From an optimization exercise on the open Yosys and OpenROAD flow, aimed at small area; shortcuts taken in it are not production practice. RTL that was checked went through simulation tests only; none was proved equivalent to the original. The series may have gaps, and a smaller design here may also do less where the tests do not look. For runs 5 to 7 and 13, only the layout was checked, not whether the RTL still works.

### config.mk
export PLATFORM = sky130hd
export DESIGN_NAME = ICMP
export DESIGN_NICKNAME = ICMP
export VERILOG_FILES = /design/flow/design.v
export SDC_FILE = /design/flow/constraint.sdc
export NUM_CORES = 4
export LEC_CHECK = 0
export CAP_MARGIN = 20
export CORE_MARGIN = 2
export CORE_UTILIZATION = 40
export SLEW_MARGIN = 20
### constraint.sdc
create_clock -name core_clock -period 5.0 [get_ports {clock}]
set_input_delay 1.0000 -clock core_clock [delete_from_list [all_inputs] [get_ports {clock}]]
set_output_delay 1.0000 -clock core_clock [all_outputs]
set_load 0.01 [all_outputs]
### design.v
`timescale 1ns / 1ps
module ICMP(readmode,sendmode,hardreset,inputdata,typeoficmpin,codein,restofheaderin,clock,outputmessage,outputvalid,restofheaderout,typeoficmpout,codeout);
input hardreset;
input [31:0] inputdata;
input [31:0] restofheaderin;
input [7:0] typeoficmpin;
input [7:0] codein;
input clock;
input readmode;
input sendmode;
output [31:0] outputmessage;
output outputvalid;
output reg [31:0] restofheaderout;
output reg [7:0] typeoficmpout;
output reg [7:0] codeout;
reg [3:0] cnt;
reg ms, mr;
reg [15:0] h0, h1, h2, h3, h4;
reg [15:0] l1, l2, l3, l4;
reg [15:0] lo;
wire idle   = (cnt == 4'd0);
wire s_e1   = ms & (cnt == 4'd1);
wire rot    = ms & (cnt >= 4'd4);
wire accum  = ms & (cnt >= 4'd4) & (cnt <= 4'd8);
wire first  = ms & (cnt == 4'd4);
wire swin   = ms & (idle | (cnt >= 4'd9));
wire rwin   = mr & (idle | (cnt >= 4'd5));
always @(posedge clock) begin
  if (hardreset) begin
    cnt <= 4'd0;
    ms <= 1'b0;
    mr <= 1'b0;
  end else if (idle) begin
    mr <= readmode;
    ms <= sendmode & ~readmode;
    cnt <= {3'b000, readmode | sendmode};
  end else if ((ms & (cnt == 4'd12)) | (mr & (cnt == 4'd6))) begin
    cnt <= 4'd0;
  end else begin
    cnt <= cnt + 4'd1;
  end
end
wire [15:0] acc_op = first ? 16'd8 : lo;
wire [15:0] lo_op  = first ? 16'd0 : l1;
wire [15:0] sum = acc_op + h0 + lo_op;
always @(posedge clock) begin
  h4 <= rot ? h0 : inputdata[31:16];
  h3 <= s_e1 ? restofheaderin[31:16] : h4;
  h2 <= s_e1 ? {typeoficmpin, codein} : h3;
  h1 <= h2;
  h0 <= h1;
  l1 <= rot ? l2 : inputdata[15:0];
  l2 <= l3;
  l3 <= l4;
  l4 <= s_e1 ? restofheaderin[15:0] : l1;
  lo <= accum ? sum : l1;
end
always @(posedge clock) begin
  if (hardreset) begin
    restofheaderout <= 32'd0;
    typeoficmpout <= 8'd0;
    codeout <= 8'd0;
  end else begin
    if (mr & (cnt == 4'd2)) begin
      typeoficmpout <= h4[15:8];
      codeout <= h4[7:0];
    end
    if (mr & (cnt == 4'd3))
      restofheaderout <= {h4, l1};
  end
end
assign outputvalid = swin;
assign outputmessage = ({32{swin}} & {h0, lo}) | ({32{rwin}} & {h3, l4});
endmodule
### flow/run.sh
#!/bin/bash
# Layout: the standard flow (standard.sh) with these changes:
#  - synthesis is ORFS's synth.tcl run through synth_recipe.tcl as standard.sh
#    does, except that ABC maps the logic with flow/area.abc (area mapping)
#    instead of ORFS's speed script; registers are mapped before ABC runs, so
#    they are the standard synthesis's
#  - the port buffers buffer_ports inserts are buf_1 cells
#  - CTS uses clkbuf_8 with smaller sink clusters and inserts no dummy loads
# make's full output goes to standard.log in the work folder; ORFS's per-step
# logs stay under orfs/logs.
set -euo pipefail
W=$(pwd)
export BUFFER_PORTS_ARGS="-buffer_cell sky130_fd_sc_hd__buf_1"
export CTS_ARGS="-sink_clustering_enable -repair_clock_nets -dont_use_dummy_load -buf_list sky130_fd_sc_hd__clkbuf_8 -sink_clustering_size 18 -sink_clustering_max_diameter 60"
awk -v s="$W/flow/area.abc" '{print} /source .*synth_preamble.tcl/ {print "set abc_args [lreplace $abc_args 1 1 " s "]"}' \
  "$FLOW_HOME/scripts/synth.tcl" > "$W/flow_synth.tcl"
grep -q "lreplace" "$W/flow_synth.tcl"
sed "s#source \$::env(SCRIPTS_DIR)/synth.tcl#source $W/flow_synth.tcl#" "$W/synth_recipe.tcl" > "$W/flow_synth_recipe.tcl"
grep -q "flow_synth.tcl" "$W/flow_synth_recipe.tcl"
sed "s#SYNTH_SCRIPT=$W/synth_recipe.tcl#SYNTH_SCRIPT=$W/flow_synth_recipe.tcl#" "$W/standard.sh" > "$W/flow_standard.sh"
grep -q "flow_synth_recipe.tcl" "$W/flow_standard.sh"
bash "$W/flow_standard.sh" > standard.log 2>&1
### flow/area.abc
strash
dc2
dch
amap
### standard.sh
#!/bin/bash
# synth_recipe.tcl (not shown) runs the flow's synth.tcl, then flattens the netlist and writes it again
# the make line also repeats each setting of config.mk as NAME=value (left out here)
make -C /OpenROAD-flow-scripts/flow DESIGN_CONFIG=/design/flow/config.mk WORK_HOME=/design/flow/orfs CLKGATE_MAP_FILE= SYNTH_SCRIPT=/design/flow/synth_recipe.tcl "${@:-finish}"
Run 1, M1 wires:
Drawn at 4 px/µm. Cells faint in the background.
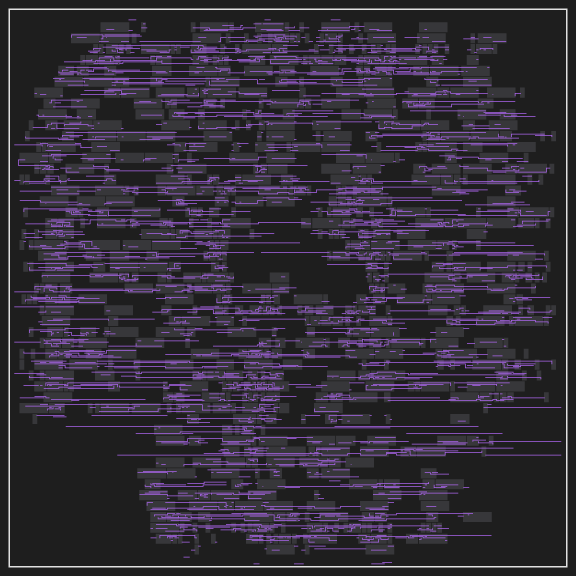
main direction = horizontal
nets with wire on the layer = 834
longest straight run = 47.8 µm
vias: 5,708
GRT met1 Usage: 0.276

Run 1, met2 routing:
Drawn at 4 px/µm. Cells faint in the background.
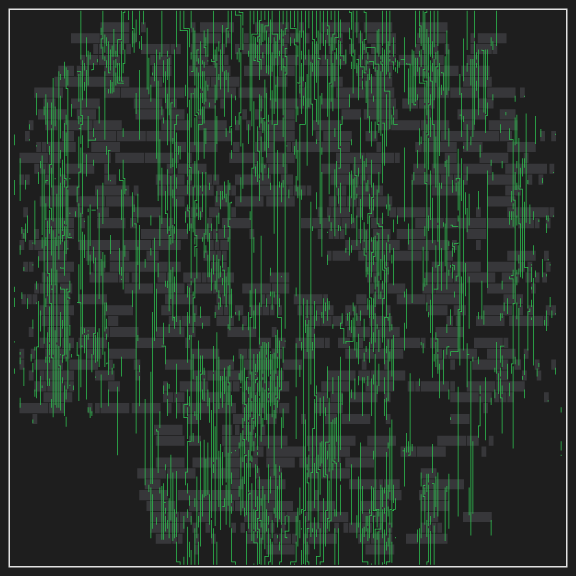
wire length on this layer = 9,930 µm
share of all routed wire = 48%
nets with wire on the layer = 826
main direction = vertical
longest straight run = 63.6 µm
M2 GR Usage: 0.355
Routed Wire Length: 20.6 mm

Run 1, met3 routing:
Drawn at 4 px/µm.
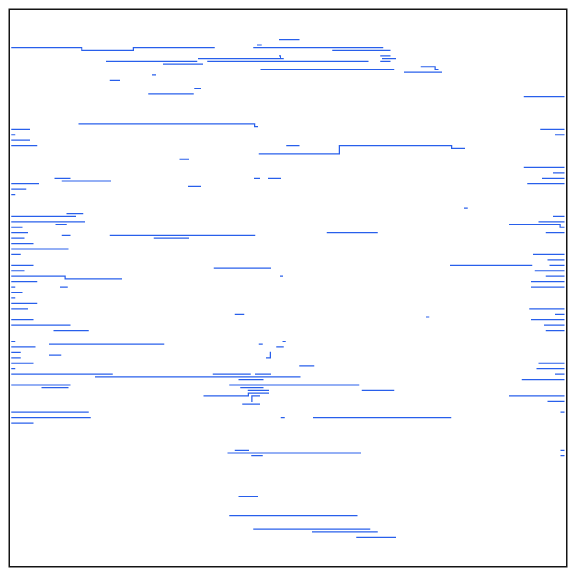
share of all routed wire = 6.4%
main direction = horizontal
wire length on this layer = 1,320 µm
nets with wire on the layer = 107
longest straight run = 51.1 µm
grt met3 use: 0.0363

==> results.toml, run 1 <==
[placed_design]
io_buffers = 164
gp_congestion = 0.820
placed_area_mm2 = 0.00831
dp_hpwl_mm = 13.7

[yosys]
syn_inst = 633
synthTopCellsByArea = "dfxtp_1 (59%), o22a_1 (9.4%), o221a_1 (6.6%), fa_1 (4.4%), ha_1 (3.3%)"
syn_area_mm2 = 0.00729
ys.flop_type = "dfxtp_1"
synth_area_per_cell_um2 = 11.5
synthTopCellsByCount = "dfxtp_1 (214), o22a_1 (78), clkinv_1 (60), nor2_1 (60), o221a_1 (43)"
yosys.area.top_type = "dfxtp_1"
syn_nets = 752
synth-edff-count = 0

[floorplanning]
fp-row-count = 49

[timing]
holdWs_ns = 0.308
final.setup.tns_ns = 0
worst_pin_slew_ns = 1.06
finalSetupViolCount = 0
fin_crit_sh = 0.922
max_slew_margin = 0.293
worst_slack_ns = 0.389
rsz0062_at_grt = "no"
max_freq_ghz = 0.217

[worst_setup_path]
critPathRequiredTime_ns = 5.44
cp_max_fo = 7
crit_buf_inv = 4
critPathCaptureType = "flip-flop"
crit_type = "reg2reg"

[final_layout]
drive_above_1_share = 0.0450
fin_area_mm2 = 0.00855
fin_util = 0.477

[min_path]
hp-class = "reg2reg"

[global_route]
grt_pass1_wl_mm = 32.1
first_global_vias = 5832
grt_overflow = 0

[cts]
h-tree-depth = 1
cts_sinks = 214
cts_buffer_depth = 3
cts_tree = "yes"

[run_status]
status = "finished clean"

[detailed_routing]
vias_per_cell = 5.43
drc_errors = 0
## run 1: flip-flops by register name (all words and copies together), names as in the netlist, 16 cells and up
signal,cells
h4,16
h1,16
l4,16
restofheaderout,32
h2,16
lo,16
l3,16
l2,16
h0,16
h3,16
l1,16
## run 1: path summary, 6_finish.rpt
check | end | slack [ns] | cells past startpoint
hold reg to reg | h0[9]$_DFF_P_ | 0.31 | 0
setup / recovery | lo[15]$_DFF_P_ | 0.39 | 29
setup reg to reg | lo[15]$_DFF_P_ | 0.39 | 29
hold / removal | h0[9]$_DFF_P_ | 0.31 | 0
## run 1: metal layers
metal  up-vias  share of wire  track usage
met5         -              0            0
met4         0          0.017       0.0548
met3        30          0.064       0.0363
met2       196           0.48        0.355
met1      2781           0.44        0.276
li1       2701              -            -
## run 1: what timing repair did
item,4_1_cts,5_1_grt
endpoints found under the hold margin,0,0
setup buffers,0,0
setup endpoints to repair,0,1
resized for setup,0,4
## run 1: final cells by class
| class | count | area [µm²] | share of cell area |
|---|---|---|---|
| Sequential cell | 214 | 4280 | 0.501 |
| Multi-Input combinational cell | 359 | 2830 | 0.331 |
| Timing Repair Buffer | 173 | 703 | 0.0823 |
| Tap cell | 229 | 287 | 0.0335 |
| Inverter | 60 | 225 | 0.0264 |
| Clock buffer | 16 | 220 | 0.0258 |
## run 1: cells in the final DEF, fill, tap and decap left out, types with 3 or more instances in the layout
cell	count
o21a_1	5
nor2b_1	11
clkinv_1	57
fa_1	16
o22a_1	78
a21oi_1	25
a22o_1	15
o21ai_0	28
o22ai_1	3
nor3_1	5
nand2_1	28
dfxtp_1	214
nor2_1	57
o32ai_1	6
inv_2	3
buf_1	164
ha_1	19
o221a_1	42
buf_4	8
clkbuf_8	16
## run 1: cells by family (layout without fill, tap and decap cells)
| family | count (synthesis) | in the layout | synth area share |
|---|---|---|---|
| AO/OA/AOI/OAI | 215 | 215 | 0.243 |
| adder cells (fa/ha/maj) | 35 | 35 | 0.0766 |
| buffers and inverters | 60 | 249 | 0.0309 |
| flip-flops | 214 | 214 | 0.588 |
| AND/OR/NAND/NOR | 109 | 109 | 0.0620 |
Run 1, the clock network:
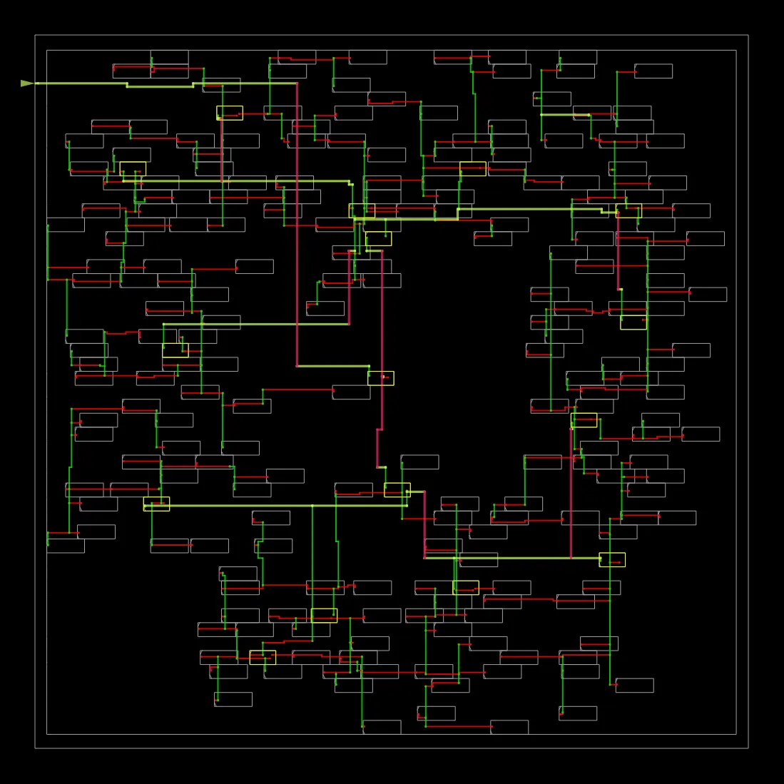

==> run 2: changes to the inputs <==
==> flow/area.abc (replaced) <==
&get -n
&st
&dch
&nf
&st
&syn2
&if -g -K 6
&synch2
&nf
&st
&syn2
&if -g -K 6
&synch2
&nf
&st
&syn2
&if -g -K 6
&synch2
&nf
&st
&syn2
&if -g -K 6
&synch2
&nf
&st
&syn2
&if -g -K 6
&synch2
&nf
&put
buffer -c
topo
stime -c
upsize -c
dnsize -c
Run 2, the clock network:
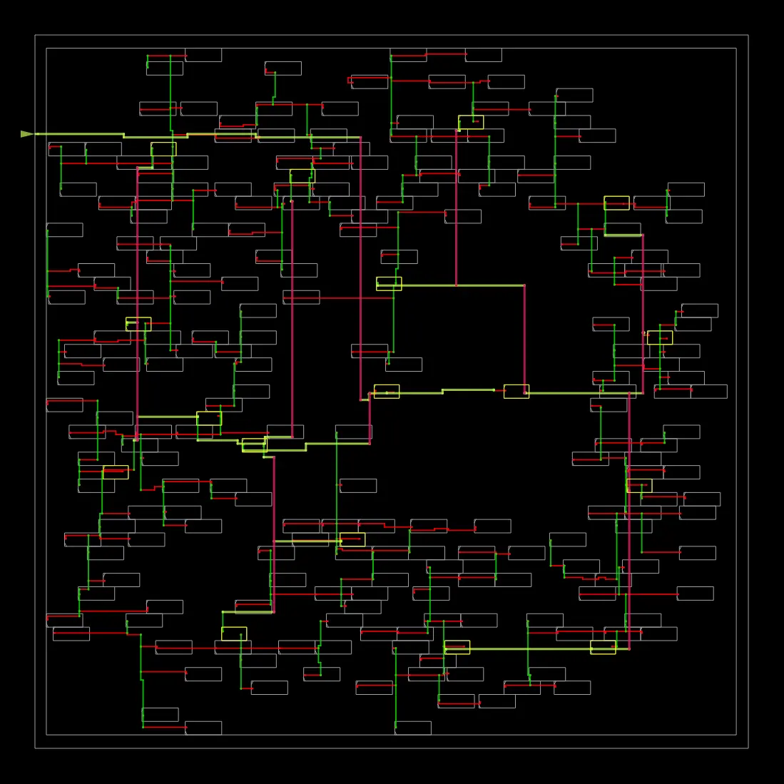
Clock Skew: 0.0402 ns
clock buf count: 17

==> run 2 against run 1 <==
First-iteration DRC count down 28%; count of clock-buffer cells in the layout up 1; via count down 5.1%.
==> results.toml, run 2 <==
[timing]
max_slew_margin = 0.391
final.setup.tns_ns = 0
fin_crit_sh = 0.848
rsz0062_at_grt = "no"
max_freq_ghz = 0.236
worst_pin_slew_ns = 0.912

[cts]
post_cts_buffers = 0
cts_tree = "yes"
cts_sinks = 214
post_cts_resized = 0

[worst_setup_path]
crit_type = "reg2reg"
r2r_end = "lo[15]$_DFF_P_"
rrSetupSlack_ns = 0.76
rr_worst_depth = 14
crit_buf_inv = 2

[floorplanning]
fp-row-count = 51

[yosys]
synthTopCellsByCount = "dfxtp_1 (214), nand2_1 (126), mux2_1 (61)"
syn_nets = 844
synth_area_per_cell_um2 = 10.8
synthTopCellsByArea = "dfxtp_1 (55%), mux2_1 (8.7%), nand2_1 (6.0%), fa_1 (4.1%), a21oi_1 (3.7%)"
ys.flop_type = "dfxtp_1"

[final_layout]
multi_input_area_share = 0.377
inverters_excl_clock = 13
layout_commonest_cell = "dfxtp_1"
final_cell_mix = "dfxtp_1 (214), buf_1 (163), nand2_1 (126)"
signal_buffers = 172
drive_above_1_share = 0.0619
multi_input_cells = 457
multi_input_area_mm2 = 0.00338
largest_reg_flops = 32
bufAreaShareNonClock = 0.0756
largest-register = "restofheaderout"

[min_path]
hp-class = "reg2reg"
hold_end = "l2[15]$_DFF_P_"
whs_path_depth = 0

[detailed_routing]
wl_met3_mm = 1.08
vias_per_cell = 4.76
vias = 5418
wl_met2_mm = 8.80
highest_layer = "met4"
drc_errors = 0
drt-met1-wl_mm = 8.78

[global_route]
first_global_vias = 5504
grt_overflow = 0
grt_pass1_wl_mm = 29.4

[run_status]
status = "finished clean"

[placed_design]
dp_hpwl_mm = 13.6
Run 2, M4 wires:
Drawn at 3 px/µm.
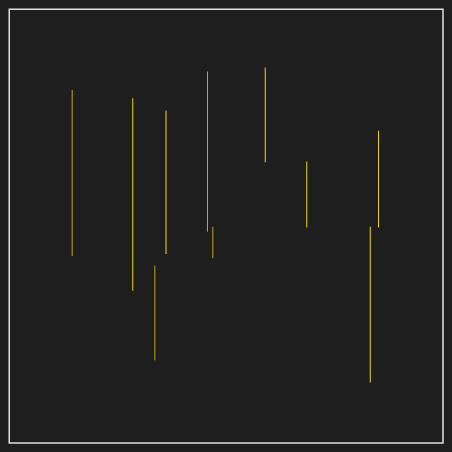
nets with wire on the layer = 5
main direction = vertical

[run 2: cell types whose count changed in the layout (fill, tap and decap cells not counted), sizes merged, moves of 10 or more]
cell    before  now
a21o         0   11
o22a        78    0
nand2       28  127
o221a       43    0
mux2         0   79
and2         0   26
nor2        60    8
a22o        15   32
inv          3   13
clkinv      57    0
a21oi       26   58
[run 2: worst max path at each step]
stage               cells past startpoint              to  slack [ns]
finish                                 14  lo[15]$_DFF_P_        0.76
global route                           15  lo[15]$_DFF_P_        0.40
CTS                                    14  lo[15]$_DFF_P_        0.76
detailed placement                     14  lo[15]$_DFF_P_        0.79
global placement                       14  lo[15]$_DFF_P_        0.94
floorplan                              16  lo[15]$_DFF_P_        1.47
[run 2: cell families after synthesis]
group,share of synthesized area
flip-flops,0.546
AND/OR/NAND/NOR,0.106
AO/OA/AOI/OAI,0.115
multiplexers,0.116
buffers and inverters,0.0296
adder cells (fa/ha/maj),0.0711
XOR/XNOR,0.0167
[run 2: worst reg2reg max path, cell delays in order (launching register included)]
cell and delay [ns]:
dfxtp_1 0.37, inv_1 0.12, ha_1 0.28, nand4_1 0.52, buf_4 0.40, and2_1 0.19
fa_1 0.45, ha_1 0.40, a21o_1 0.19, a21o_1 0.17, a21o_1 0.18, a211oi_2 0.22
xnor2_1 0.20, o21bai_1 0.12, a211o_1 0.29
[run 2: routing by layer]
layer  vias to the layer above  global-route usage
met5                         -                   0
met4                         0              0.0418
met3                        25              0.0421
met2                       127               0.313
met1                      2517               0.241
li1                       2749                   -
[run 2: stage by stage]
step | hold slack (ns) | instance area [µm²] | utilization | cells | setup WS [ns]
6_report | 0.289 | 8960 | 0.463 | 1138 | 0.761
3_5_place_dp | 0.312 | 8720 | 0.451 | 1121 | 0.791
4_1_cts | 0.304 | 8960 | 0.463 | 1138 | 0.762
2_1_floorplan | 0.310 | 7850 | - | 725 | 1.47
5_1_grt | 0.290 | 8960 | 0.463 | 1138 | 0.399
3_3_place_gp | 0.310 | 8720 | 0.451 | 1121 | 0.935
Run 2, met2 routing:
Drawn at 4 px/µm. Cells faint in the background.
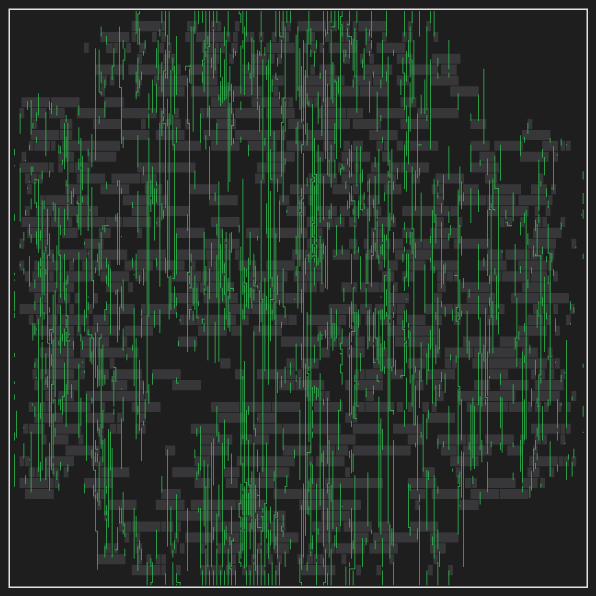

==> run 3: changes to the inputs <==
--- a/flow/run.sh
+++ b/flow/run.sh
@@ -11,7 +11,7 @@
 set -euo pipefail
 W=$(pwd)
 export BUFFER_PORTS_ARGS="-buffer_cell sky130_fd_sc_hd__buf_1"
-export CTS_ARGS="-sink_clustering_enable -repair_clock_nets -dont_use_dummy_load -buf_list sky130_fd_sc_hd__clkbuf_8 -sink_clustering_size 18 -sink_clustering_max_diameter 60"
+export CTS_ARGS="-sink_clustering_enable -repair_clock_nets -dont_use_dummy_load -buf_list sky130_fd_sc_hd__clkbuf_4 -sink_clustering_size 10 -sink_clustering_max_diameter 40"
 awk -v s="$W/flow/area.abc" '{print} /source .*synth_preamble.tcl/ {print "set abc_args [lreplace $abc_args 1 1 " s "]"}' \
   "$FLOW_HOME/scripts/synth.tcl" > "$W/flow_synth.tcl"
 grep -q "lreplace" "$W/flow_synth.tcl"
==> flow/area.abc (replaced) <==
strash
dc2
dch
amap
Run 3, met2 routing:
Drawn at 4 px/µm. Cells faint in the background.
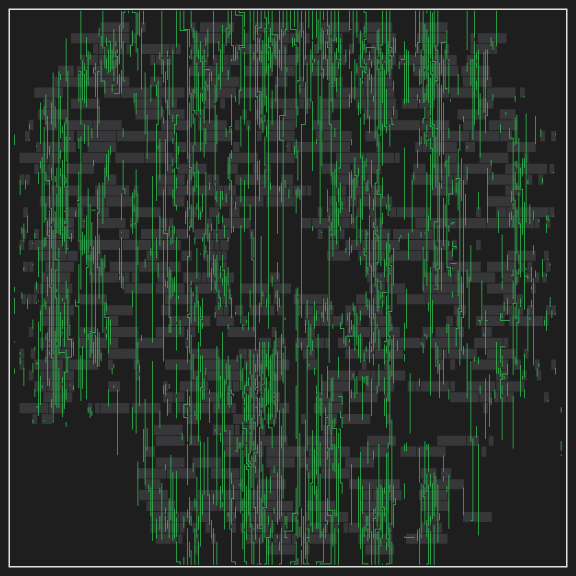
nets with wire on the layer = 843
wire length on this layer = 9,780 µm

==> run 3 against run 2 <==
Fmax fell by 8.7%; sequential cell count did not move; core utilization rose by 1.5 points; global-route usage rose by 2.5 points; area after synthesis fell by 7.2%; register-to-register slack got worse by 0.40 ns; die area fell by 7.0%; clock skew rose by 0.018 ns; worst setup slack got worse by 0.40 ns; sequential share of layout area rose by 2.2 points; final cell count fell by 6.3%; highest routed layer unchanged.
==> results.toml, run 3 <==
[run_status]
status = "finished clean"

[timing]
worst_pin_slew_ns = 1.09
holdWs_ns = 0.292
worst_slack_ns = 0.358
max_slew_margin = 0.277
fin_crit_sh = 0.928

[final_layout]
final_cell_mix = "dfxtp_1 (214), buf_1 (164), o22a_1 (78)"
layout_commonest_cell = "dfxtp_1"
largest_reg_flops = 32
largest-register = "restofheaderout"

[worst_setup_path]
rr_worst_depth = 27
critPathCaptureType = "flip-flop"
critPathRequiredTime_ns = 5.52
crit_type = "reg2reg"

[yosys]
synth_area_per_cell_um2 = 11.5
synthTopCellsByCount = "dfxtp_1 (214), o22a_1 (78), clkinv_1 (60), nor2_1 (60), o221a_1 (43)"
synth-edff-count = 0
syn_inst = 633
yosys.area.top_type = "dfxtp_1"
syn_nets = 752
ys.flop_type = "dfxtp_1"
syn_area_mm2 = 0.00729

[cts]
cts_tree = "yes"
cts_sinks = 214

[global_route]
grt_pass1_wl_mm = 32.3
grt_overflow = 0
first_global_vias = 5935

[min_path]
hp-class = "reg2reg"
whs_path_depth = 0

[floorplanning]
fp-row-count = 49

[placed_design]
place_worst_setup_slack_ns = 0.290
Run 3, met3 routing:
Drawn at 4 px/µm.
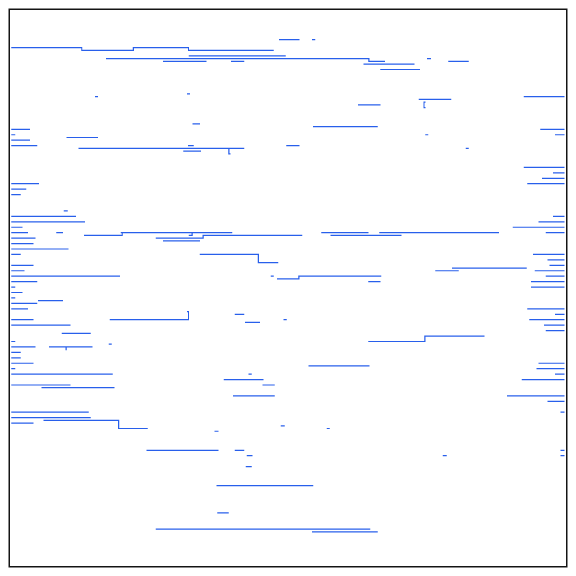
vias: 5,790
Routed Wire Length: 20.7 mm
grt met3 use: 0.0432

[run 3: kinds of logic after synthesis]
| group | count (synthesis) | synth area share |
|---|---|---|
| and+or+nand+nor | 109 | 0.0620 |
| AOI/OAI and AO/OA | 215 | 0.243 |
| adders and majority gates | 35 | 0.0766 |
| DFF | 214 | 0.588 |
| buffers and inverters | 60 | 0.0309 |
[run 3: final timing paths]
check / startpoint / slack [ns] / end
max: cnt[0]$_SDFF_PP0_ / 0.36 / lo[15]$_DFF_P_
max reg2reg: cnt[0]$_SDFF_PP0_ / 0.36 / lo[15]$_DFF_P_
min: h1[5]$_DFF_P_ / 0.29 / h0[5]$_DFF_P_
min reg2reg: h1[5]$_DFF_P_ / 0.29 / h0[5]$_DFF_P_
[run 3: final cells by class]
| type | count | area [µm²] |
|---|---|---|
| clock buffers | 29 | 218 |
| well taps | 229 | 287 |
| flip-flops and latches | 214 | 4280 |
| fillers | 1705 | 9340 |
| inverters | 60 | 225 |
| diodes | 1 | 2.50 |
| repair buffers | 174 | 711 |
| multi-input cells | 359 | 2840 |
[run 3: metrics by stage]
| step | std cells | cell area (µm²) |
|---|---|---|
| floorplan | 633 | 7290 |
| global placement | 1034 | 8280 |
| detailed placement | 1035 | 8310 |
| CTS | 1064 | 8530 |
| global route | 1066 | 8570 |
| finish | 1066 | 8570 |
[run 3: timing repair]
item	in CTS	in global routing
buffers inserted	0	1
gates resized for setup	0	8
endpoints found under the setup margin	0	1
hold buffers	0	0
[run 3: metal layers]
metal	track usage	routed length (µm)	vias to the layer above
met1	0.272	9070	2819
li1	-	-	2740
met2	0.352	9780	185
met5	0	0	-
met3	0.0432	1260	46
met4	0.0670	550	0
[run 3: critical path, delay by kind of cell (launching register included)]
family / cells / cell delay, ns
AOI/OAI and AO/OA: 6 / 1.24
adders and majority gates: 3 / 0.95
buffers and inverters: 4 / 0.60
DFF: 1 / 0.36
and+or+nand+nor: 14 / 1.35
Run 3, M1 wires:
Drawn at 4 px/µm. Cells faint in the background.
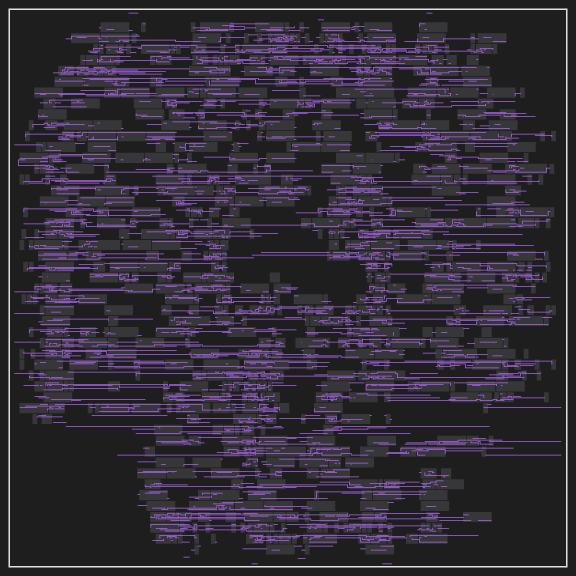

==> run 4: changes to the inputs <==
--- a/flow/run.sh
+++ b/flow/run.sh
@@ -11,7 +11,7 @@
 set -euo pipefail
 W=$(pwd)
 export BUFFER_PORTS_ARGS="-buffer_cell sky130_fd_sc_hd__buf_1"
-export CTS_ARGS="-sink_clustering_enable -repair_clock_nets -dont_use_dummy_load -buf_list sky130_fd_sc_hd__clkbuf_4 -sink_clustering_size 10 -sink_clustering_max_diameter 40"
+export CTS_ARGS="-sink_clustering_enable -repair_clock_nets -dont_use_dummy_load -buf_list sky130_fd_sc_hd__clkbuf_16 -sink_clustering_size 30 -sink_clustering_max_diameter 80"
 awk -v s="$W/flow/area.abc" '{print} /source .*synth_preamble.tcl/ {print "set abc_args [lreplace $abc_args 1 1 " s "]"}' \
   "$FLOW_HOME/scripts/synth.tcl" > "$W/flow_synth.tcl"
 grep -q "lreplace" "$W/flow_synth.tcl"
Run 4, M1 wires:
Drawn at 4 px/µm. Cells faint in the background.
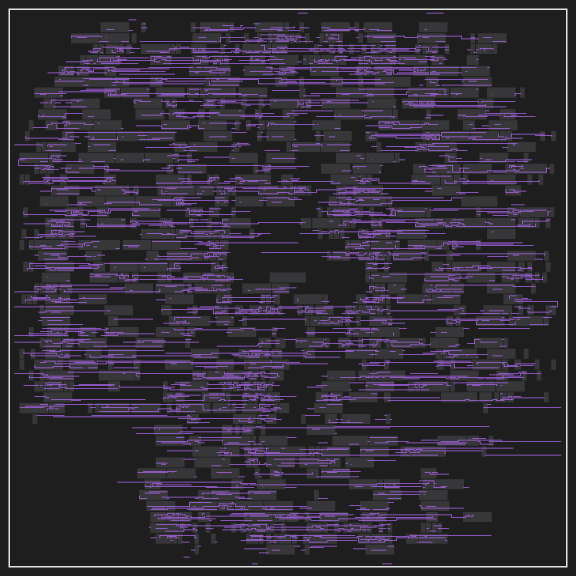
main direction = horizontal
wire length on this layer = 8,960 µm
nets with wire on the layer = 819
share of all routed wire = 44%

Run 4, met3 routing:
Drawn at 4 px/µm.
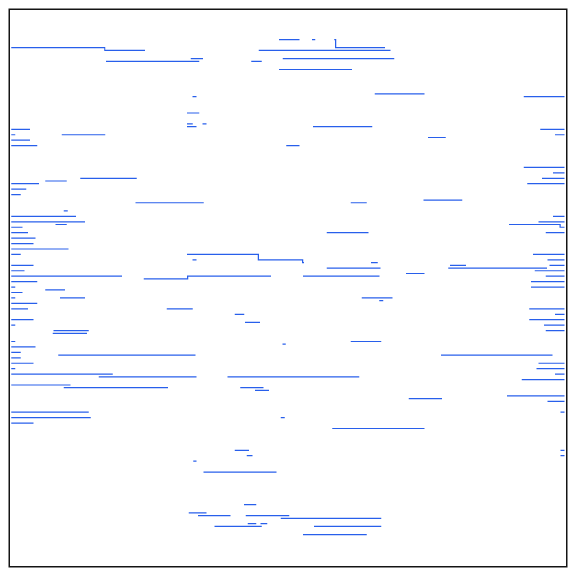
longest straight run = 34.0 µm
wire length on this layer = 1,210 µm
nets with wire on the layer = 105
main direction = horizontal

==> run 4 against run 3 <==
Register-to-register slack gained 0.03 ns; first-iteration DRC count grew 3.5%; non-clock buffer count shrank 1; via count shrank 1.7%; fmax grew 0.71%; critical endpoint unchanged; largest cell class unchanged.
==> results.toml, run 4 <==
[min_path]
hold_end = "h0[11]$_DFF_P_"
hp-class = "reg2reg"
whs_path_depth = 0

[cts]
cts_tree = "yes"
post_cts_buffers = 0
cts_buffer_depth = 3

[worst_setup_path]
rrSetupSlack_ns = 0.39
r2r_end = "lo[15]$_DFF_P_"
critPathCaptureType = "flip-flop"
crit_type = "reg2reg"

[yosys]
syn_nets = 752
synthTopCellsByArea = "dfxtp_1 (59%), o22a_1 (9.4%), o221a_1 (6.6%), fa_1 (4.4%), ha_1 (3.3%)"
synth-compound-area-share = 0.243
synth_mux_area_frac = 0
yosys.area_share.adder = 0.0766
synth_xor_area_frac = 0

[final_layout]
final_cell_mix = "dfxtp_1 (214), buf_1 (164), o22a_1 (78)"
largest_reg_flops = 32
largest-register = "restofheaderout"
drive_above_1_share = 0.0403

[global_route]
first_global_vias = 5797

[timing]
worst_slack_ns = 0.390

[placed_design]
io_buffers = 164

[run_status]
status = "finished clean"
-- run 4: cells by family (layout without fill, tap and decap cells) --
family,count (synthesis),after routing
compound gates,215,215
fa+ha+maj,35,35
buf+inv,60,245
flops,214,214
simple gates,109,109
-- run 4: through the flow --
stage	instance area, µm²	utilization	cells	hold WS [ns]
4_1_cts	8610	0.481	1047	0.304
6_report	8630	0.482	1047	0.299
3_5_place_dp	8310	0.464	1035	0.312
2_1_floorplan	7290	-	633	0.310
3_3_place_gp	8280	0.463	1034	0.310
5_1_grt	8630	0.482	1047	0.303
-- run 4: cell type report --
class / instances / area (µm²)
Fill cell: 1698 / 9280
Multi-Input combinational cell: 359 / 2830
Clock buffer: 12 / 300
Timing Repair Buffer: 173 / 703
Sequential cell: 214 / 4280
Inverter: 60 / 225
Tap cell: 229 / 287
-- run 4: worst max-delay path by stage --
| stage | startpoint | end | depth (start not counted) |
|---|---|---|---|
| after global routing | cnt[0]$_SDFF_PP0_ | lo[15]$_DFF_P_ | 31 |
| after detailed placement | cnt[0]$_SDFF_PP0_ | lo[15]$_DFF_P_ | 29 |
| after global placement | cnt[0]$_SDFF_PP0_ | lo[15]$_DFF_P_ | 29 |
| after CTS | cnt[0]$_SDFF_PP0_ | lo[15]$_DFF_P_ | 29 |
| final | cnt[1]$_SDFF_PP0_ | lo[15]$_DFF_P_ | 29 |
| after floorplan | cnt[0]$_SDFF_PP0_ | lo[15]$_DFF_P_ | 29 |
-- run 4: per-layer routing --
| metal | up-vias | wire [µm] | global-route usage |
|---|---|---|---|
| met4 | 0 | 466 | 0.0532 |
| li1 | 2692 | - | - |
| met3 | 35 | 1210 | 0.0376 |
| met1 | 2777 | 8960 | 0.274 |
| met5 | - | 0 | 0 |
| met2 | 186 | 9800 | 0.352 |
-- run 4: critical path: cells and delay by family, from the launching register on --
kind | cells | cell delay [ns]
compound gates | 7 | 1.37
simple gates | 14 | 1.34
fa+ha+maj | 4 | 1.10
buf+inv | 4 | 0.39
flops | 1 | 0.37
-- run 4: what timing repair did --
action	in CTS	in global routing
resized for setup	0	4
hold buffers	0	0
setup endpoints to repair	0	2
Run 4, met2 routing:
Drawn at 4 px/µm. Cells faint in the background.
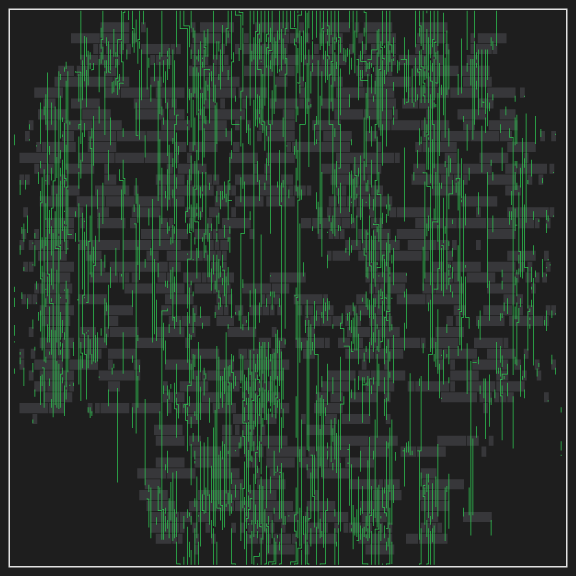

==> run 5: changes to the inputs <==
--- a/design.v
+++ b/design.v
@@ -21,10 +21,11 @@
 wire idle   = (cnt == 4'd0);
 wire s_e1   = ms & (cnt == 4'd1);
 wire rot    = ms & (cnt >= 4'd4);
-wire accum  = ms & (cnt >= 4'd4) & (cnt <= 4'd8);
 wire first  = ms & (cnt == 4'd4);
 wire swin   = ms & (idle | (cnt >= 4'd9));
 wire rwin   = mr & (idle | (cnt >= 4'd5));
+wire lwin   = ms & (cnt == 4'd9);
+wire l4win  = (ms & (idle | (cnt >= 4'd10))) | rwin;
 always @(posedge clock) begin
   if (hardreset) begin
     cnt <= 4'd0;
@@ -53,7 +54,7 @@
   l2 <= l3;
   l3 <= l4;
   l4 <= s_e1 ? restofheaderin[15:0] : l1;
-  lo <= accum ? sum : l1;
+  lo <= sum;
 end
 always @(posedge clock) begin
   if (hardreset) begin
@@ -70,5 +71,6 @@
   end
 end
 assign outputvalid = swin;
-assign outputmessage = ({32{swin}} & {h0, lo}) | ({32{rwin}} & {h3, l4});
+assign outputmessage = {({16{swin}} & h0) | ({16{rwin}} & h3),
+                        ({16{lwin}} & lo) | ({16{l4win}} & l4)};
 endmodule
--- a/flow/run.sh
+++ b/flow/run.sh
@@ -11,7 +11,7 @@
 set -euo pipefail
 W=$(pwd)
 export BUFFER_PORTS_ARGS="-buffer_cell sky130_fd_sc_hd__buf_1"
-export CTS_ARGS="-sink_clustering_enable -repair_clock_nets -dont_use_dummy_load -buf_list sky130_fd_sc_hd__clkbuf_16 -sink_clustering_size 30 -sink_clustering_max_diameter 80"
+export CTS_ARGS="-sink_clustering_enable -repair_clock_nets -dont_use_dummy_load -buf_list sky130_fd_sc_hd__clkbuf_8 -sink_clustering_size 18 -sink_clustering_max_diameter 60"
 awk -v s="$W/flow/area.abc" '{print} /source .*synth_preamble.tcl/ {print "set abc_args [lreplace $abc_args 1 1 " s "]"}' \
   "$FLOW_HOME/scripts/synth.tcl" > "$W/flow_synth.tcl"
 grep -q "lreplace" "$W/flow_synth.tcl"
Run 5, met2 routing:
Drawn at 4 px/µm. Cells faint in the background.
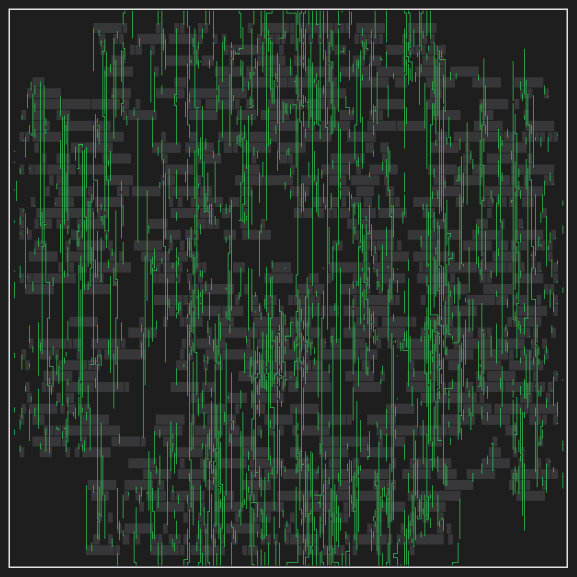
wire length on this layer = 8,940 µm
share of all routed wire = 45%
main direction = vertical

==> run 5 against run 4 <==
Still clean on timing, DRC and antenna; sequential share of layout area about the same; core utilization decreased by 0.16 points; count of clock-buffer cells in the layout increased by 5; area after synthesis increased by 0.24%; final cell count increased by 9.0%; non-clock buffer count increased by 6; worst setup slack got worse by 0.049 ns; final area about the same; critical path depth unchanged; first-iteration DRC count decreased by 12%; largest cell class unchanged.
==> results.toml, run 5 <==
[run_status]
status = "finished clean"

[yosys]
syn_area_mm2 = 0.00730
yosys.area.top_type = "dfxtp_1"
synth-edff-count = 0
syn_inst = 715
synth_area_per_cell_um2 = 10.2
ys.flop_type = "dfxtp_1"

[detailed_routing]
vias_per_cell = 4.98
vias = 5684
drc_errors = 0
drt_wl_total_mm = 19.7

[timing]
rsz0062_at_grt = "no"
worst_pin_slew_ns = 1.02
finalSetupViolCount = 0
max_slew_margin = 0.319
fin_crit_sh = 0.932
final.setup.tns_ns = 0
max_freq_ghz = 0.215

[final_layout]
synthToLayoutAreaGrowth_pct = 18.1
fillers = 1784
fin_util = 0.480
drive_above_1_share = 0.0483
largest-register = "restofheaderout"
layout_commonest_cell = "dfxtp_1"
largest_reg_flops = 32

[worst_setup_path]
worst_path_most_repeated_cell = "nor2_1"
crit_buf_inv = 4
crit_cells = 29
critical-path-slowest-cell = "fa_1"
rr_worst_depth = 29
crit_type = "reg2reg"
cp_max_fo = 7
critPathCaptureType = "flip-flop"
critPathRequiredTime_ns = 5.44
crit_family = "simple AND/OR/NAND/NOR gates"

[global_route]
grt_pass1_wl_mm = 30.0
first_global_vias = 5424
grt_overflow = 0

[min_path]
hp-class = "reg2reg"
whs_path_depth = 0

[placed_design]
dp_hpwl_mm = 12.9
io_buffers = 164
gp_congestion = 0.865

[cts]
h-tree-depth = 1
ctsHoldBuffers = 0
cts_sinks = 214
cts_buffer_depth = 3
cts_tree = "yes"

[floorplanning]
fp-row-count = 49
Run 5, the clock network:
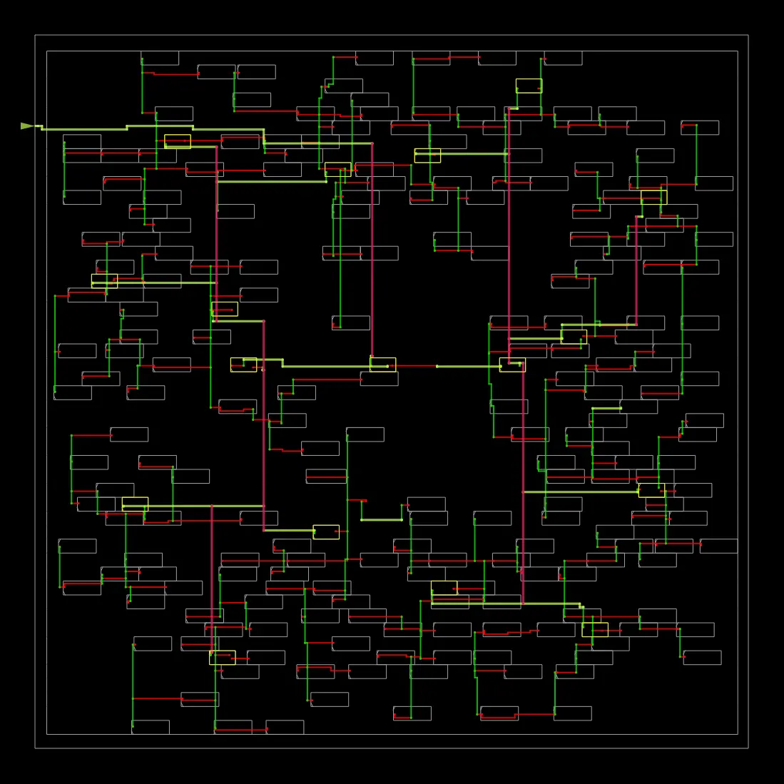
Clock Skew: 0.0356 ns
Clock Latency Late Sink: 0.50 ns

[run 5: changes by cell type after synthesis, moves of 16 or more]
cell	previous run	this run
nor2_1	60	148
nor3_1	8	53
o21ai_0	28	6
o221a_1	43	0
o22ai_1	3	19
[run 5: area by class of cell]
cell class / instances / area (µm²) / share of cell area
Tap cell: 229 / 287 / 0.0332
Timing Repair Buffer: 179 / 764 / 0.0886
Sequential cell: 214 / 4290 / 0.497
Inverter: 75 / 284 / 0.0329
Clock buffer: 17 / 234 / 0.0271
Antenna cell: 1 / 2.50 / 0.000290
Multi-Input combinational cell: 426 / 2770 / 0.321
[run 5: layer usage]
metal  wire length, µm  global-route usage  vias to the layer above
li1                  -                   -                     2852
met1              9410               0.276                     2652
met2              8940               0.334                      157
met3              1010              0.0356                       23
met4               317              0.0340                        0
met5                 0                   0                        -
[run 5: cell families after synthesis]
group	after synthesis	synth area share
flip-flops	214	0.587
AND/OR/NAND/NOR	244	0.143
buffers and inverters	75	0.0385
adder cells (fa/ha/maj)	35	0.0764
AO/OA/AOI/OAI	147	0.156
[run 5: worst paths after layout]
| kind | start | endpoint |
|---|---|---|
| max | cnt[1]$_SDFF_PP0_ | lo[15]$_DFF_P_ |
| min | h1[10]$_DFF_P_ | h0[10]$_DFF_P_ |
| max reg2reg | cnt[1]$_SDFF_PP0_ | lo[15]$_DFF_P_ |
| min reg2reg | h1[10]$_DFF_P_ | h0[10]$_DFF_P_ |
[run 5: repair_timing]
| item | in CTS | in global routing |
|---|---|---|
| resized for setup | 1 | 9 |
| endpoints found under the setup margin | 1 | 1 |
| cloned | 0 | 0 |
| pin swaps | 0 | 1 |
| setup buffers | 0 | 1 |
[run 5: metrics by stage]
stage,area [µm²],cells,setup WS [ns],hold WS [ns]
floorplan,7310,715,0.0401,0.310
global placement,8320,1120,0.149,0.310
detailed placement,8320,1120,0.0399,0.312
CTS,8560,1137,0.122,0.287
global route,8620,1140,0.0103,0.277
finish,8630,1141,0.341,0.286
Run 5, M1 wires:
Drawn at 4 px/µm. Cells faint in the background.
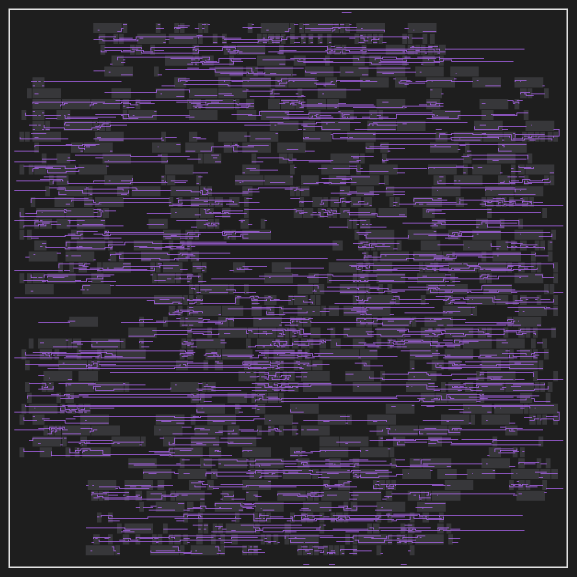

==> run 6: changes to the inputs <==
==> flow/area.abc (replaced) <==
strash
dc2
dc2
dch -f
amap
Run 6, M1 wires:
Drawn at 4 px/µm. Cells faint in the background.
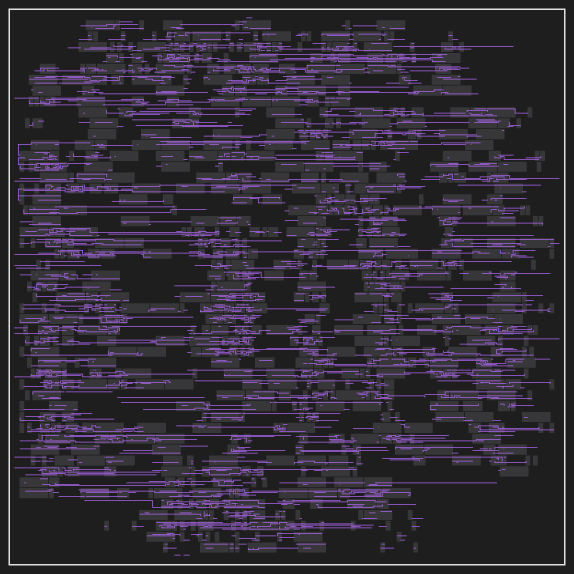
main direction = horizontal
nets with wire on the layer = 847
share of all routed wire = 43%
wire length on this layer = 8,540 µm

==> run 6 against run 5 <==
Still clean on timing, DRC and antenna; die area decreased by 0.95%; global-route usage increased by 0.10 points; fmax about the same; worst setup slack improved by 0.0037 ns; critical path type unchanged; critical endpoint unchanged; highest routed layer unchanged.
==> results.toml, run 6 <==
[run_status]
status = "finished clean"

[yosys]
ys.flop_type = "dfxtp_1"
syn_area_mm2 = 0.00723
synthTopCellsByCount = "dfxtp_1 (214), clkinv_1 (73), o22a_1 (73)"
syn_nets = 751
synth-edff-count = 0

[cts]
ctsHoldBuffers = 0
clk_latency_ns = 0.50
cts_buffer_depth = 3

[final_layout]
synthToLayoutAreaGrowth_pct = 18.4
largest_reg_flops = 32
fin_util = 0.480

[worst_setup_path]
critPathRequiredTime_ns = 5.39
crit_type = "reg2reg"
crit_cells = 26
crit_start = "cnt[0]$_SDFF_PP0_"
r2r-start = "cnt[0]$_SDFF_PP0_"
critical-path-slowest-cell = "fa_1"

[min_path]
hp-class = "reg2reg"
hold_end = "h1[14]$_DFF_P_"

[timing]
fin_crit_sh = 0.931
max_slew_margin = 0.325
max_freq_ghz = 0.215

[detailed_routing]
drt_wl_total_mm = 19.8
vias = 5563
drt-met1-wl_mm = 8.54

[floorplanning]
fp-row-count = 49

[global_route]
met3_usage = 0.0416
grt_overflow = 0
use_met2 = 0.344
met1_usage = 0.254
Run 6, met2 routing:
Drawn at 4 px/µm. Cells faint in the background.
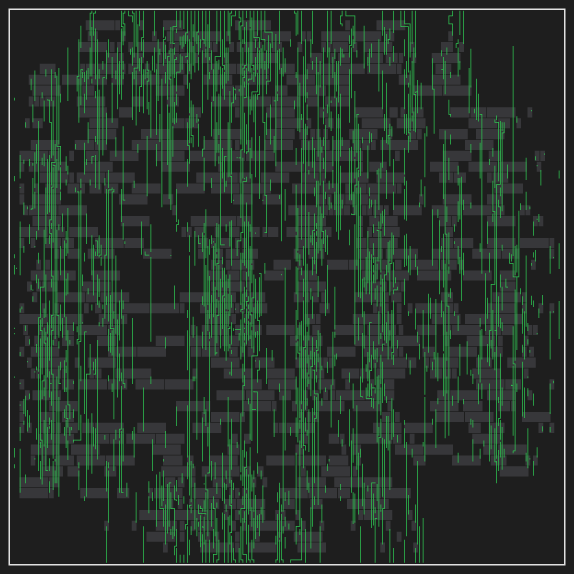
main direction = vertical
wire length on this layer = 9,450 µm
share of all routed wire = 48%
nets with wire on the layer = 830

run 6: changes by cell type in the layout (fill, tap and decap cells not counted), sizes merged, moves of 2 or more:
| cell | previous run | this run |
|---|---|---|
| o221a | 0 | 32 |
| a22oi | 0 | 16 |
| nor3 | 53 | 6 |
| nor2 | 148 | 61 |
| buf | 178 | 181 |
| a21oi | 19 | 17 |
| o21ai | 6 | 8 |
| o21a | 7 | 11 |
| inv | 4 | 1 |
| nand2 | 15 | 23 |
| nand3 | 8 | 5 |
| nand2b | 1 | 3 |
run 6: logic make-up (layout without fill, tap and decap cells):
group,count (synthesis),count (layout),synth area share
adders and majority gates,35,35,0.0771
DFF,214,214,0.592
and+or+nand+nor,114,114,0.0676
AOI/OAI and AO/OA,196,196,0.225
buffers and inverters,73,271,0.0379
run 6: worst reg2reg max path: stages, from the launching register on:
cell and delay, ns:
dfxtp_2 0.35, clkinv_1 0.09, ha_1 0.21, nand2_2 0.10, nor2_4 0.26, nor2_1 0.10
fa_1 0.47, ha_1 0.24, fa_2 0.35, a21oi_1 0.15, o21ai_1 0.09, and2_0 0.17
o21a_1 0.17, nor2_1 0.11, nor2_1 0.07, o21a_1 0.16, nor2_1 0.13, nor2_1 0.08
o21a_1 0.18, nor2_2 0.09, nor2_1 0.06, o21a_1 0.16, or2_0 0.21, and2_0 0.17
o21a_1 0.18, nor2_2 0.10, o21ai_0 0.09
run 6: final cells by class:
class	count	area [µm²]
inverter	73	278
tap	229	287
multi-input combinational	345	2730
timing repair buffer	181	751
fill	1689	9280
clock buffer	17	234
sequential	214	4290
run 6: metrics by stage:
step	hold WS (ns)	setup WS, ns	instance area (µm²)
2_1_floorplan	0.310	0.227	7240
3_3_place_gp	0.310	0.290	8260
3_5_place_dp	0.312	0.120	8260
4_1_cts	0.294	0.0925	8490
5_1_grt	0.291	-0.0414	8560
6_report	0.291	0.345	8560
run 6: what timing repair did:
action	in CTS	in global routing
setup endpoints to repair	0	2
resized for setup	0	13
buffers inserted	0	5
Run 6, the clock network:
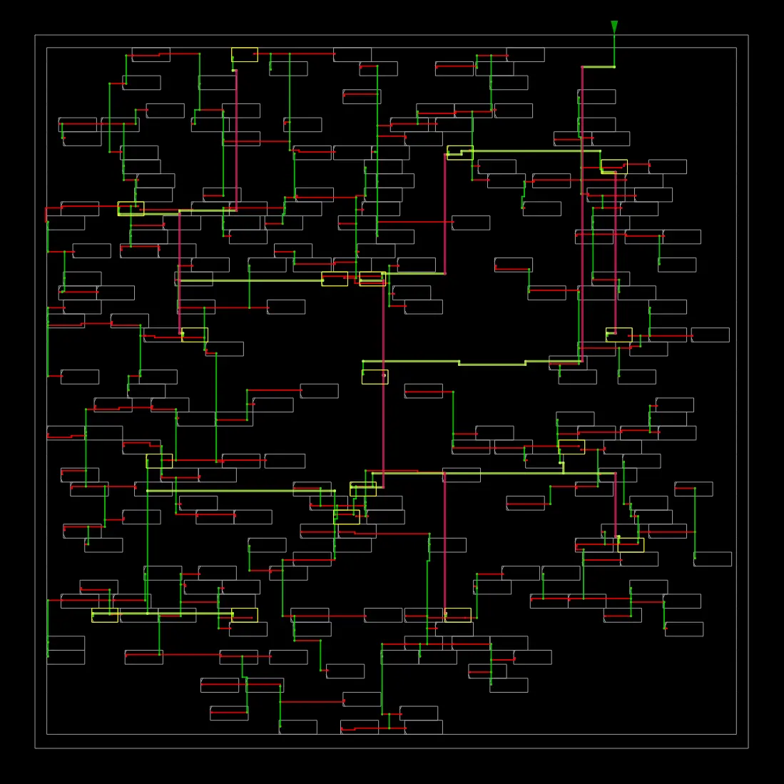

==> run 7: changes to the inputs <==
--- a/design.v
+++ b/design.v
@@ -21,7 +21,7 @@
 wire idle   = (cnt == 4'd0);
 wire s_e1   = ms & (cnt == 4'd1);
 wire rot    = ms & (cnt >= 4'd4);
-wire first  = ms & (cnt == 4'd4);
+wire first  = ms & (cnt == 4'd5);
 wire swin   = ms & (idle | (cnt >= 4'd9));
 wire rwin   = mr & (idle | (cnt >= 4'd5));
 wire lwin   = ms & (cnt == 4'd9);
@@ -41,9 +41,8 @@
     cnt <= cnt + 4'd1;
   end
 end
-wire [15:0] acc_op = first ? 16'd8 : lo;
-wire [15:0] lo_op  = first ? 16'd0 : l1;
-wire [15:0] sum = acc_op + h0 + lo_op;
+wire [15:0] acc_op = first ? h4 : lo;
+wire [15:0] sum = acc_op + h0 + l1 + 16'd2;
 always @(posedge clock) begin
   h4 <= rot ? h0 : inputdata[31:16];
   h3 <= s_e1 ? restofheaderin[31:16] : h4;
Run 7, the clock network:
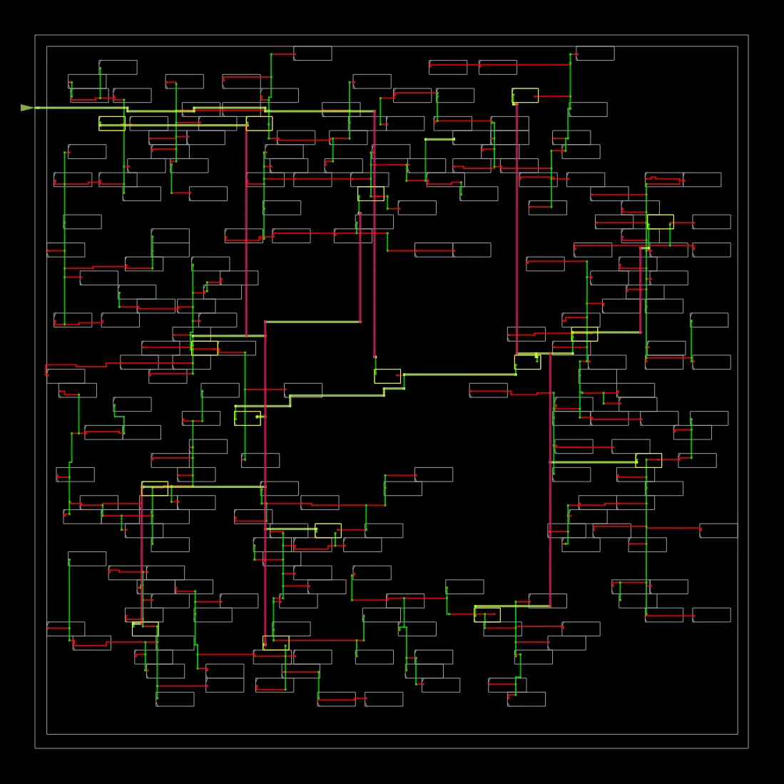
Clock Skew: 0.0536 ns
Clock Latency Late Sink: 0.52 ns
clk sink count: 214
clock buf count: 16

Run 7, met3 routing:
Drawn at 4 px/µm.
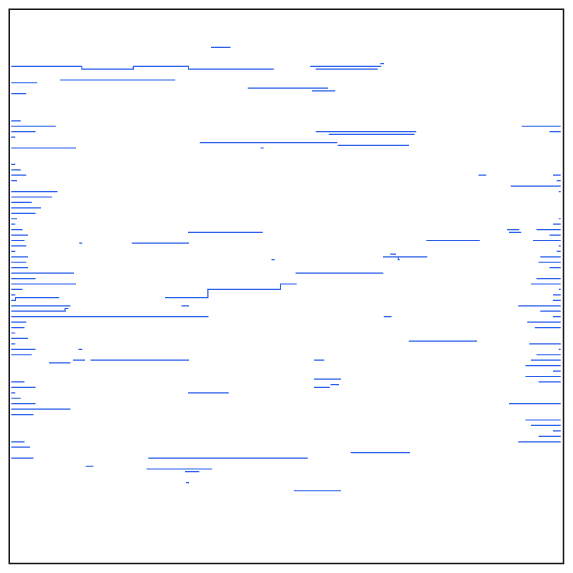
wire length on this layer = 1,060 µm
longest straight run = 49.0 µm
nets with wire on the layer = 114
share of all routed wire = 5.5%
Routed Wire Length: 19.3 mm
grt met3 use: 0.0374
vias: 5,435

==> run 7 against run 6 <==
Critical endpoint unchanged; area after synthesis is 0.40% lower; synthesized cell count is 0.32% higher; register-to-register slack better by 0.15 ns; clock skew is 0.0040 ns higher; still clean; global-route usage is 0.73 points lower; highest routed layer unchanged; critical path type unchanged.
==> results.toml, run 7 <==
[timing]
worst_pin_slew_ns = 1.05
fin_crit_sh = 0.901
finalSetupViolCount = 0
holdWs_ns = 0.328
max_slew_margin = 0.301
final.setup.tns_ns = 0
max_freq_ghz = 0.222

[cts]
post_cts_resized = 0
cts_tree = "yes"
h-tree-depth = 1
ctsHoldBuffers = 0

[yosys]
syn_nets = 752
ys.flop_type = "dfxtp_1"
syn_area_mm2 = 0.00720
syn_inst = 634
synthTopCellsByArea = "dfxtp_1 (59%), o22a_1 (8.6%), o221a_1 (5.0%), fa_1 (4.2%), clkinv_1 (3.9%)"
synthTopCellsByCount = "dfxtp_1 (214), clkinv_1 (75), o22a_1 (71)"
synth-edff-count = 0
yosys.area.top_type = "dfxtp_1"

[worst_setup_path]
crit_type = "reg2reg"
cp_max_fo = 4
critPathRequiredTime_ns = 5.41
rr_worst_depth = 28
worst_path_most_repeated_cell = "nor2_1"
crit_family = "compound AO/OA/AOI/OAI gates"
r2r-start = "cnt[1]$_SDFF_PP0_"
critPathCaptureType = "flip-flop"

[placed_design]
io_buffers = 164
gp_congestion = 0.818

[final_layout]
n_antenna_cell = 0
layout_commonest_cell = "dfxtp_1"
largest-register = "restofheaderout"
final_cell_mix = "dfxtp_1 (214), buf_1 (164), clkinv_1 (72)"
largest_reg_flops = 32
drive_above_1_share = 0.0531
fillers = 1719

[min_path]
hold_end = "l3[14]$_DFF_P_"

[detailed_routing]
vias_per_cell = 5.14
wl_met2_mm = 8.74
highest_layer = "met4"

[floorplanning]
fp-row-count = 49

[run_status]
status = "finished clean"

[global_route]
grt_pass1_wl_mm = 29.3
use_met2 = 0.312
grt_overflow = 0
first_global_vias = 5352
[run 7: cell count changes after synthesis, moves of 3 or more]
cell and delta:
a22o_1 +11, a21oi_1 +16, nand3_1 -3, nand2_1 -8, nor2_1 +4, a32o_1 -11
o22ai_1 +4, nor2b_1 -10
[run 7: layout make-up]
cell class | count | area, µm² | share of cell area
flip-flops and latches | 214 | 4280 | 0.504
multi-input cells | 345 | 2710 | 0.319
repair buffers | 178 | 721 | 0.0847
well taps | 229 | 287 | 0.0337
inverters | 75 | 285 | 0.0335
clock buffers | 16 | 220 | 0.0259
[run 7: worst max path at each step]
stage / start / endpoint / slack (ns) / cells past startpoint
global placement: cnt[0]$_SDFF_PP0_ / lo[15]$_DFF_P_ / 0.36 / 27
global route: cnt[1]$_SDFF_PP0_ / lo[15]$_DFF_P_ / -0.02 / 29
detailed placement: cnt[1]$_SDFF_PP0_ / lo[15]$_DFF_P_ / 0.18 / 28
finish: cnt[1]$_SDFF_PP0_ / lo[15]$_DFF_P_ / 0.50 / 28
floorplan: cnt[1]$_SDFF_PP0_ / lo[15]$_DFF_P_ / 0.36 / 28
CTS: cnt[1]$_SDFF_PP0_ / lo[15]$_DFF_P_ / 0.16 / 28
[run 7: cells by family (layout without fill, tap and decap cells)]
kind of cell / Yosys count / count (layout) / share of synthesized area
AOI/OAI and AO/OA: 217 / 217 / 0.239
DFF: 214 / 214 / 0.595
buffers and inverters: 75 / 269 / 0.0391
adders and majority gates: 34 / 34 / 0.0747
and+or+nand+nor: 94 / 94 / 0.0524
[run 7: metrics by stage]
stage / worst slack [ns] / util / area [µm²] / cells
2_1_floorplan: 0.364 / - / 7200 / 634
3_3_place_gp: 0.356 / 0.462 / 8250 / 1038
3_5_place_dp: 0.185 / 0.462 / 8250 / 1038
4_1_cts: 0.158 / 0.475 / 8470 / 1054
5_1_grt: -0.0212 / 0.477 / 8510 / 1057
6_report: 0.496 / 0.477 / 8510 / 1057
Run 7, met2 routing:
Drawn at 4 px/µm. Cells faint in the background.
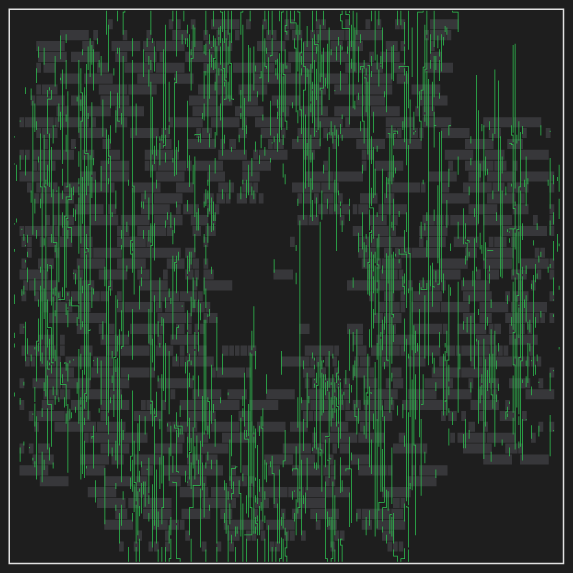

==> run 8: changes to the inputs <==
--- a/design.v
+++ b/design.v
@@ -21,7 +21,7 @@
 wire idle   = (cnt == 4'd0);
 wire s_e1   = ms & (cnt == 4'd1);
 wire rot    = ms & (cnt >= 4'd4);
-wire first  = ms & (cnt == 4'd5);
+wire hsel   = (cnt <= 4'd5);
 wire swin   = ms & (idle | (cnt >= 4'd9));
 wire rwin   = mr & (idle | (cnt >= 4'd5));
 wire lwin   = ms & (cnt == 4'd9);
@@ -41,15 +41,18 @@
     cnt <= cnt + 4'd1;
   end
 end
-wire [15:0] acc_op = first ? h4 : lo;
-wire [15:0] sum = acc_op + h0 + l1 + 16'd2;
+wire [15:0] h4_d = rot ? h0 : inputdata[31:16];
+wire [15:0] l1_d = rot ? l2 : inputdata[15:0];
+wire [15:0] acc_op = s_e1 ? l1_d : lo;
+wire [15:0] add_op = hsel ? h4_d : l1_d;
+wire [15:0] sum = acc_op + add_op + 16'd1;
 always @(posedge clock) begin
-  h4 <= rot ? h0 : inputdata[31:16];
+  h4 <= h4_d;
   h3 <= s_e1 ? restofheaderin[31:16] : h4;
   h2 <= s_e1 ? {typeoficmpin, codein} : h3;
   h1 <= h2;
   h0 <= h1;
-  l1 <= rot ? l2 : inputdata[15:0];
+  l1 <= l1_d;
   l2 <= l3;
   l3 <= l4;
   l4 <= s_e1 ? restofheaderin[15:0] : l1;
Run 8, met2 routing:
Drawn at 4 px/µm. Cells faint in the background.
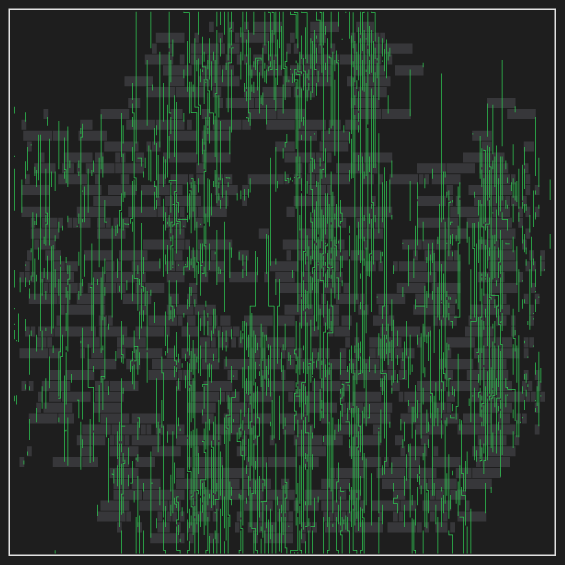
nets with wire on the layer = 817
share of all routed wire = 47%
longest straight run = 56.1 µm
vias: 5,726
M2 GR Usage: 0.367
Routed Wire Length: 20.8 mm

Run 8, the clock network:
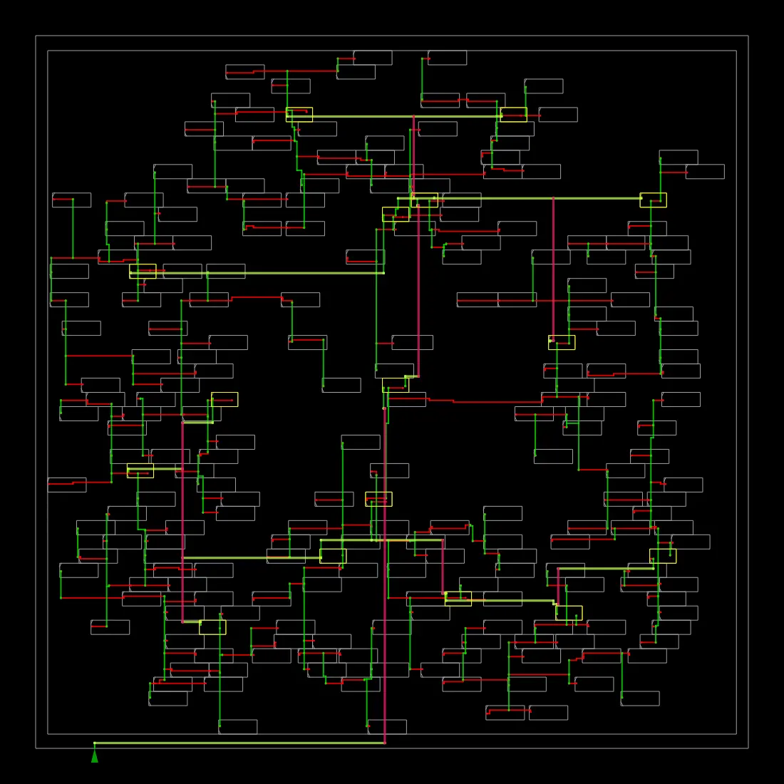
CTS Buf Count: 16
Clock Skew: 0.0448 ns
FF+latch count: 214
Clock Latency Late Sink: 0.51 ns

==> run 8 against run 7 <==
Critical path type unchanged; non-clock buffer count grew 4; hold slack gained 0.0011 ns; fmax shrank 0.24%; worst setup slack lost 0.011 ns; synthesized cell count shrank 0.95%; critical path depth grew 2; final cell count shrank 0.57%; clock skew shrank 0.0087 ns; die area shrank 3.0%.
==> results.toml, run 8 <==
[global_route]
first_global_vias = 5914
grt_overflow = 0
grt_pass1_wl_mm = 31.6

[final_layout]
largest-register = "restofheaderout"
largest_reg_flops = 32
drive_above_1_share = 0.0678
layout_commonest_cell = "dfxtp_1"
final_cell_mix = "dfxtp_1 (211), buf_1 (164), clkinv_1 (86)"
fin_util = 0.485
synthToLayoutAreaGrowth_pct = 19.3

[worst_setup_path]
critPathRequiredTime_ns = 5.44
r2r_end = "lo[14]$_DFF_P_"
cp_max_fo = 11
rrSetupSlack_ns = 0.48
r2r-start = "cnt[0]$_SDFF_PP0_"
critical-path-slowest-cell = "dfxtp_2"
crit_type = "reg2reg"
worst_path_most_repeated_cell = "nor2_1"

[cts]
post_cts_buffers = 0
cts_tree = "yes"
post_cts_resized = 0
h-tree-depth = 1

[yosys]
ys.flop_type = "dfxtp_1"
syn_inst = 628
synthTopCellsByArea = "dfxtp_1 (61%), o22ai_1 (6.9%), o22a_1 (6.3%), o221a_1 (5.2%), clkinv_1 (4.9%)"
synth_area_per_cell_um2 = 11.1
yosys.area.top_type = "dfxtp_1"
syn_nets = 733

[placed_design]
dp_hpwl_mm = 14.0
io_buffers = 164
gp_congestion = 0.865

[timing]
finalSetupViolCount = 0
max_slew_margin = 0.381
final.setup.tns_ns = 0
fin_crit_sh = 0.903
worst_pin_slew_ns = 0.926

[min_path]
whs_path_depth = 0
hold_end = "h1[14]$_DFF_P_"
hp-start = "h2[14]$_DFF_P_"

[floorplanning]
fp-row-count = 48

[run_status]
status = "finished clean"
==> run 8: cell types whose count changed after synthesis, sizes merged, moves of 2 or more <==
| cell | delta |
|---|---|
| a21oi | -18 |
| a22o | +3 |
| clkinv | +16 |
| fa | -14 |
| nor2 | -24 |
| o21a | +2 |
| o21ai | -3 |
| o22a | -21 |
| o22ai | +55 |
==> run 8: worst max path at each step <==
stage,from,end,slack (ns)
after floorplan,cnt[2]$_SDFF_PP0_,lo[14]$_DFF_P_,-1.50
after detailed placement,inputdata[0],lo[14]$_DFF_P_,0.45
after global placement,inputdata[0],lo[14]$_DFF_P_,0.63
after global routing,cnt[0]$_SDFF_PP0_,lo[14]$_DFF_P_,-0.005
final,cnt[0]$_SDFF_PP0_,lo[14]$_DFF_P_,0.48
after CTS,cnt[0]$_SDFF_PP0_,lo[14]$_DFF_P_,0.49
==> run 8: critical path: cells and delay by family, from the launching register on <==
family	cells	cell delay, ns
buffers and inverters	5	0.52
DFF	1	0.39
AOI/OAI and AO/OA	10	1.47
and+or+nand+nor	12	1.28
adders and majority gates	3	0.79
==> run 8: layout make-up <==
type / count / area, µm²
clock buffers: 16 / 220
fillers: 1653 / 8840
inverters: 91 / 347
multi-input cells: 323 / 2440
flip-flops and latches: 214 / 4290
well taps: 225 / 282
repair buffers: 182 / 754
==> run 8: stage by stage <==
| step | worst slack (ns) | std cells | hold WS [ns] | area (µm²) |
|---|---|---|---|---|
| after global placement | 0.627 | 1035 | 0.310 | 8110 |
| after global routing | -0.00455 | 1051 | 0.339 | 8330 |
| after detailed placement | 0.448 | 1035 | 0.312 | 8110 |
| after floorplan | -1.50 | 628 | 0.310 | 7030 |
| final | 0.485 | 1051 | 0.329 | 8330 |
| after CTS | 0.492 | 1051 | 0.328 | 8330 |
==> run 8: logic make-up (layout without fill, tap and decap cells) <==
logic type	count (synthesis)	in the layout	share of synthesized area
compound gates	232	232	0.257
flops	214	214	0.613
fa+ha+maj	21	21	0.0387
simple gates	70	70	0.0416
buf+inv	91	289	0.0489
==> run 8: routing by layer <==
layer / vias up / wire length (µm) / track usage / part of all wire
met4: 0 / 517 / 0.0822 / 0.025
met2: 228 / 9710 / 0.367 / 0.47
li1: 2706 / - / - / -
met1: 2755 / 9120 / 0.290 / 0.44
met3: 37 / 1430 / 0.0365 / 0.069
met5: - / 0 / 0 / 0
Run 8, M4 wires:
Drawn at 3 px/µm.
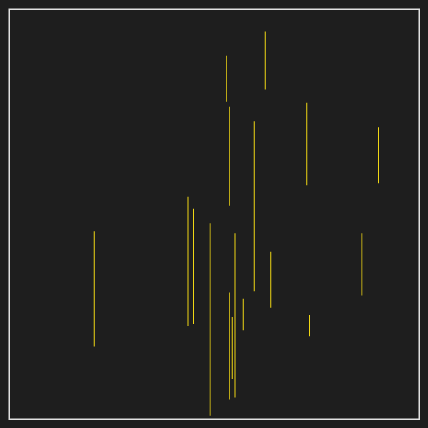

==> run 9: changes to the inputs <==
--- a/flow/run.sh
+++ b/flow/run.sh
@@ -11,6 +11,7 @@
 set -euo pipefail
 W=$(pwd)
 export BUFFER_PORTS_ARGS="-buffer_cell sky130_fd_sc_hd__buf_1"
+export REMOVE_ABC_BUFFERS=1
 export CTS_ARGS="-sink_clustering_enable -repair_clock_nets -dont_use_dummy_load -buf_list sky130_fd_sc_hd__clkbuf_8 -sink_clustering_size 18 -sink_clustering_max_diameter 60"
 awk -v s="$W/flow/area.abc" '{print} /source .*synth_preamble.tcl/ {print "set abc_args [lreplace $abc_args 1 1 " s "]"}' \
   "$FLOW_HOME/scripts/synth.tcl" > "$W/flow_synth.tcl"
Run 9, M4 wires:
Drawn at 3 px/µm.
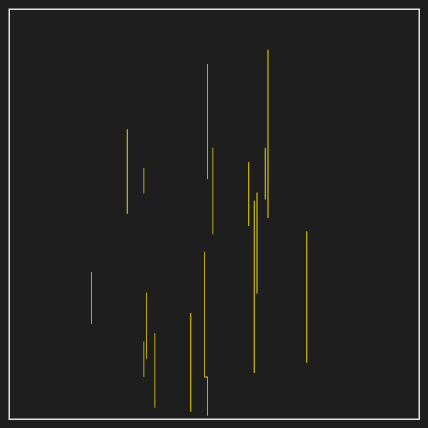
main direction = vertical
share of all routed wire = 2.4%
nets with wire on the layer = 13
longest straight run = 57.1 µm
wire length on this layer = 493 µm

Run 9, met3 routing:
Drawn at 4 px/µm.
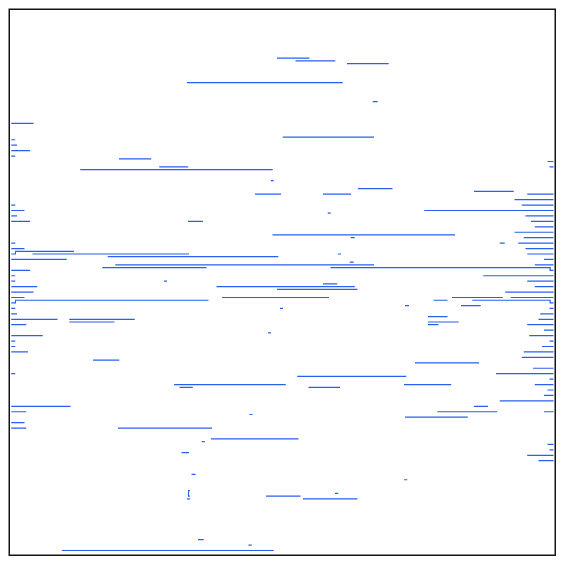
grt met3 use: 0.0433
Routed Wire Length: 20.4 mm
vias: 5,648

==> run 9 against run 8 <==
Still clean on timing, DRC and antenna; non-clock buffer count grew 5; critical path depth down 2; worst setup slack got worse by 0.12 ns; area after synthesis unchanged; via count decreased by 1.4%; first-iteration DRC count down 20%; final cell count is 0.48% higher; register-to-register slack got worse by 0.12 ns; clock skew shrank 0.020 ns; routed wire length fell by 1.9%; sequential cell count stayed put; critical endpoint unchanged.
==> results.toml, run 9 <==
[run_status]
status = "finished clean"

[final_layout]
final_cell_mix = "dfxtp_1 (214), buf_1 (164), clkinv_1 (90)"
synthToLayoutAreaGrowth_pct = 19.3
fillers = 1692
fin_area_mm2 = 0.00833
largest_reg_flops = 32
n_antenna_cell = 0
largest-register = "restofheaderout"

[worst_setup_path]
cp_max_fo = 4
critPathCaptureType = "flip-flop"
crit_type = "reg2reg"
r2r-start = "cnt[0]$_SDFF_PP0_"
worst_path_most_repeated_cell = "nor2_1"
rrSetupSlack_ns = 0.36
rr_worst_depth = 28
critical-path-slowest-cell = "fa_1"

[cts]
cts_buffer_depth = 3
h-tree-depth = 1
clk_latency_ns = 0.50
ctsHoldBuffers = 0
cts_tree = "yes"

[yosys]
synthTopCellsByArea = "dfxtp_1 (61%), o22ai_1 (6.9%), o22a_1 (6.3%), o221a_1 (5.2%), clkinv_1 (4.9%)"
synthSimpleGateAreaFrac = 0.0416
synth-compound-area-share = 0.257
yosys.area.top_type = "dfxtp_1"
syn_inst = 628
syn_area_mm2 = 0.00698
synthTopCellsByCount = "dfxtp_1 (214), clkinv_1 (91), o22ai_1 (77)"
synth_area_per_cell_um2 = 11.1
yosys.area_share.adder = 0.0387
ys.flop_type = "dfxtp_1"
synth_top_family_by_area = "compound AO/OA/AOI/OAI gates"
synth_xor_area_frac = 0

[min_path]
hp-start = "h1[10]$_DFF_P_"
hp-class = "reg2reg"
whs_path_depth = 0
hold_end = "h0[10]$_DFF_P_"

[timing]
worst_pin_slew_ns = 0.968
max_freq_ghz = 0.216
finalSetupViolCount = 0
max_slew_margin = 0.353
skew_ns = 0.0247
final.setup.tns_ns = 0
holdWs_ns = 0.312
fin_crit_sh = 0.927
rsz0062_at_grt = "yes"

[placed_design]
placed_area_mm2 = 0.00805
io_buffers = 164
gp_congestion = 0.908

[floorplanning]
fp-row-count = 48

[detailed_routing]
drc_errors = 0
vias_per_cell = 5.35

[global_route]
grt_pass1_wl_mm = 30.7
first_global_vias = 5743
grt_overflow = 0
## run 9: cell types whose count changed in the layout (fill, tap and decap cells not counted), sizes merged
cell  before  now
buf      182  187
## run 9: metrics by stage
step,setup WS (ns),instances,util
6_report,0.365,1056,0.485
5_1_grt,-0.0505,1056,0.485
4_1_cts,0.316,1049,0.481
3_5_place_dp,0.334,1033,0.469
3_3_place_gp,0.544,1033,0.469
2_1_floorplan,-4.96,628,-
## run 9: worst max-delay path by stage
stage	start	end	slack, ns
3_5_place_dp	ms$_SDFFE_PP0P_	lo[14]$_DFF_P_	0.33
2_1_floorplan	cnt[1]$_SDFF_PP0_	lo[14]$_DFF_P_	-4.96
6_report	cnt[0]$_SDFF_PP0_	lo[14]$_DFF_P_	0.36
5_1_grt	cnt[0]$_SDFF_PP0_	lo[14]$_DFF_P_	-0.05
3_3_place_gp	inputdata[0]	lo[14]$_DFF_P_	0.54
4_1_cts	ms$_SDFFE_PP0P_	lo[14]$_DFF_P_	0.32
## run 9: routing by layer
metal  part of all wire  vias up  GRT usage
met4              0.024        0     0.0689
met1               0.44     2720      0.278
li1                   -     2710          -
met5                  0        -          0
met3              0.065       36     0.0433
met2               0.47      182      0.359
## run 9: area by class of cell
class                           count  area, µm²  share of cell area
Clock buffer                       16        220              0.0264
Inverter                           91        342              0.0410
Multi-Input combinational cell    323       2410               0.290
Sequential cell                   214       4280               0.514
Tap cell                          225        282              0.0338
Timing Repair Buffer              187        792              0.0950
## run 9: cell families (layout without fill, tap and decap cells)
family	after synthesis	count (layout)
AND/OR/NAND/NOR	70	70
flip-flops	214	214
buffers and inverters	91	294
AO/OA/AOI/OAI	232	232
adder cells (fa/ha/maj)	21	21
## run 9: worst max-delay path, delay by kind of cell, from the launching register on
kind / cells / cell delay (ns)
AND/OR/NAND/NOR: 11 / 1.33
flip-flops: 1 / 0.41
AO/OA/AOI/OAI: 10 / 1.49
buffers and inverters: 4 / 0.47
adder cells (fa/ha/maj): 3 / 0.84
## run 9: what timing repair did
action                                  in CTS  in global routing
gates resized for setup                      0                  3
setup buffers                                0                  7
endpoints found under the setup margin       0                  2
Run 9, the clock network:
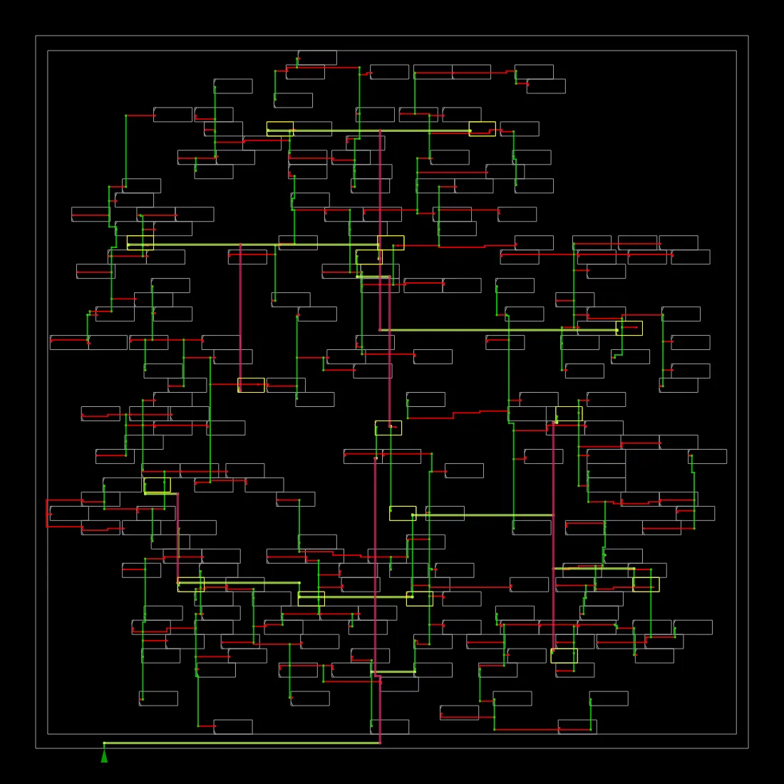

==> run 10: changes to the inputs <==
--- a/flow/run.sh
+++ b/flow/run.sh
@@ -11,7 +11,6 @@
 set -euo pipefail
 W=$(pwd)
 export BUFFER_PORTS_ARGS="-buffer_cell sky130_fd_sc_hd__buf_1"
-export REMOVE_ABC_BUFFERS=1
 export CTS_ARGS="-sink_clustering_enable -repair_clock_nets -dont_use_dummy_load -buf_list sky130_fd_sc_hd__clkbuf_8 -sink_clustering_size 18 -sink_clustering_max_diameter 60"
 awk -v s="$W/flow/area.abc" '{print} /source .*synth_preamble.tcl/ {print "set abc_args [lreplace $abc_args 1 1 " s "]"}' \
   "$FLOW_HOME/scripts/synth.tcl" > "$W/flow_synth.tcl"
--- a/config.mk
+++ b/config.mk
@@ -7,5 +7,5 @@
 export LEC_CHECK = 0
 export CAP_MARGIN = 20
 export CORE_MARGIN = 2
-export CORE_UTILIZATION = 40
+export CORE_UTILIZATION = 75
 export SLEW_MARGIN = 20
Run 10, the clock network:
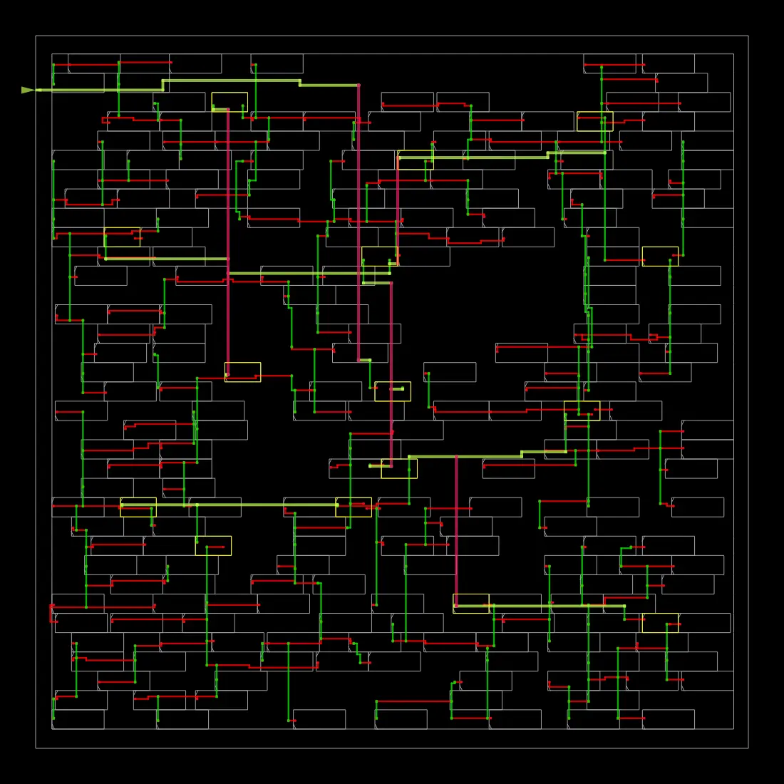
Clock Skew: 0.0242 ns
CTS Buf Count: 15
Clock Latency Late Sink: 0.49 ns

==> run 10 against run 9 <==
Critical path depth up 3; non-clock buffer count down 6; still clean; final cell count down 11%; final area down 2.0%; routed wire length down 4.2%; fmax up 0.96%; hold slack better by 0.011 ns.
==> results.toml, run 10 <==
[run_status]
status = "finished clean"

[yosys]
synth_top_family_by_area = "compound AO/OA/AOI/OAI gates"
syn_inst = 628
syn_nets = 733
synthTopCellsByArea = "dfxtp_1 (61%), o22ai_1 (6.9%), o22a_1 (6.3%), o221a_1 (5.2%), clkinv_1 (4.9%)"
syn_area_mm2 = 0.00698
synthTopCellsByCount = "dfxtp_1 (214), clkinv_1 (91), o22ai_1 (77)"
synth_area_per_cell_um2 = 11.1
synth_xor_area_frac = 0
ys.flop_type = "dfxtp_1"
yosys.area.top_type = "dfxtp_1"

[detailed_routing]
wl_met3_mm = 1.57
vias = 5995
wl_met2_mm = 9.77
vias_per_cell = 6.41
drt_wl_total_mm = 19.5
highest_layer = "met4"
drt-met1-wl_mm = 7.48

[timing]
holdWs_ns = 0.322
finalSetupViolCount = 0
max_slew_margin = 0.434
final.setup.tns_ns = 0
max_freq_ghz = 0.218
rsz0062_at_grt = "no"

[final_layout]
synthToLayoutAreaGrowth_pct = 17.0
drive_above_1_share = 0.0680
largest_reg_flops = 32
fin_util = 0.893
final_cell_mix = "dfxtp_1 (211), buf_1 (164), clkinv_1 (85)"
layout_commonest_cell = "dfxtp_1"
largest-register = "restofheaderout"
final_cells = 935

[min_path]
hp-class = "reg2reg"

[worst_setup_path]
crit_type = "reg2reg"
crit_buf_inv = 5
crit_family = "compound AO/OA/AOI/OAI gates"
worst_path_most_repeated_cell = "nand2_1"
cp_max_fo = 15
critical-path-slowest-cell = "dfxtp_2"

[cts]
cts_sinks = 214
h-tree-depth = 1
cts_tree = "yes"

[global_route]
first_global_vias = 6118

[floorplanning]
fp-row-count = 35
Run 10, met2 routing:
Drawn at 6 px/µm. Cells faint in the background.
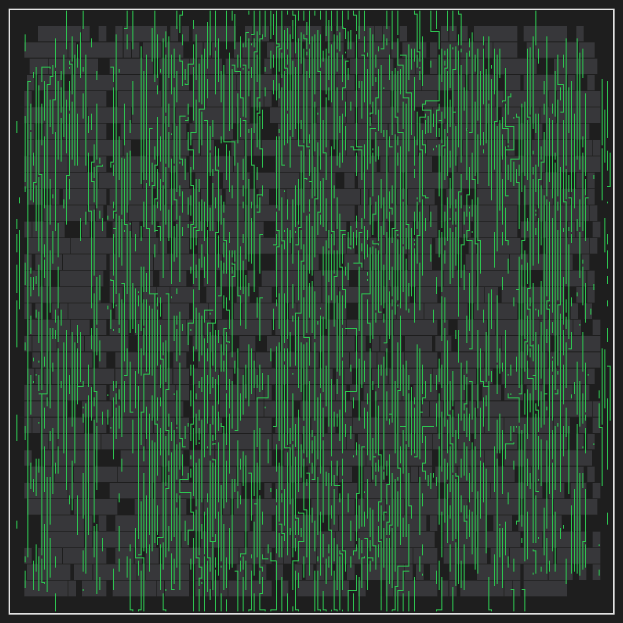
share of all routed wire = 50%
wire length on this layer = 9,770 µm
longest straight run = 79.2 µm

-- run 10: cell counts after synthesis --
Identical to the previous run, type by type.
-- run 10: logic make-up after synthesis --
kind of cell | after synthesis
and+or+nand+nor | 70
AOI/OAI and AO/OA | 232
buffers and inverters | 91
DFF | 214
adders and majority gates | 21
-- run 10: metrics by stage --
step / worst slack [ns] / area (µm²)
detailed placement: 0.352 / 7940
floorplan: -1.50 / 7030
CTS: 0.286 / 8150
global placement: 0.592 / 7940
finish: 0.408 / 8170
global route: 0.0344 / 8170
-- run 10: repair_timing --
| action | 4_1_cts | 5_1_grt |
|---|---|---|
| hold buffers | 0 | 0 |
| buffers inserted | 0 | 1 |
| endpoints found under the setup margin | 0 | 2 |
| resized for setup | 0 | 3 |
-- run 10: layout make-up --
type,count,area [µm²]
sequential,214,4290
multi-input combinational,323,2440
fill,441,983
timing repair buffer,181,747
inverter,91,347
clock buffer,15,206
tap,111,139
-- run 10: metal layers --
metal / vias to the layer above / GRT usage
met3: 68 / 0.0645
li1: 2705 / -
met1: 2875 / 0.456
met4: 0 / 0.165
met2: 347 / 0.681
met5: - / 0
-- run 10: worst paths after layout --
path	start	endpoint	slack [ns]	cells past startpoint
min reg2reg	l3[9]$_DFF_P_	l2[9]$_DFF_P_	0.32	0
min	l3[9]$_DFF_P_	l2[9]$_DFF_P_	0.32	0
max	cnt[0]$_SDFF_PP0_	lo[15]$_DFF_P_	0.41	31
max reg2reg	cnt[0]$_SDFF_PP0_	lo[15]$_DFF_P_	0.41	31
Run 10, met3 routing:
Drawn at 6 px/µm.
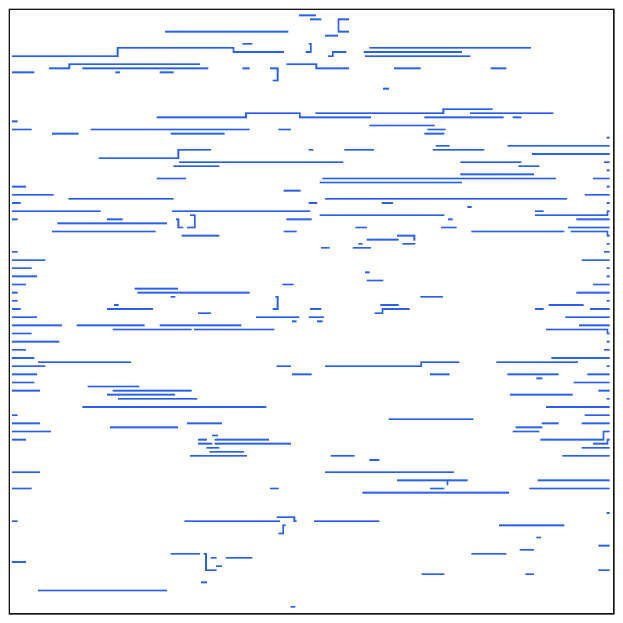

==> run 11: changes to the inputs <==
--- a/config.mk
+++ b/config.mk
@@ -7,5 +7,5 @@
 export LEC_CHECK = 0
 export CAP_MARGIN = 20
 export CORE_MARGIN = 2
-export CORE_UTILIZATION = 75
+export CORE_UTILIZATION = 60
 export SLEW_MARGIN = 20
Run 11, met3 routing:
Drawn at 4 px/µm.
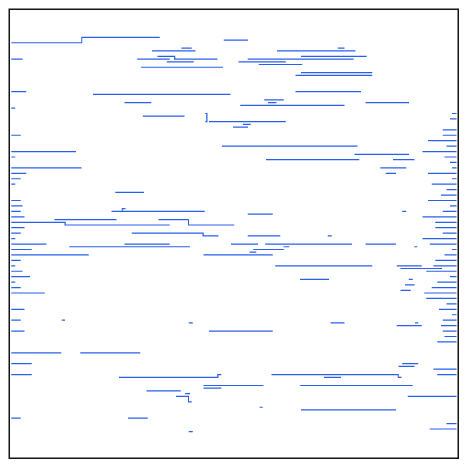
vias: 5,745
grt met3 use: 0.0479
Routed Wire Length: 19.4 mm

Run 11, M1 wires:
Drawn at 4 px/µm. Cells faint in the background.
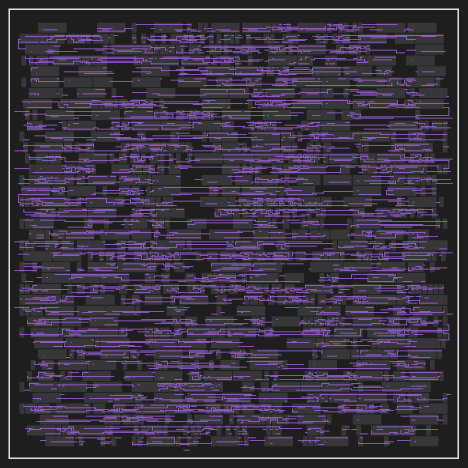
share of all routed wire = 43%
nets with wire on the layer = 845
longest straight run = 42.3 µm

==> run 11 against run 10 <==
Sequential cell count unchanged; count of clock-buffer cells in the layout unchanged; global-route usage decreased by 7.8 points; fmax increased by 4.2%; routed wire length decreased by 0.95%; final cell count increased by 3.4%; register-to-register slack improved by 0.19 ns; die area increased by 24%; worst setup slack improved by 0.19 ns; area after synthesis unchanged; critical endpoint is now lo[14]$_DFF_P_; largest cell class unchanged; highest routed layer unchanged.
==> results.toml, run 11 <==
[yosys]
syn_inst = 628
synth_area_per_cell_um2 = 11.1
synthTopCellsByArea = "dfxtp_1 (61%), o22ai_1 (6.9%), o22a_1 (6.3%), o221a_1 (5.2%), clkinv_1 (4.9%)"
synthTopCellsByCount = "dfxtp_1 (214), clkinv_1 (91), o22ai_1 (77)"

[global_route]
first_global_vias = 5840
grt_overflow = 0
grt_pass1_wl_mm = 30.4

[placed_design]
dp.cells = 952
dp_hpwl_mm = 12.7

[cts]
h-tree-depth = 1
cts_tree = "yes"
clk_latency_ns = 0.51

[final_layout]
final_cells = 967
largest_reg_flops = 32
layout_commonest_cell = "dfxtp_1"
drive_above_1_share = 0.0643
final_cell_mix = "dfxtp_1 (211), buf_1 (164), clkinv_1 (86)"

[worst_setup_path]
crit_type = "reg2reg"
critPathRequiredTime_ns = 5.40
cp_max_fo = 16
critical-path-slowest-cell = "dfxtp_2"
worst_path_most_repeated_cell = "nor2_1"

[floorplanning]
fp-row-count = 39

[detailed_routing]
vias_per_cell = 5.94
drc_errors = 0

[timing]
fin_crit_sh = 0.881
skew_ns = 0.0540
rsz0062_at_grt = "no"
max_slew_margin = 0.410
finalSetupViolCount = 0

[run_status]
status = "finished clean"
## run 11: worst paths after layout
path | slack, ns | cells past startpoint | end | start
setup reg to reg | 0.60 | 28 | lo[14]$_DFF_P_ | cnt[0]$_SDFF_PP0_
setup / recovery | 0.60 | 28 | lo[14]$_DFF_P_ | cnt[0]$_SDFF_PP0_
hold / removal | 0.29 | 0 | h1[2]$_DFF_P_ | h2[2]$_DFF_P_
hold reg to reg | 0.29 | 0 | h1[2]$_DFF_P_ | h2[2]$_DFF_P_
## run 11: layout make-up
type                    count  area [µm²]  share of cell area
flip-flops and latches    214        4290               0.522
well taps                 143         179              0.0218
multi-input cells         323        2430               0.296
clock buffers              15         206              0.0251
inverters                  91         347              0.0422
repair buffers            181         763              0.0929
## run 11: routing by layer
layer / GRT usage / vias up / wire (µm)
li1: - / 2694 / -
met1: 0.400 / 2776 / 8420
met2: 0.514 / 241 / 9150
met3: 0.0479 / 34 / 1300
met4: 0.105 / 0 / 490
met5: 0 / - / 0
## run 11: worst max-delay path, delay by kind of cell (launching register included)
kind                     cells  cell delay (ns)
AND/OR/NAND/NOR             11             1.11
AO/OA/AOI/OAI               10             1.64
buffers and inverters        4             0.45
adder cells (fa/ha/maj)      3             0.73
flip-flops                   1             0.37
## run 11: kinds of logic after synthesis
family,after synthesis,share of synthesized area
compound gates,232,0.257
fa+ha+maj,21,0.0387
buf+inv,91,0.0489
flops,214,0.613
simple gates,70,0.0416
## run 11: metrics by stage
step | area (µm²) | hold WS (ns) | util | TNS [ns] | worst slack, ns
global placement | 7980 | 0.310 | 0.702 | 0 | 0.650
global route | 8220 | 0.292 | 0.723 | 0 | 0.210
floorplan | 7030 | 0.310 | - | -8.84 | -1.50
CTS | 8220 | 0.297 | 0.723 | 0 | 0.620
detailed placement | 8010 | 0.313 | 0.705 | 0 | 0.536
finish | 8220 | 0.286 | 0.723 | 0 | 0.595
==> run 12: changes to the inputs <==
==> config.mk (replaced) <==
export PLATFORM = sky130hd
export DESIGN_NAME = ICMP
export DESIGN_NICKNAME = ICMP
export VERILOG_FILES = /design/flow/design.v
export SDC_FILE = /design/flow/constraint.sdc
export NUM_CORES = 4
export LEC_CHECK = 0
export CAP_MARGIN = 5
export CORE_MARGIN = 2
export CORE_UTILIZATION = 40
export SLEW_MARGIN = 5
Run 12, M1 wires:
Drawn at 4 px/µm. Cells faint in the background.
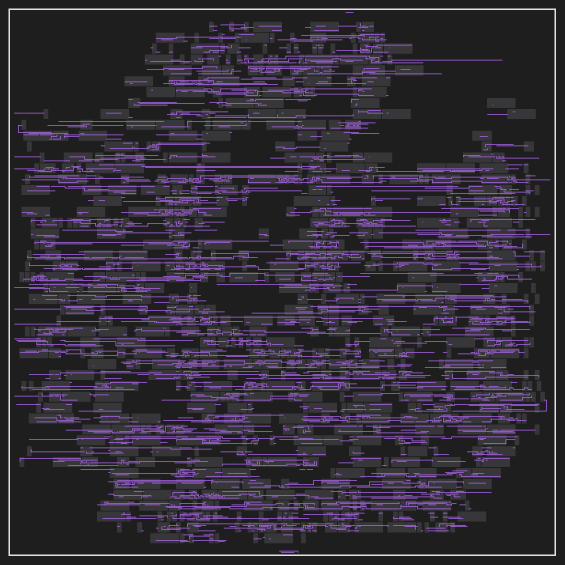
nets with wire on the layer = 832
main direction = horizontal
GRT met1 Usage: 0.290
vias: 5,726
Routed Wire Length: 20.8 mm

Run 12, met3 routing:
Drawn at 4 px/µm.
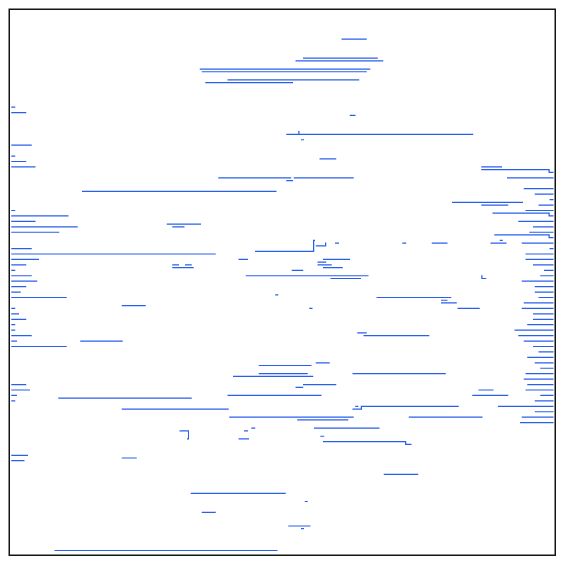
longest straight run = 55.4 µm
share of all routed wire = 6.9%
nets with wire on the layer = 125
grt met3 use: 0.0365

==> run 12 against run 11 <==
Synthesized cell count unchanged; area after synthesis unchanged; global-route usage decreased by 8.3 points; final cell count rose by 8.7%; hold slack better by 0.043 ns; routed wire length rose by 7.4%; count of clock-buffer cells in the layout up 1; worst setup slack worse by 0.11 ns; core utilization fell by 24 points; critical path type unchanged; critical endpoint unchanged.
==> results.toml, run 12 <==
[cts]
cts_tree = "yes"
cts_sinks = 214
cts_buffers = 16
clk_latency_ns = 0.51

[yosys]
synth-edff-count = 0
syn_inst = 628
synthTopCellsByCount = "dfxtp_1 (214), clkinv_1 (91), o22ai_1 (77)"
synth_area_per_cell_um2 = 11.1

[timing]
skew_ns = 0.0448
finalSetupViolCount = 0
worst_pin_slew_ns = 0.926

[worst_setup_path]
cp_max_fo = 11
critPathRequiredTime_ns = 5.44
critPathCaptureType = "flip-flop"

[min_path]
hp-class = "reg2reg"
whs_path_depth = 0

[final_layout]
layout_commonest_cell = "dfxtp_1"
drive_above_1_share = 0.0678
n_antenna_cell = 0

[detailed_routing]
drc_errors = 0

[placed_design]
dp_hpwl_mm = 14.0
gp_congestion = 0.865

[global_route]
grt_overflow = 0
grt_pass1_wl_mm = 31.6

[run_status]
status = "finished clean"
==> run 12: cell counts after synthesis <==
Identical to the previous run, type by type.
==> run 12: stage by stage <==
stage                     setup TNS, ns  hold WS, ns  std cells  instance area [µm²]
after floorplan                   -8.84        0.310        628                 7030
after global placement                0        0.310       1035                 8110
after detailed placement              0        0.312       1035                 8110
after CTS                             0        0.328       1051                 8330
after global routing           -0.00455        0.339       1051                 8330
final                                 0        0.329       1051                 8330
==> run 12: final timing paths <==
check | from | to | slack (ns)
max reg2reg | cnt[0]$_SDFF_PP0_ | lo[14]$_DFF_P_ | 0.48
min | h2[14]$_DFF_P_ | h1[14]$_DFF_P_ | 0.33
max | cnt[0]$_SDFF_PP0_ | lo[14]$_DFF_P_ | 0.48
min reg2reg | h2[14]$_DFF_P_ | h1[14]$_DFF_P_ | 0.33
==> run 12: per-layer routing <==
layer,up-vias,GRT usage,share of wire
met4,0,0.0822,0.025
met5,-,0,0
met3,37,0.0365,0.069
met1,2755,0.290,0.44
met2,228,0.367,0.47
li1,2706,-,-
==> run 12: area by class of cell <==
class,count,area (µm²)
fill,1653,8840
sequential,214,4290
multi-input combinational,323,2440
timing repair buffer,182,754
inverter,91,347
tap,225,282
clock buffer,16,220
==> run 12: critical path: cells and delay by family, from the launching register on <==
family                     cells  cell delay (ns)
AOI/OAI and AO/OA             10             1.47
adders and majority gates      3             0.79
buffers and inverters          5             0.52
DFF                            1             0.39
and+or+nand+nor               12             1.28
==> run 12: kinds of logic (layout without fill, tap and decap cells) <==
logic type	count (synthesis)	count (layout)	synth area share
flops	214	214	0.613
fa+ha+maj	21	21	0.0387
buf+inv	91	289	0.0489
simple gates	70	70	0.0416
compound gates	232	232	0.257
==> run 13: changes to the inputs <==
--- a/design.v
+++ b/design.v
@@ -16,8 +16,11 @@
 reg [3:0] cnt;
 reg ms, mr;
 reg [15:0] h0, h1, h2, h3, h4;
-reg [15:0] l1, l2, l3, l4;
-reg [15:0] lo;
+reg [15:0] l1, l2, l3;
+reg [15:0] l4_n;    
+reg [15:0] lo_n;    
+wire [15:0] l4 = ~l4_n;
+wire [15:0] lo = ~lo_n;
 wire idle   = (cnt == 4'd0);
 wire s_e1   = ms & (cnt == 4'd1);
 wire rot    = ms & (cnt >= 4'd4);
@@ -55,8 +58,8 @@
   l1 <= l1_d;
   l2 <= l3;
   l3 <= l4;
-  l4 <= s_e1 ? restofheaderin[15:0] : l1;
-  lo <= sum;
+  l4_n <= ~(s_e1 ? restofheaderin[15:0] : l1);
+  lo_n <= ~sum;
 end
 always @(posedge clock) begin
   if (hardreset) begin
==> config.mk (replaced) <==
export PLATFORM = sky130hd
export DESIGN_NAME = ICMP
export DESIGN_NICKNAME = ICMP
export VERILOG_FILES = /design/flow/design.v
export SDC_FILE = /design/flow/constraint.sdc
export NUM_CORES = 4
export LEC_CHECK = 0
export CAP_MARGIN = 20
export CORE_MARGIN = 2
export CORE_UTILIZATION = 60
export SLEW_MARGIN = 20
Run 13, met2 routing:
Drawn at 4 px/µm. Cells faint in the background.
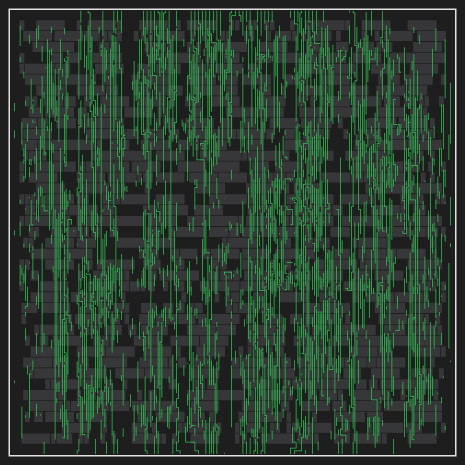
Routed Wire Length: 18.8 mm
vias: 5,684

Run 13, the clock network:
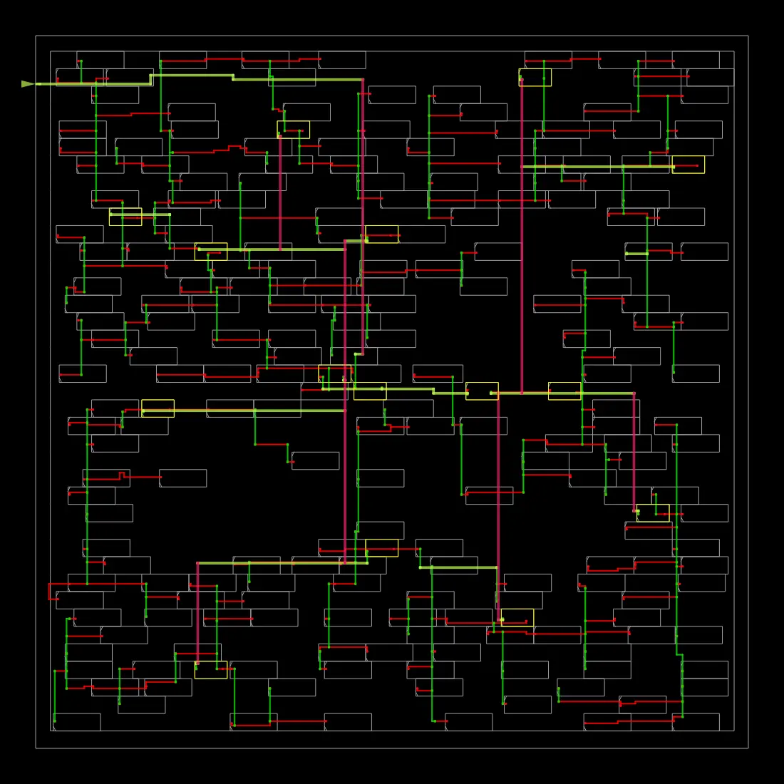
clock buf count: 15
Clock Skew: 0.0316 ns

==> run 13 against run 12 <==
Still clean on timing, DRC and antenna; area after synthesis shrank 1.2%; final area fell by 1.8%; clock skew fell by 0.013 ns; first-iteration DRC count rose by 36%; hold slack better by 0.0033 ns; largest cell class unchanged.
==> results.toml, run 13 <==
[cts]
cts_sinks = 214
h-tree-depth = 1
ctsHoldBuffers = 0
cts_buffers = 15
cts_tree = "yes"

[timing]
max_freq_ghz = 0.219
holdWs_ns = 0.332
rsz0062_at_grt = "no"
worst_pin_slew_ns = 0.998
fin_crit_sh = 0.911

[worst_setup_path]
crit_buf_inv = 4
crit_type = "reg2reg"
cp_max_fo = 20
r2r_end = "lo_n[15]$_DFF_P_"
r2r-start = "ms$_SDFFE_PP0P_"
rr_worst_depth = 28
worst_path_most_repeated_cell = "nor2_1"

[min_path]
whs_path_depth = 0
hold_end = "h0[6]$_DFF_P_"
hp-class = "reg2reg"
hp-start = "h1[6]$_DFF_P_"

[placed_design]
gp_congestion = 0.931
dp_hpwl_mm = 12.5

[final_layout]
layout_commonest_cell = "dfxtp_1"
fin_util = 0.723
largest-register = "restofheaderout"
largest_reg_flops = 32

[yosys]
ys.flop_type = "dfxtp_1"
syn_nets = 721
syn_area_mm2 = 0.00690
synthTopCellsByCount = "dfxtp_1 (214), o22ai_1 (91), clkinv_1 (73)"

[detailed_routing]
drc_errors = 0
vias_per_cell = 5.95

[global_route]
first_global_vias = 5723

[run_status]
status = "finished clean"
[run 13: cell count changes after synthesis, moves of 7 or more]
cell	previous run	this run
o21ai_0	6	13
o22a_1	50	34
o22ai_1	77	91
clkinv_1	91	73
[run 13: through the flow]
step                      setup TNS, ns  cells  setup slack (ns)  area [µm²]
after floorplan                   -9.13    615             -1.69        6930
after global placement                0    936             0.369        7860
after detailed placement              0    937             0.200        7880
after CTS                             0    952             0.115        8090
after global routing                  0    956            0.0148        8190
final                                 0    956             0.444        8190
[run 13: cell families (layout without fill, tap and decap cells)]
family	count (synthesis)	count (layout)	synth area share
and+or+nand+nor	75	75	0.0459
adders and majority gates	22	22	0.0410
AOI/OAI and AO/OA	231	231	0.253
buffers and inverters	73	271	0.0397
DFF	214	214	0.621
[run 13: layout make-up]
cell class | instances | area (µm²)
Sequential cell | 214 | 4290
Fill cell | 896 | 3130
Multi-Input combinational cell | 328 | 2450
Timing Repair Buffer | 182 | 771
Inverter | 73 | 283
Clock buffer | 15 | 206
Tap cell | 143 | 179
Timing Repair inverter | 1 | 5.00
[run 13: timing repair]
item                                   4_1_cts  5_1_grt
setup endpoints to repair                    0        3
setup buffers                                0        3
gates resized for setup                      0       16
endpoints found under the hold margin        0        0
[run 13: worst max-delay path by stage]
stage	slack, ns	cells after the start	start	to
global placement	0.37	31	cnt[0]$_SDFF_PP0_	lo_n[15]$_DFF_P_
CTS	0.12	31	cnt[0]$_SDFF_PP0_	lo_n[15]$_DFF_P_
finish	0.44	28	ms$_SDFFE_PP0P_	lo_n[15]$_DFF_P_
global route	0.01	29	ms$_SDFFE_PP0P_	lo_n[15]$_DFF_P_
detailed placement	0.20	31	cnt[0]$_SDFF_PP0_	lo_n[15]$_DFF_P_
floorplan	-1.69	29	cnt[2]$_SDFF_PP0_	lo_n[15]$_DFF_P_
[run 13: layer usage]
metal / global-route usage / share of wire / up-vias
li1: - / - / 2681
met1: 0.396 / 0.43 / 2702
met2: 0.509 / 0.48 / 267
met3: 0.0525 / 0.075 / 34
met4: 0.0733 / 0.023 / 0
met5: 0 / 0 / -
Run 13, met3 routing:
Drawn at 4 px/µm.
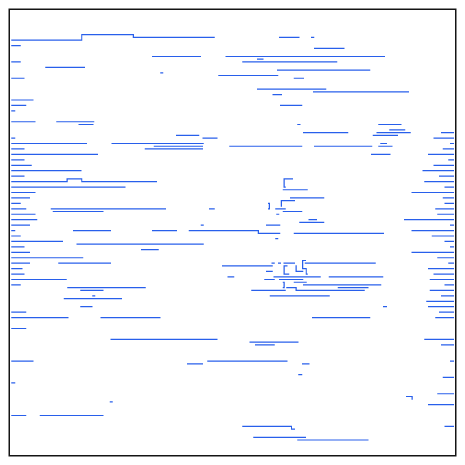

==> run 14: changes to the inputs <==
--- a/design.v
+++ b/design.v
@@ -16,8 +16,10 @@
 reg [3:0] cnt;
 reg ms, mr;
 reg [15:0] h0, h1, h2, h3, h4;
-reg [15:0] l1, l2, l3;
-reg [15:0] l4_n;    
+reg [15:0] l1;
+reg [15:0] l2_n, l3_n, l4_n;    
+wire [15:0] l2 = ~l2_n;
+wire [15:0] l3 = ~l3_n;
 reg [15:0] lo_n;    
 wire [15:0] l4 = ~l4_n;
 wire [15:0] lo = ~lo_n;
@@ -56,8 +58,8 @@
   h1 <= h2;
   h0 <= h1;
   l1 <= l1_d;
-  l2 <= l3;
-  l3 <= l4;
+  l2_n <= l3_n;
+  l3_n <= l4_n;
   l4_n <= ~(s_e1 ? restofheaderin[15:0] : l1);
   lo_n <= ~sum;
 end
Run 14, met3 routing:
Drawn at 4 px/µm.
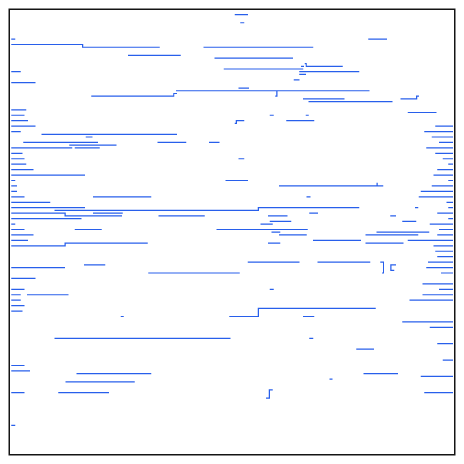
nets with wire on the layer = 119
main direction = horizontal
wire length on this layer = 1,260 µm
longest straight run = 50.8 µm

Run 14, met2 routing:
Drawn at 4 px/µm. Cells faint in the background.
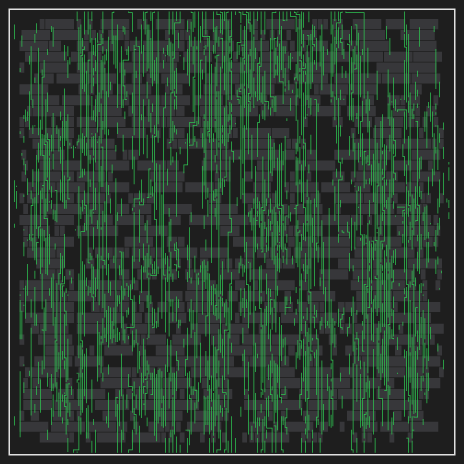
main direction = vertical
share of all routed wire = 48%
nets with wire on the layer = 807
wire length on this layer = 8,650 µm

==> run 14 against run 13 <==
Clock skew is 0.026 ns higher; non-clock buffer count is 2 higher; core utilization is 0.62 points lower; largest cell class unchanged.
==> results.toml, run 14 <==
[run_status]
status = "finished clean"

[placed_design]
placed_area_mm2 = 0.00783
gp_congestion = 0.876

[final_layout]
fin_util = 0.717
largest_reg_flops = 32
final_cell_mix = "dfxtp_1 (212), buf_1 (164), o22ai_1 (76)"
drive_above_1_share = 0.0618
synthToLayoutAreaGrowth_pct = 17.7
fin_area_mm2 = 0.00808
layout_commonest_cell = "dfxtp_1"

[yosys]
synthTopCellsByCount = "dfxtp_1 (214), o22ai_1 (78), clkinv_1 (57)"
ys.flop_type = "dfxtp_1"
syn_nets = 716
synth_area_per_cell_um2 = 11.3

[cts]
h-tree-depth = 1
ctsHoldBuffers = 0

[timing]
skew_ns = 0.0577
worst_slack_ns = 0.349

[worst_setup_path]
crit_type = "reg2reg"
critPathCaptureType = "flip-flop"
cp_max_fo = 8
critPathRequiredTime_ns = 5.44

[min_path]
hp-class = "reg2reg"

[floorplanning]
fp-row-count = 39

[detailed_routing]
drc_errors = 0
vias = 5622

[global_route]
grt_pass1_wl_mm = 28.1
==> run 14: through the flow <==
stage / TNS [ns] / std cells
after floorplan: -9.10 / 610
after global placement: 0 / 933
after detailed placement: 0 / 933
after CTS: 0 / 948
after global routing: -0.0727 / 952
final: 0 / 952
==> run 14: path summary, 6_finish.rpt <==
path | from | end | slack (ns) | cells past startpoint
hold reg to reg | l4_n[12]$_DFF_P_ | l3_n[12]$_DFF_P_ | 0.30 | 0
hold / removal | l4_n[12]$_DFF_P_ | l3_n[12]$_DFF_P_ | 0.30 | 0
setup / recovery | ms$_SDFFE_PP0P_ | lo_n[15]$_DFF_P_ | 0.35 | 30
setup reg to reg | ms$_SDFFE_PP0P_ | lo_n[15]$_DFF_P_ | 0.35 | 30
==> run 14: worst max-delay path: cells and delay by family (launching register included) <==
kind / cells / cell delay (ns)
simple gates: 14 / 1.48
flops: 1 / 0.40
fa+ha+maj: 1 / 0.31
compound gates: 11 / 1.75
buf+inv: 4 / 0.68
==> run 14: layout make-up <==
cell class | instances | area (µm²)
fill | 899 | 3190
multi-input combinational | 339 | 2420
sequential | 214 | 4290
inverter | 57 | 221
tap | 143 | 179
clock buffer | 15 | 206
timing repair buffer | 184 | 766
==> run 14: kinds of logic after synthesis <==
kind of cell / count (synthesis) / synth area share
adder cells (fa/ha/maj): 22 / 0.0412
buffers and inverters: 57 / 0.0312
flip-flops: 214 / 0.624
AND/OR/NAND/NOR: 84 / 0.0494
AO/OA/AOI/OAI: 233 / 0.254
==> run 14: timing repair <==
| action | 4_1_cts | 5_1_grt |
|---|---|---|
| endpoints found under the hold margin | 0 | 0 |
| setup endpoints to repair | 0 | 2 |
| gates resized for setup | 0 | 4 |
| setup buffers | 0 | 4 |
==> run 14: metal layers <==
metal	track usage	part of all wire	vias to the layer above
li1	-	-	2672
met1	0.366	0.42	2701
met2	0.484	0.48	216
met3	0.0498	0.070	33
met4	0.0867	0.024	0
met5	0	0	-
Run 14, M1 wires:
Drawn at 4 px/µm. Cells faint in the background.
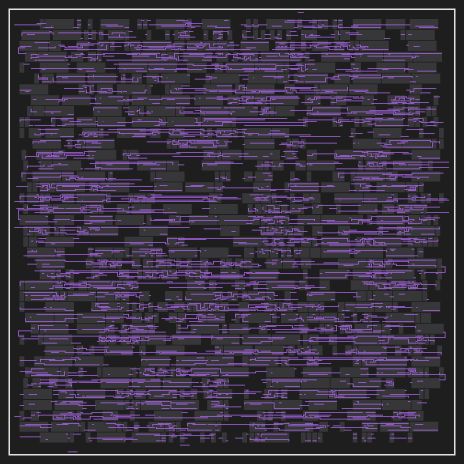

==> run 15: changes to the inputs <==
--- a/config.mk
+++ b/config.mk
@@ -7,5 +7,6 @@
 export LEC_CHECK = 0
 export CAP_MARGIN = 20
 export CORE_MARGIN = 2
-export CORE_UTILIZATION = 60
+export CORE_UTILIZATION = 70
+export PLACE_DENSITY = 0.8
 export SLEW_MARGIN = 20
Run 15, M1 wires:
Drawn at 6 px/µm. Cells faint in the background.
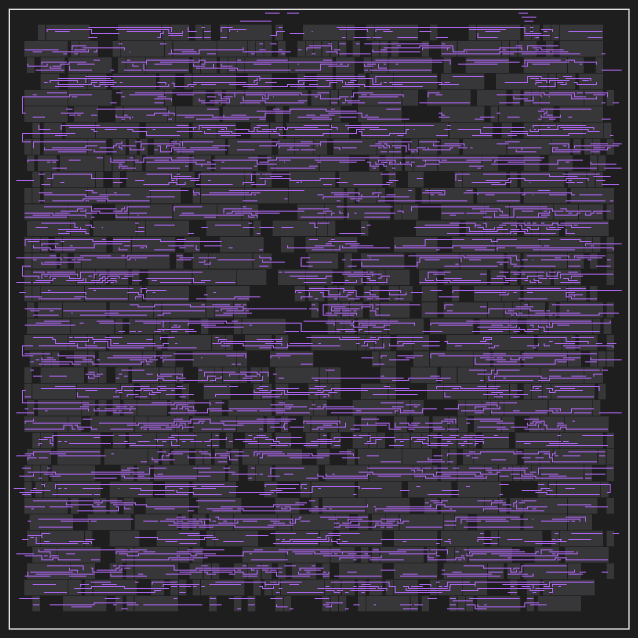
longest straight run = 44.6 µm
share of all routed wire = 40%
nets with wire on the layer = 843
main direction = horizontal

==> run 15 against run 14 <==
Still clean on timing, DRC and antenna; first-iteration DRC count fell by 1.4%; global-route usage up 4.9 points; final cell count shrank 1.3%; routed wire length rose by 2.8%; critical path type unchanged; critical endpoint unchanged.
==> results.toml, run 15 <==
[run_status]
status = "finished clean"

[worst_setup_path]
r2r-start = "ms$_SDFFE_PP0P_"
crit_type = "reg2reg"
crit_buf_inv = 4
rr_worst_depth = 30
r2r_end = "lo_n[15]$_DFF_P_"
worst_path_most_repeated_cell = "nor2_1"
critPathRequiredTime_ns = 5.44

[yosys]
ys.flop_type = "dfxtp_1"
synth_area_per_cell_um2 = 11.3
synth-edff-count = 0
synthTopCellsByArea = "dfxtp_1 (62%), o22ai_1 (7.1%), o221a_1 (5.2%), o22a_1 (4.1%), ha_1 (3.8%)"
yosys.area.top_type = "dfxtp_1"

[placed_design]
io_buffers = 164
place_worst_setup_slack_ns = 0.306
dp.cells = 921

[final_layout]
fin_area_mm2 = 0.00805
drive_above_1_share = 0.0595
synthToLayoutAreaGrowth_pct = 17.2
largest-register = "restofheaderout"
final_cells = 940
n_antenna_cell = 0

[cts]
h-tree-depth = 1
clk_latency_ns = 0.50
cts_buffer_depth = 3

[detailed_routing]
vias = 5805

[timing]
fin_crit_sh = 0.911
max_slew_margin = 0.403

[min_path]
whs_path_depth = 0
Run 15, met2 routing:
Drawn at 6 px/µm. Cells faint in the background.
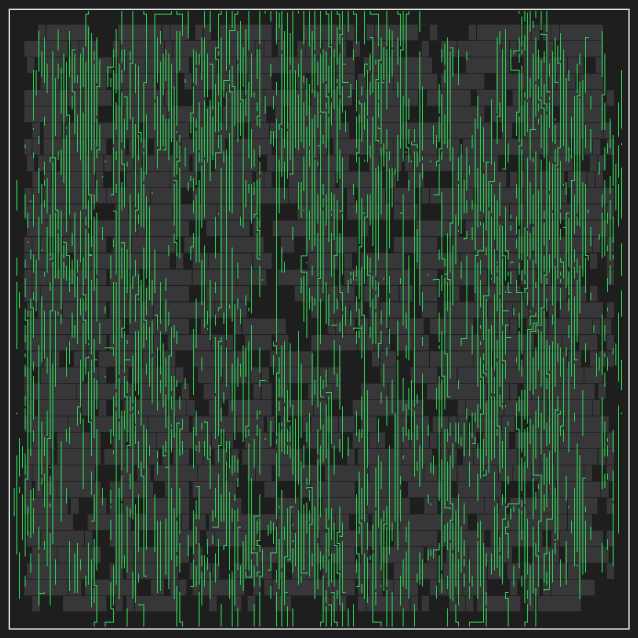
nets with wire on the layer = 835
wire length on this layer = 9,130 µm
share of all routed wire = 50%

run 15: cell counts after synthesis:
Identical to the previous run, type by type.
run 15: timing repair:
action,in CTS,in global routing
setup buffers,0,4
setup endpoints to repair,0,1
resized for setup,0,3
run 15: area by class of cell:
cell class / count / area (µm²)
Sequential cell: 214 / 4290
Multi-Input combinational cell: 339 / 2420
Fill cell: 574 / 1590
Timing Repair Buffer: 182 / 751
Inverter: 57 / 221
Clock buffer: 15 / 206
Tap cell: 133 / 166
run 15: cell families (layout without fill, tap and decap cells):
logic type	count (synthesis)	after routing	share of synthesized area
AOI/OAI and AO/OA	233	233	0.254
adders and majority gates	22	22	0.0412
buffers and inverters	57	254	0.0312
DFF	214	214	0.624
and+or+nand+nor	84	84	0.0494
run 15: stage by stage:
step / setup TNS, ns / hold WS (ns) / utilization
finish: 0 / 0.315 / 0.835
global route: -0.0135 / 0.317 / 0.835
CTS: 0 / 0.309 / 0.831
detailed placement: 0 / 0.312 / 0.809
global placement: 0 / 0.310 / 0.809
floorplan: -9.10 / 0.310 / -
run 15: worst max-delay path by stage:
stage / from / end / slack, ns / cells after the start
finish: ms$_SDFFE_PP0P_ / lo_n[15]$_DFF_P_ / 0.44 / 30
global route: ms$_SDFFE_PP0P_ / lo_n[15]$_DFF_P_ / -0.01 / 30
detailed placement: ms$_SDFFE_PP0P_ / lo_n[15]$_DFF_P_ / 0.31 / 30
floorplan: cnt[3]$_SDFF_PP0_ / lo_n[15]$_DFF_P_ / -1.59 / 29
global placement: ms$_SDFFE_PP0P_ / lo_n[15]$_DFF_P_ / 0.47 / 30
CTS: ms$_SDFFE_PP0P_ / lo_n[15]$_DFF_P_ / 0.33 / 30
run 15: metal layers:
layer	global-route usage	wire length, µm	vias to the layer above
li1	-	-	2671
met1	0.409	7320	2792
met2	0.573	9130	290
met3	0.0692	1430	52
met4	0.122	557	0
met5	0	0	-

## afterwards: timing with drivers on the ports
In the flow no input, the clock included, has a driving cell. The finished layouts below were timed again as built, in two steps. Step 1 assumes that a clkbuf_16 drives the clock port and a buf_2 every other input. Step 2 times the ports against the registers' clock, not the clock port: input delays grow and output delays shrink by t, the midpoint of the rising clock arrivals with the driver on. a / b / c = ideal / step 1 / step 2; a / b = the first two.
run	t, ns	setup slack, ns	hold slack, ns	worst register clock-pin slew, ns	pins driven straight from the clock port
run 1	0.516	0.389 / 0.389 / 0.389	0.308 / 0.308 / 0.308	0.11 / 0.11	1
run 2	0.537	0.761 / 0.761 / 0.761	0.289 / 0.289 / 0.289	0.11 / 0.11	1
run 3	0.655	0.358 / 0.358 / 0.358	0.292 / 0.292 / 0.292	0.11 / 0.11	1
run 4	0.490	0.390 / 0.390 / 0.390	0.299 / 0.299 / 0.299	0.11 / 0.11	1
run 5	0.523	0.341 / 0.341 / 0.341	0.286 / 0.286 / 0.286	0.11 / 0.11	1
run 6	0.512	0.345 / 0.345 / 0.345	0.291 / 0.291 / 0.291	0.11 / 0.11	1
run 7	0.532	0.496 / 0.496 / 0.496	0.328 / 0.328 / 0.328	0.11 / 0.11	1
run 8	0.522	0.485 / 0.485 / 0.461	0.329 / 0.329 / 0.329	0.11 / 0.11	1
run 9	0.524	0.365 / 0.365 / 0.365	0.312 / 0.312 / 0.312	0.12 / 0.12	1
run 10	0.512	0.408 / 0.408 / 0.408	0.322 / 0.322 / 0.322	0.12 / 0.12	1
run 11	0.518	0.595 / 0.595 / 0.532	0.286 / 0.286 / 0.286	0.12 / 0.12	1
run 12	0.522	0.485 / 0.485 / 0.461	0.329 / 0.329 / 0.329	0.11 / 0.11	1
run 13	0.514	0.444 / 0.444 / 0.418	0.332 / 0.332 / 0.332	0.11 / 0.11	1
run 14	0.507	0.349 / 0.349 / 0.349	0.300 / 0.300 / 0.300	0.11 / 0.11	1
run 15	0.517	0.443 / 0.443 / 0.421	0.315 / 0.315 / 0.315	0.11 / 0.11	1
After both steps setup and hold are still met in every run listed. For run 11, which loses most, drivers alone change the setup slack by 0.000 ns; drivers and shift together by -0.063 ns.
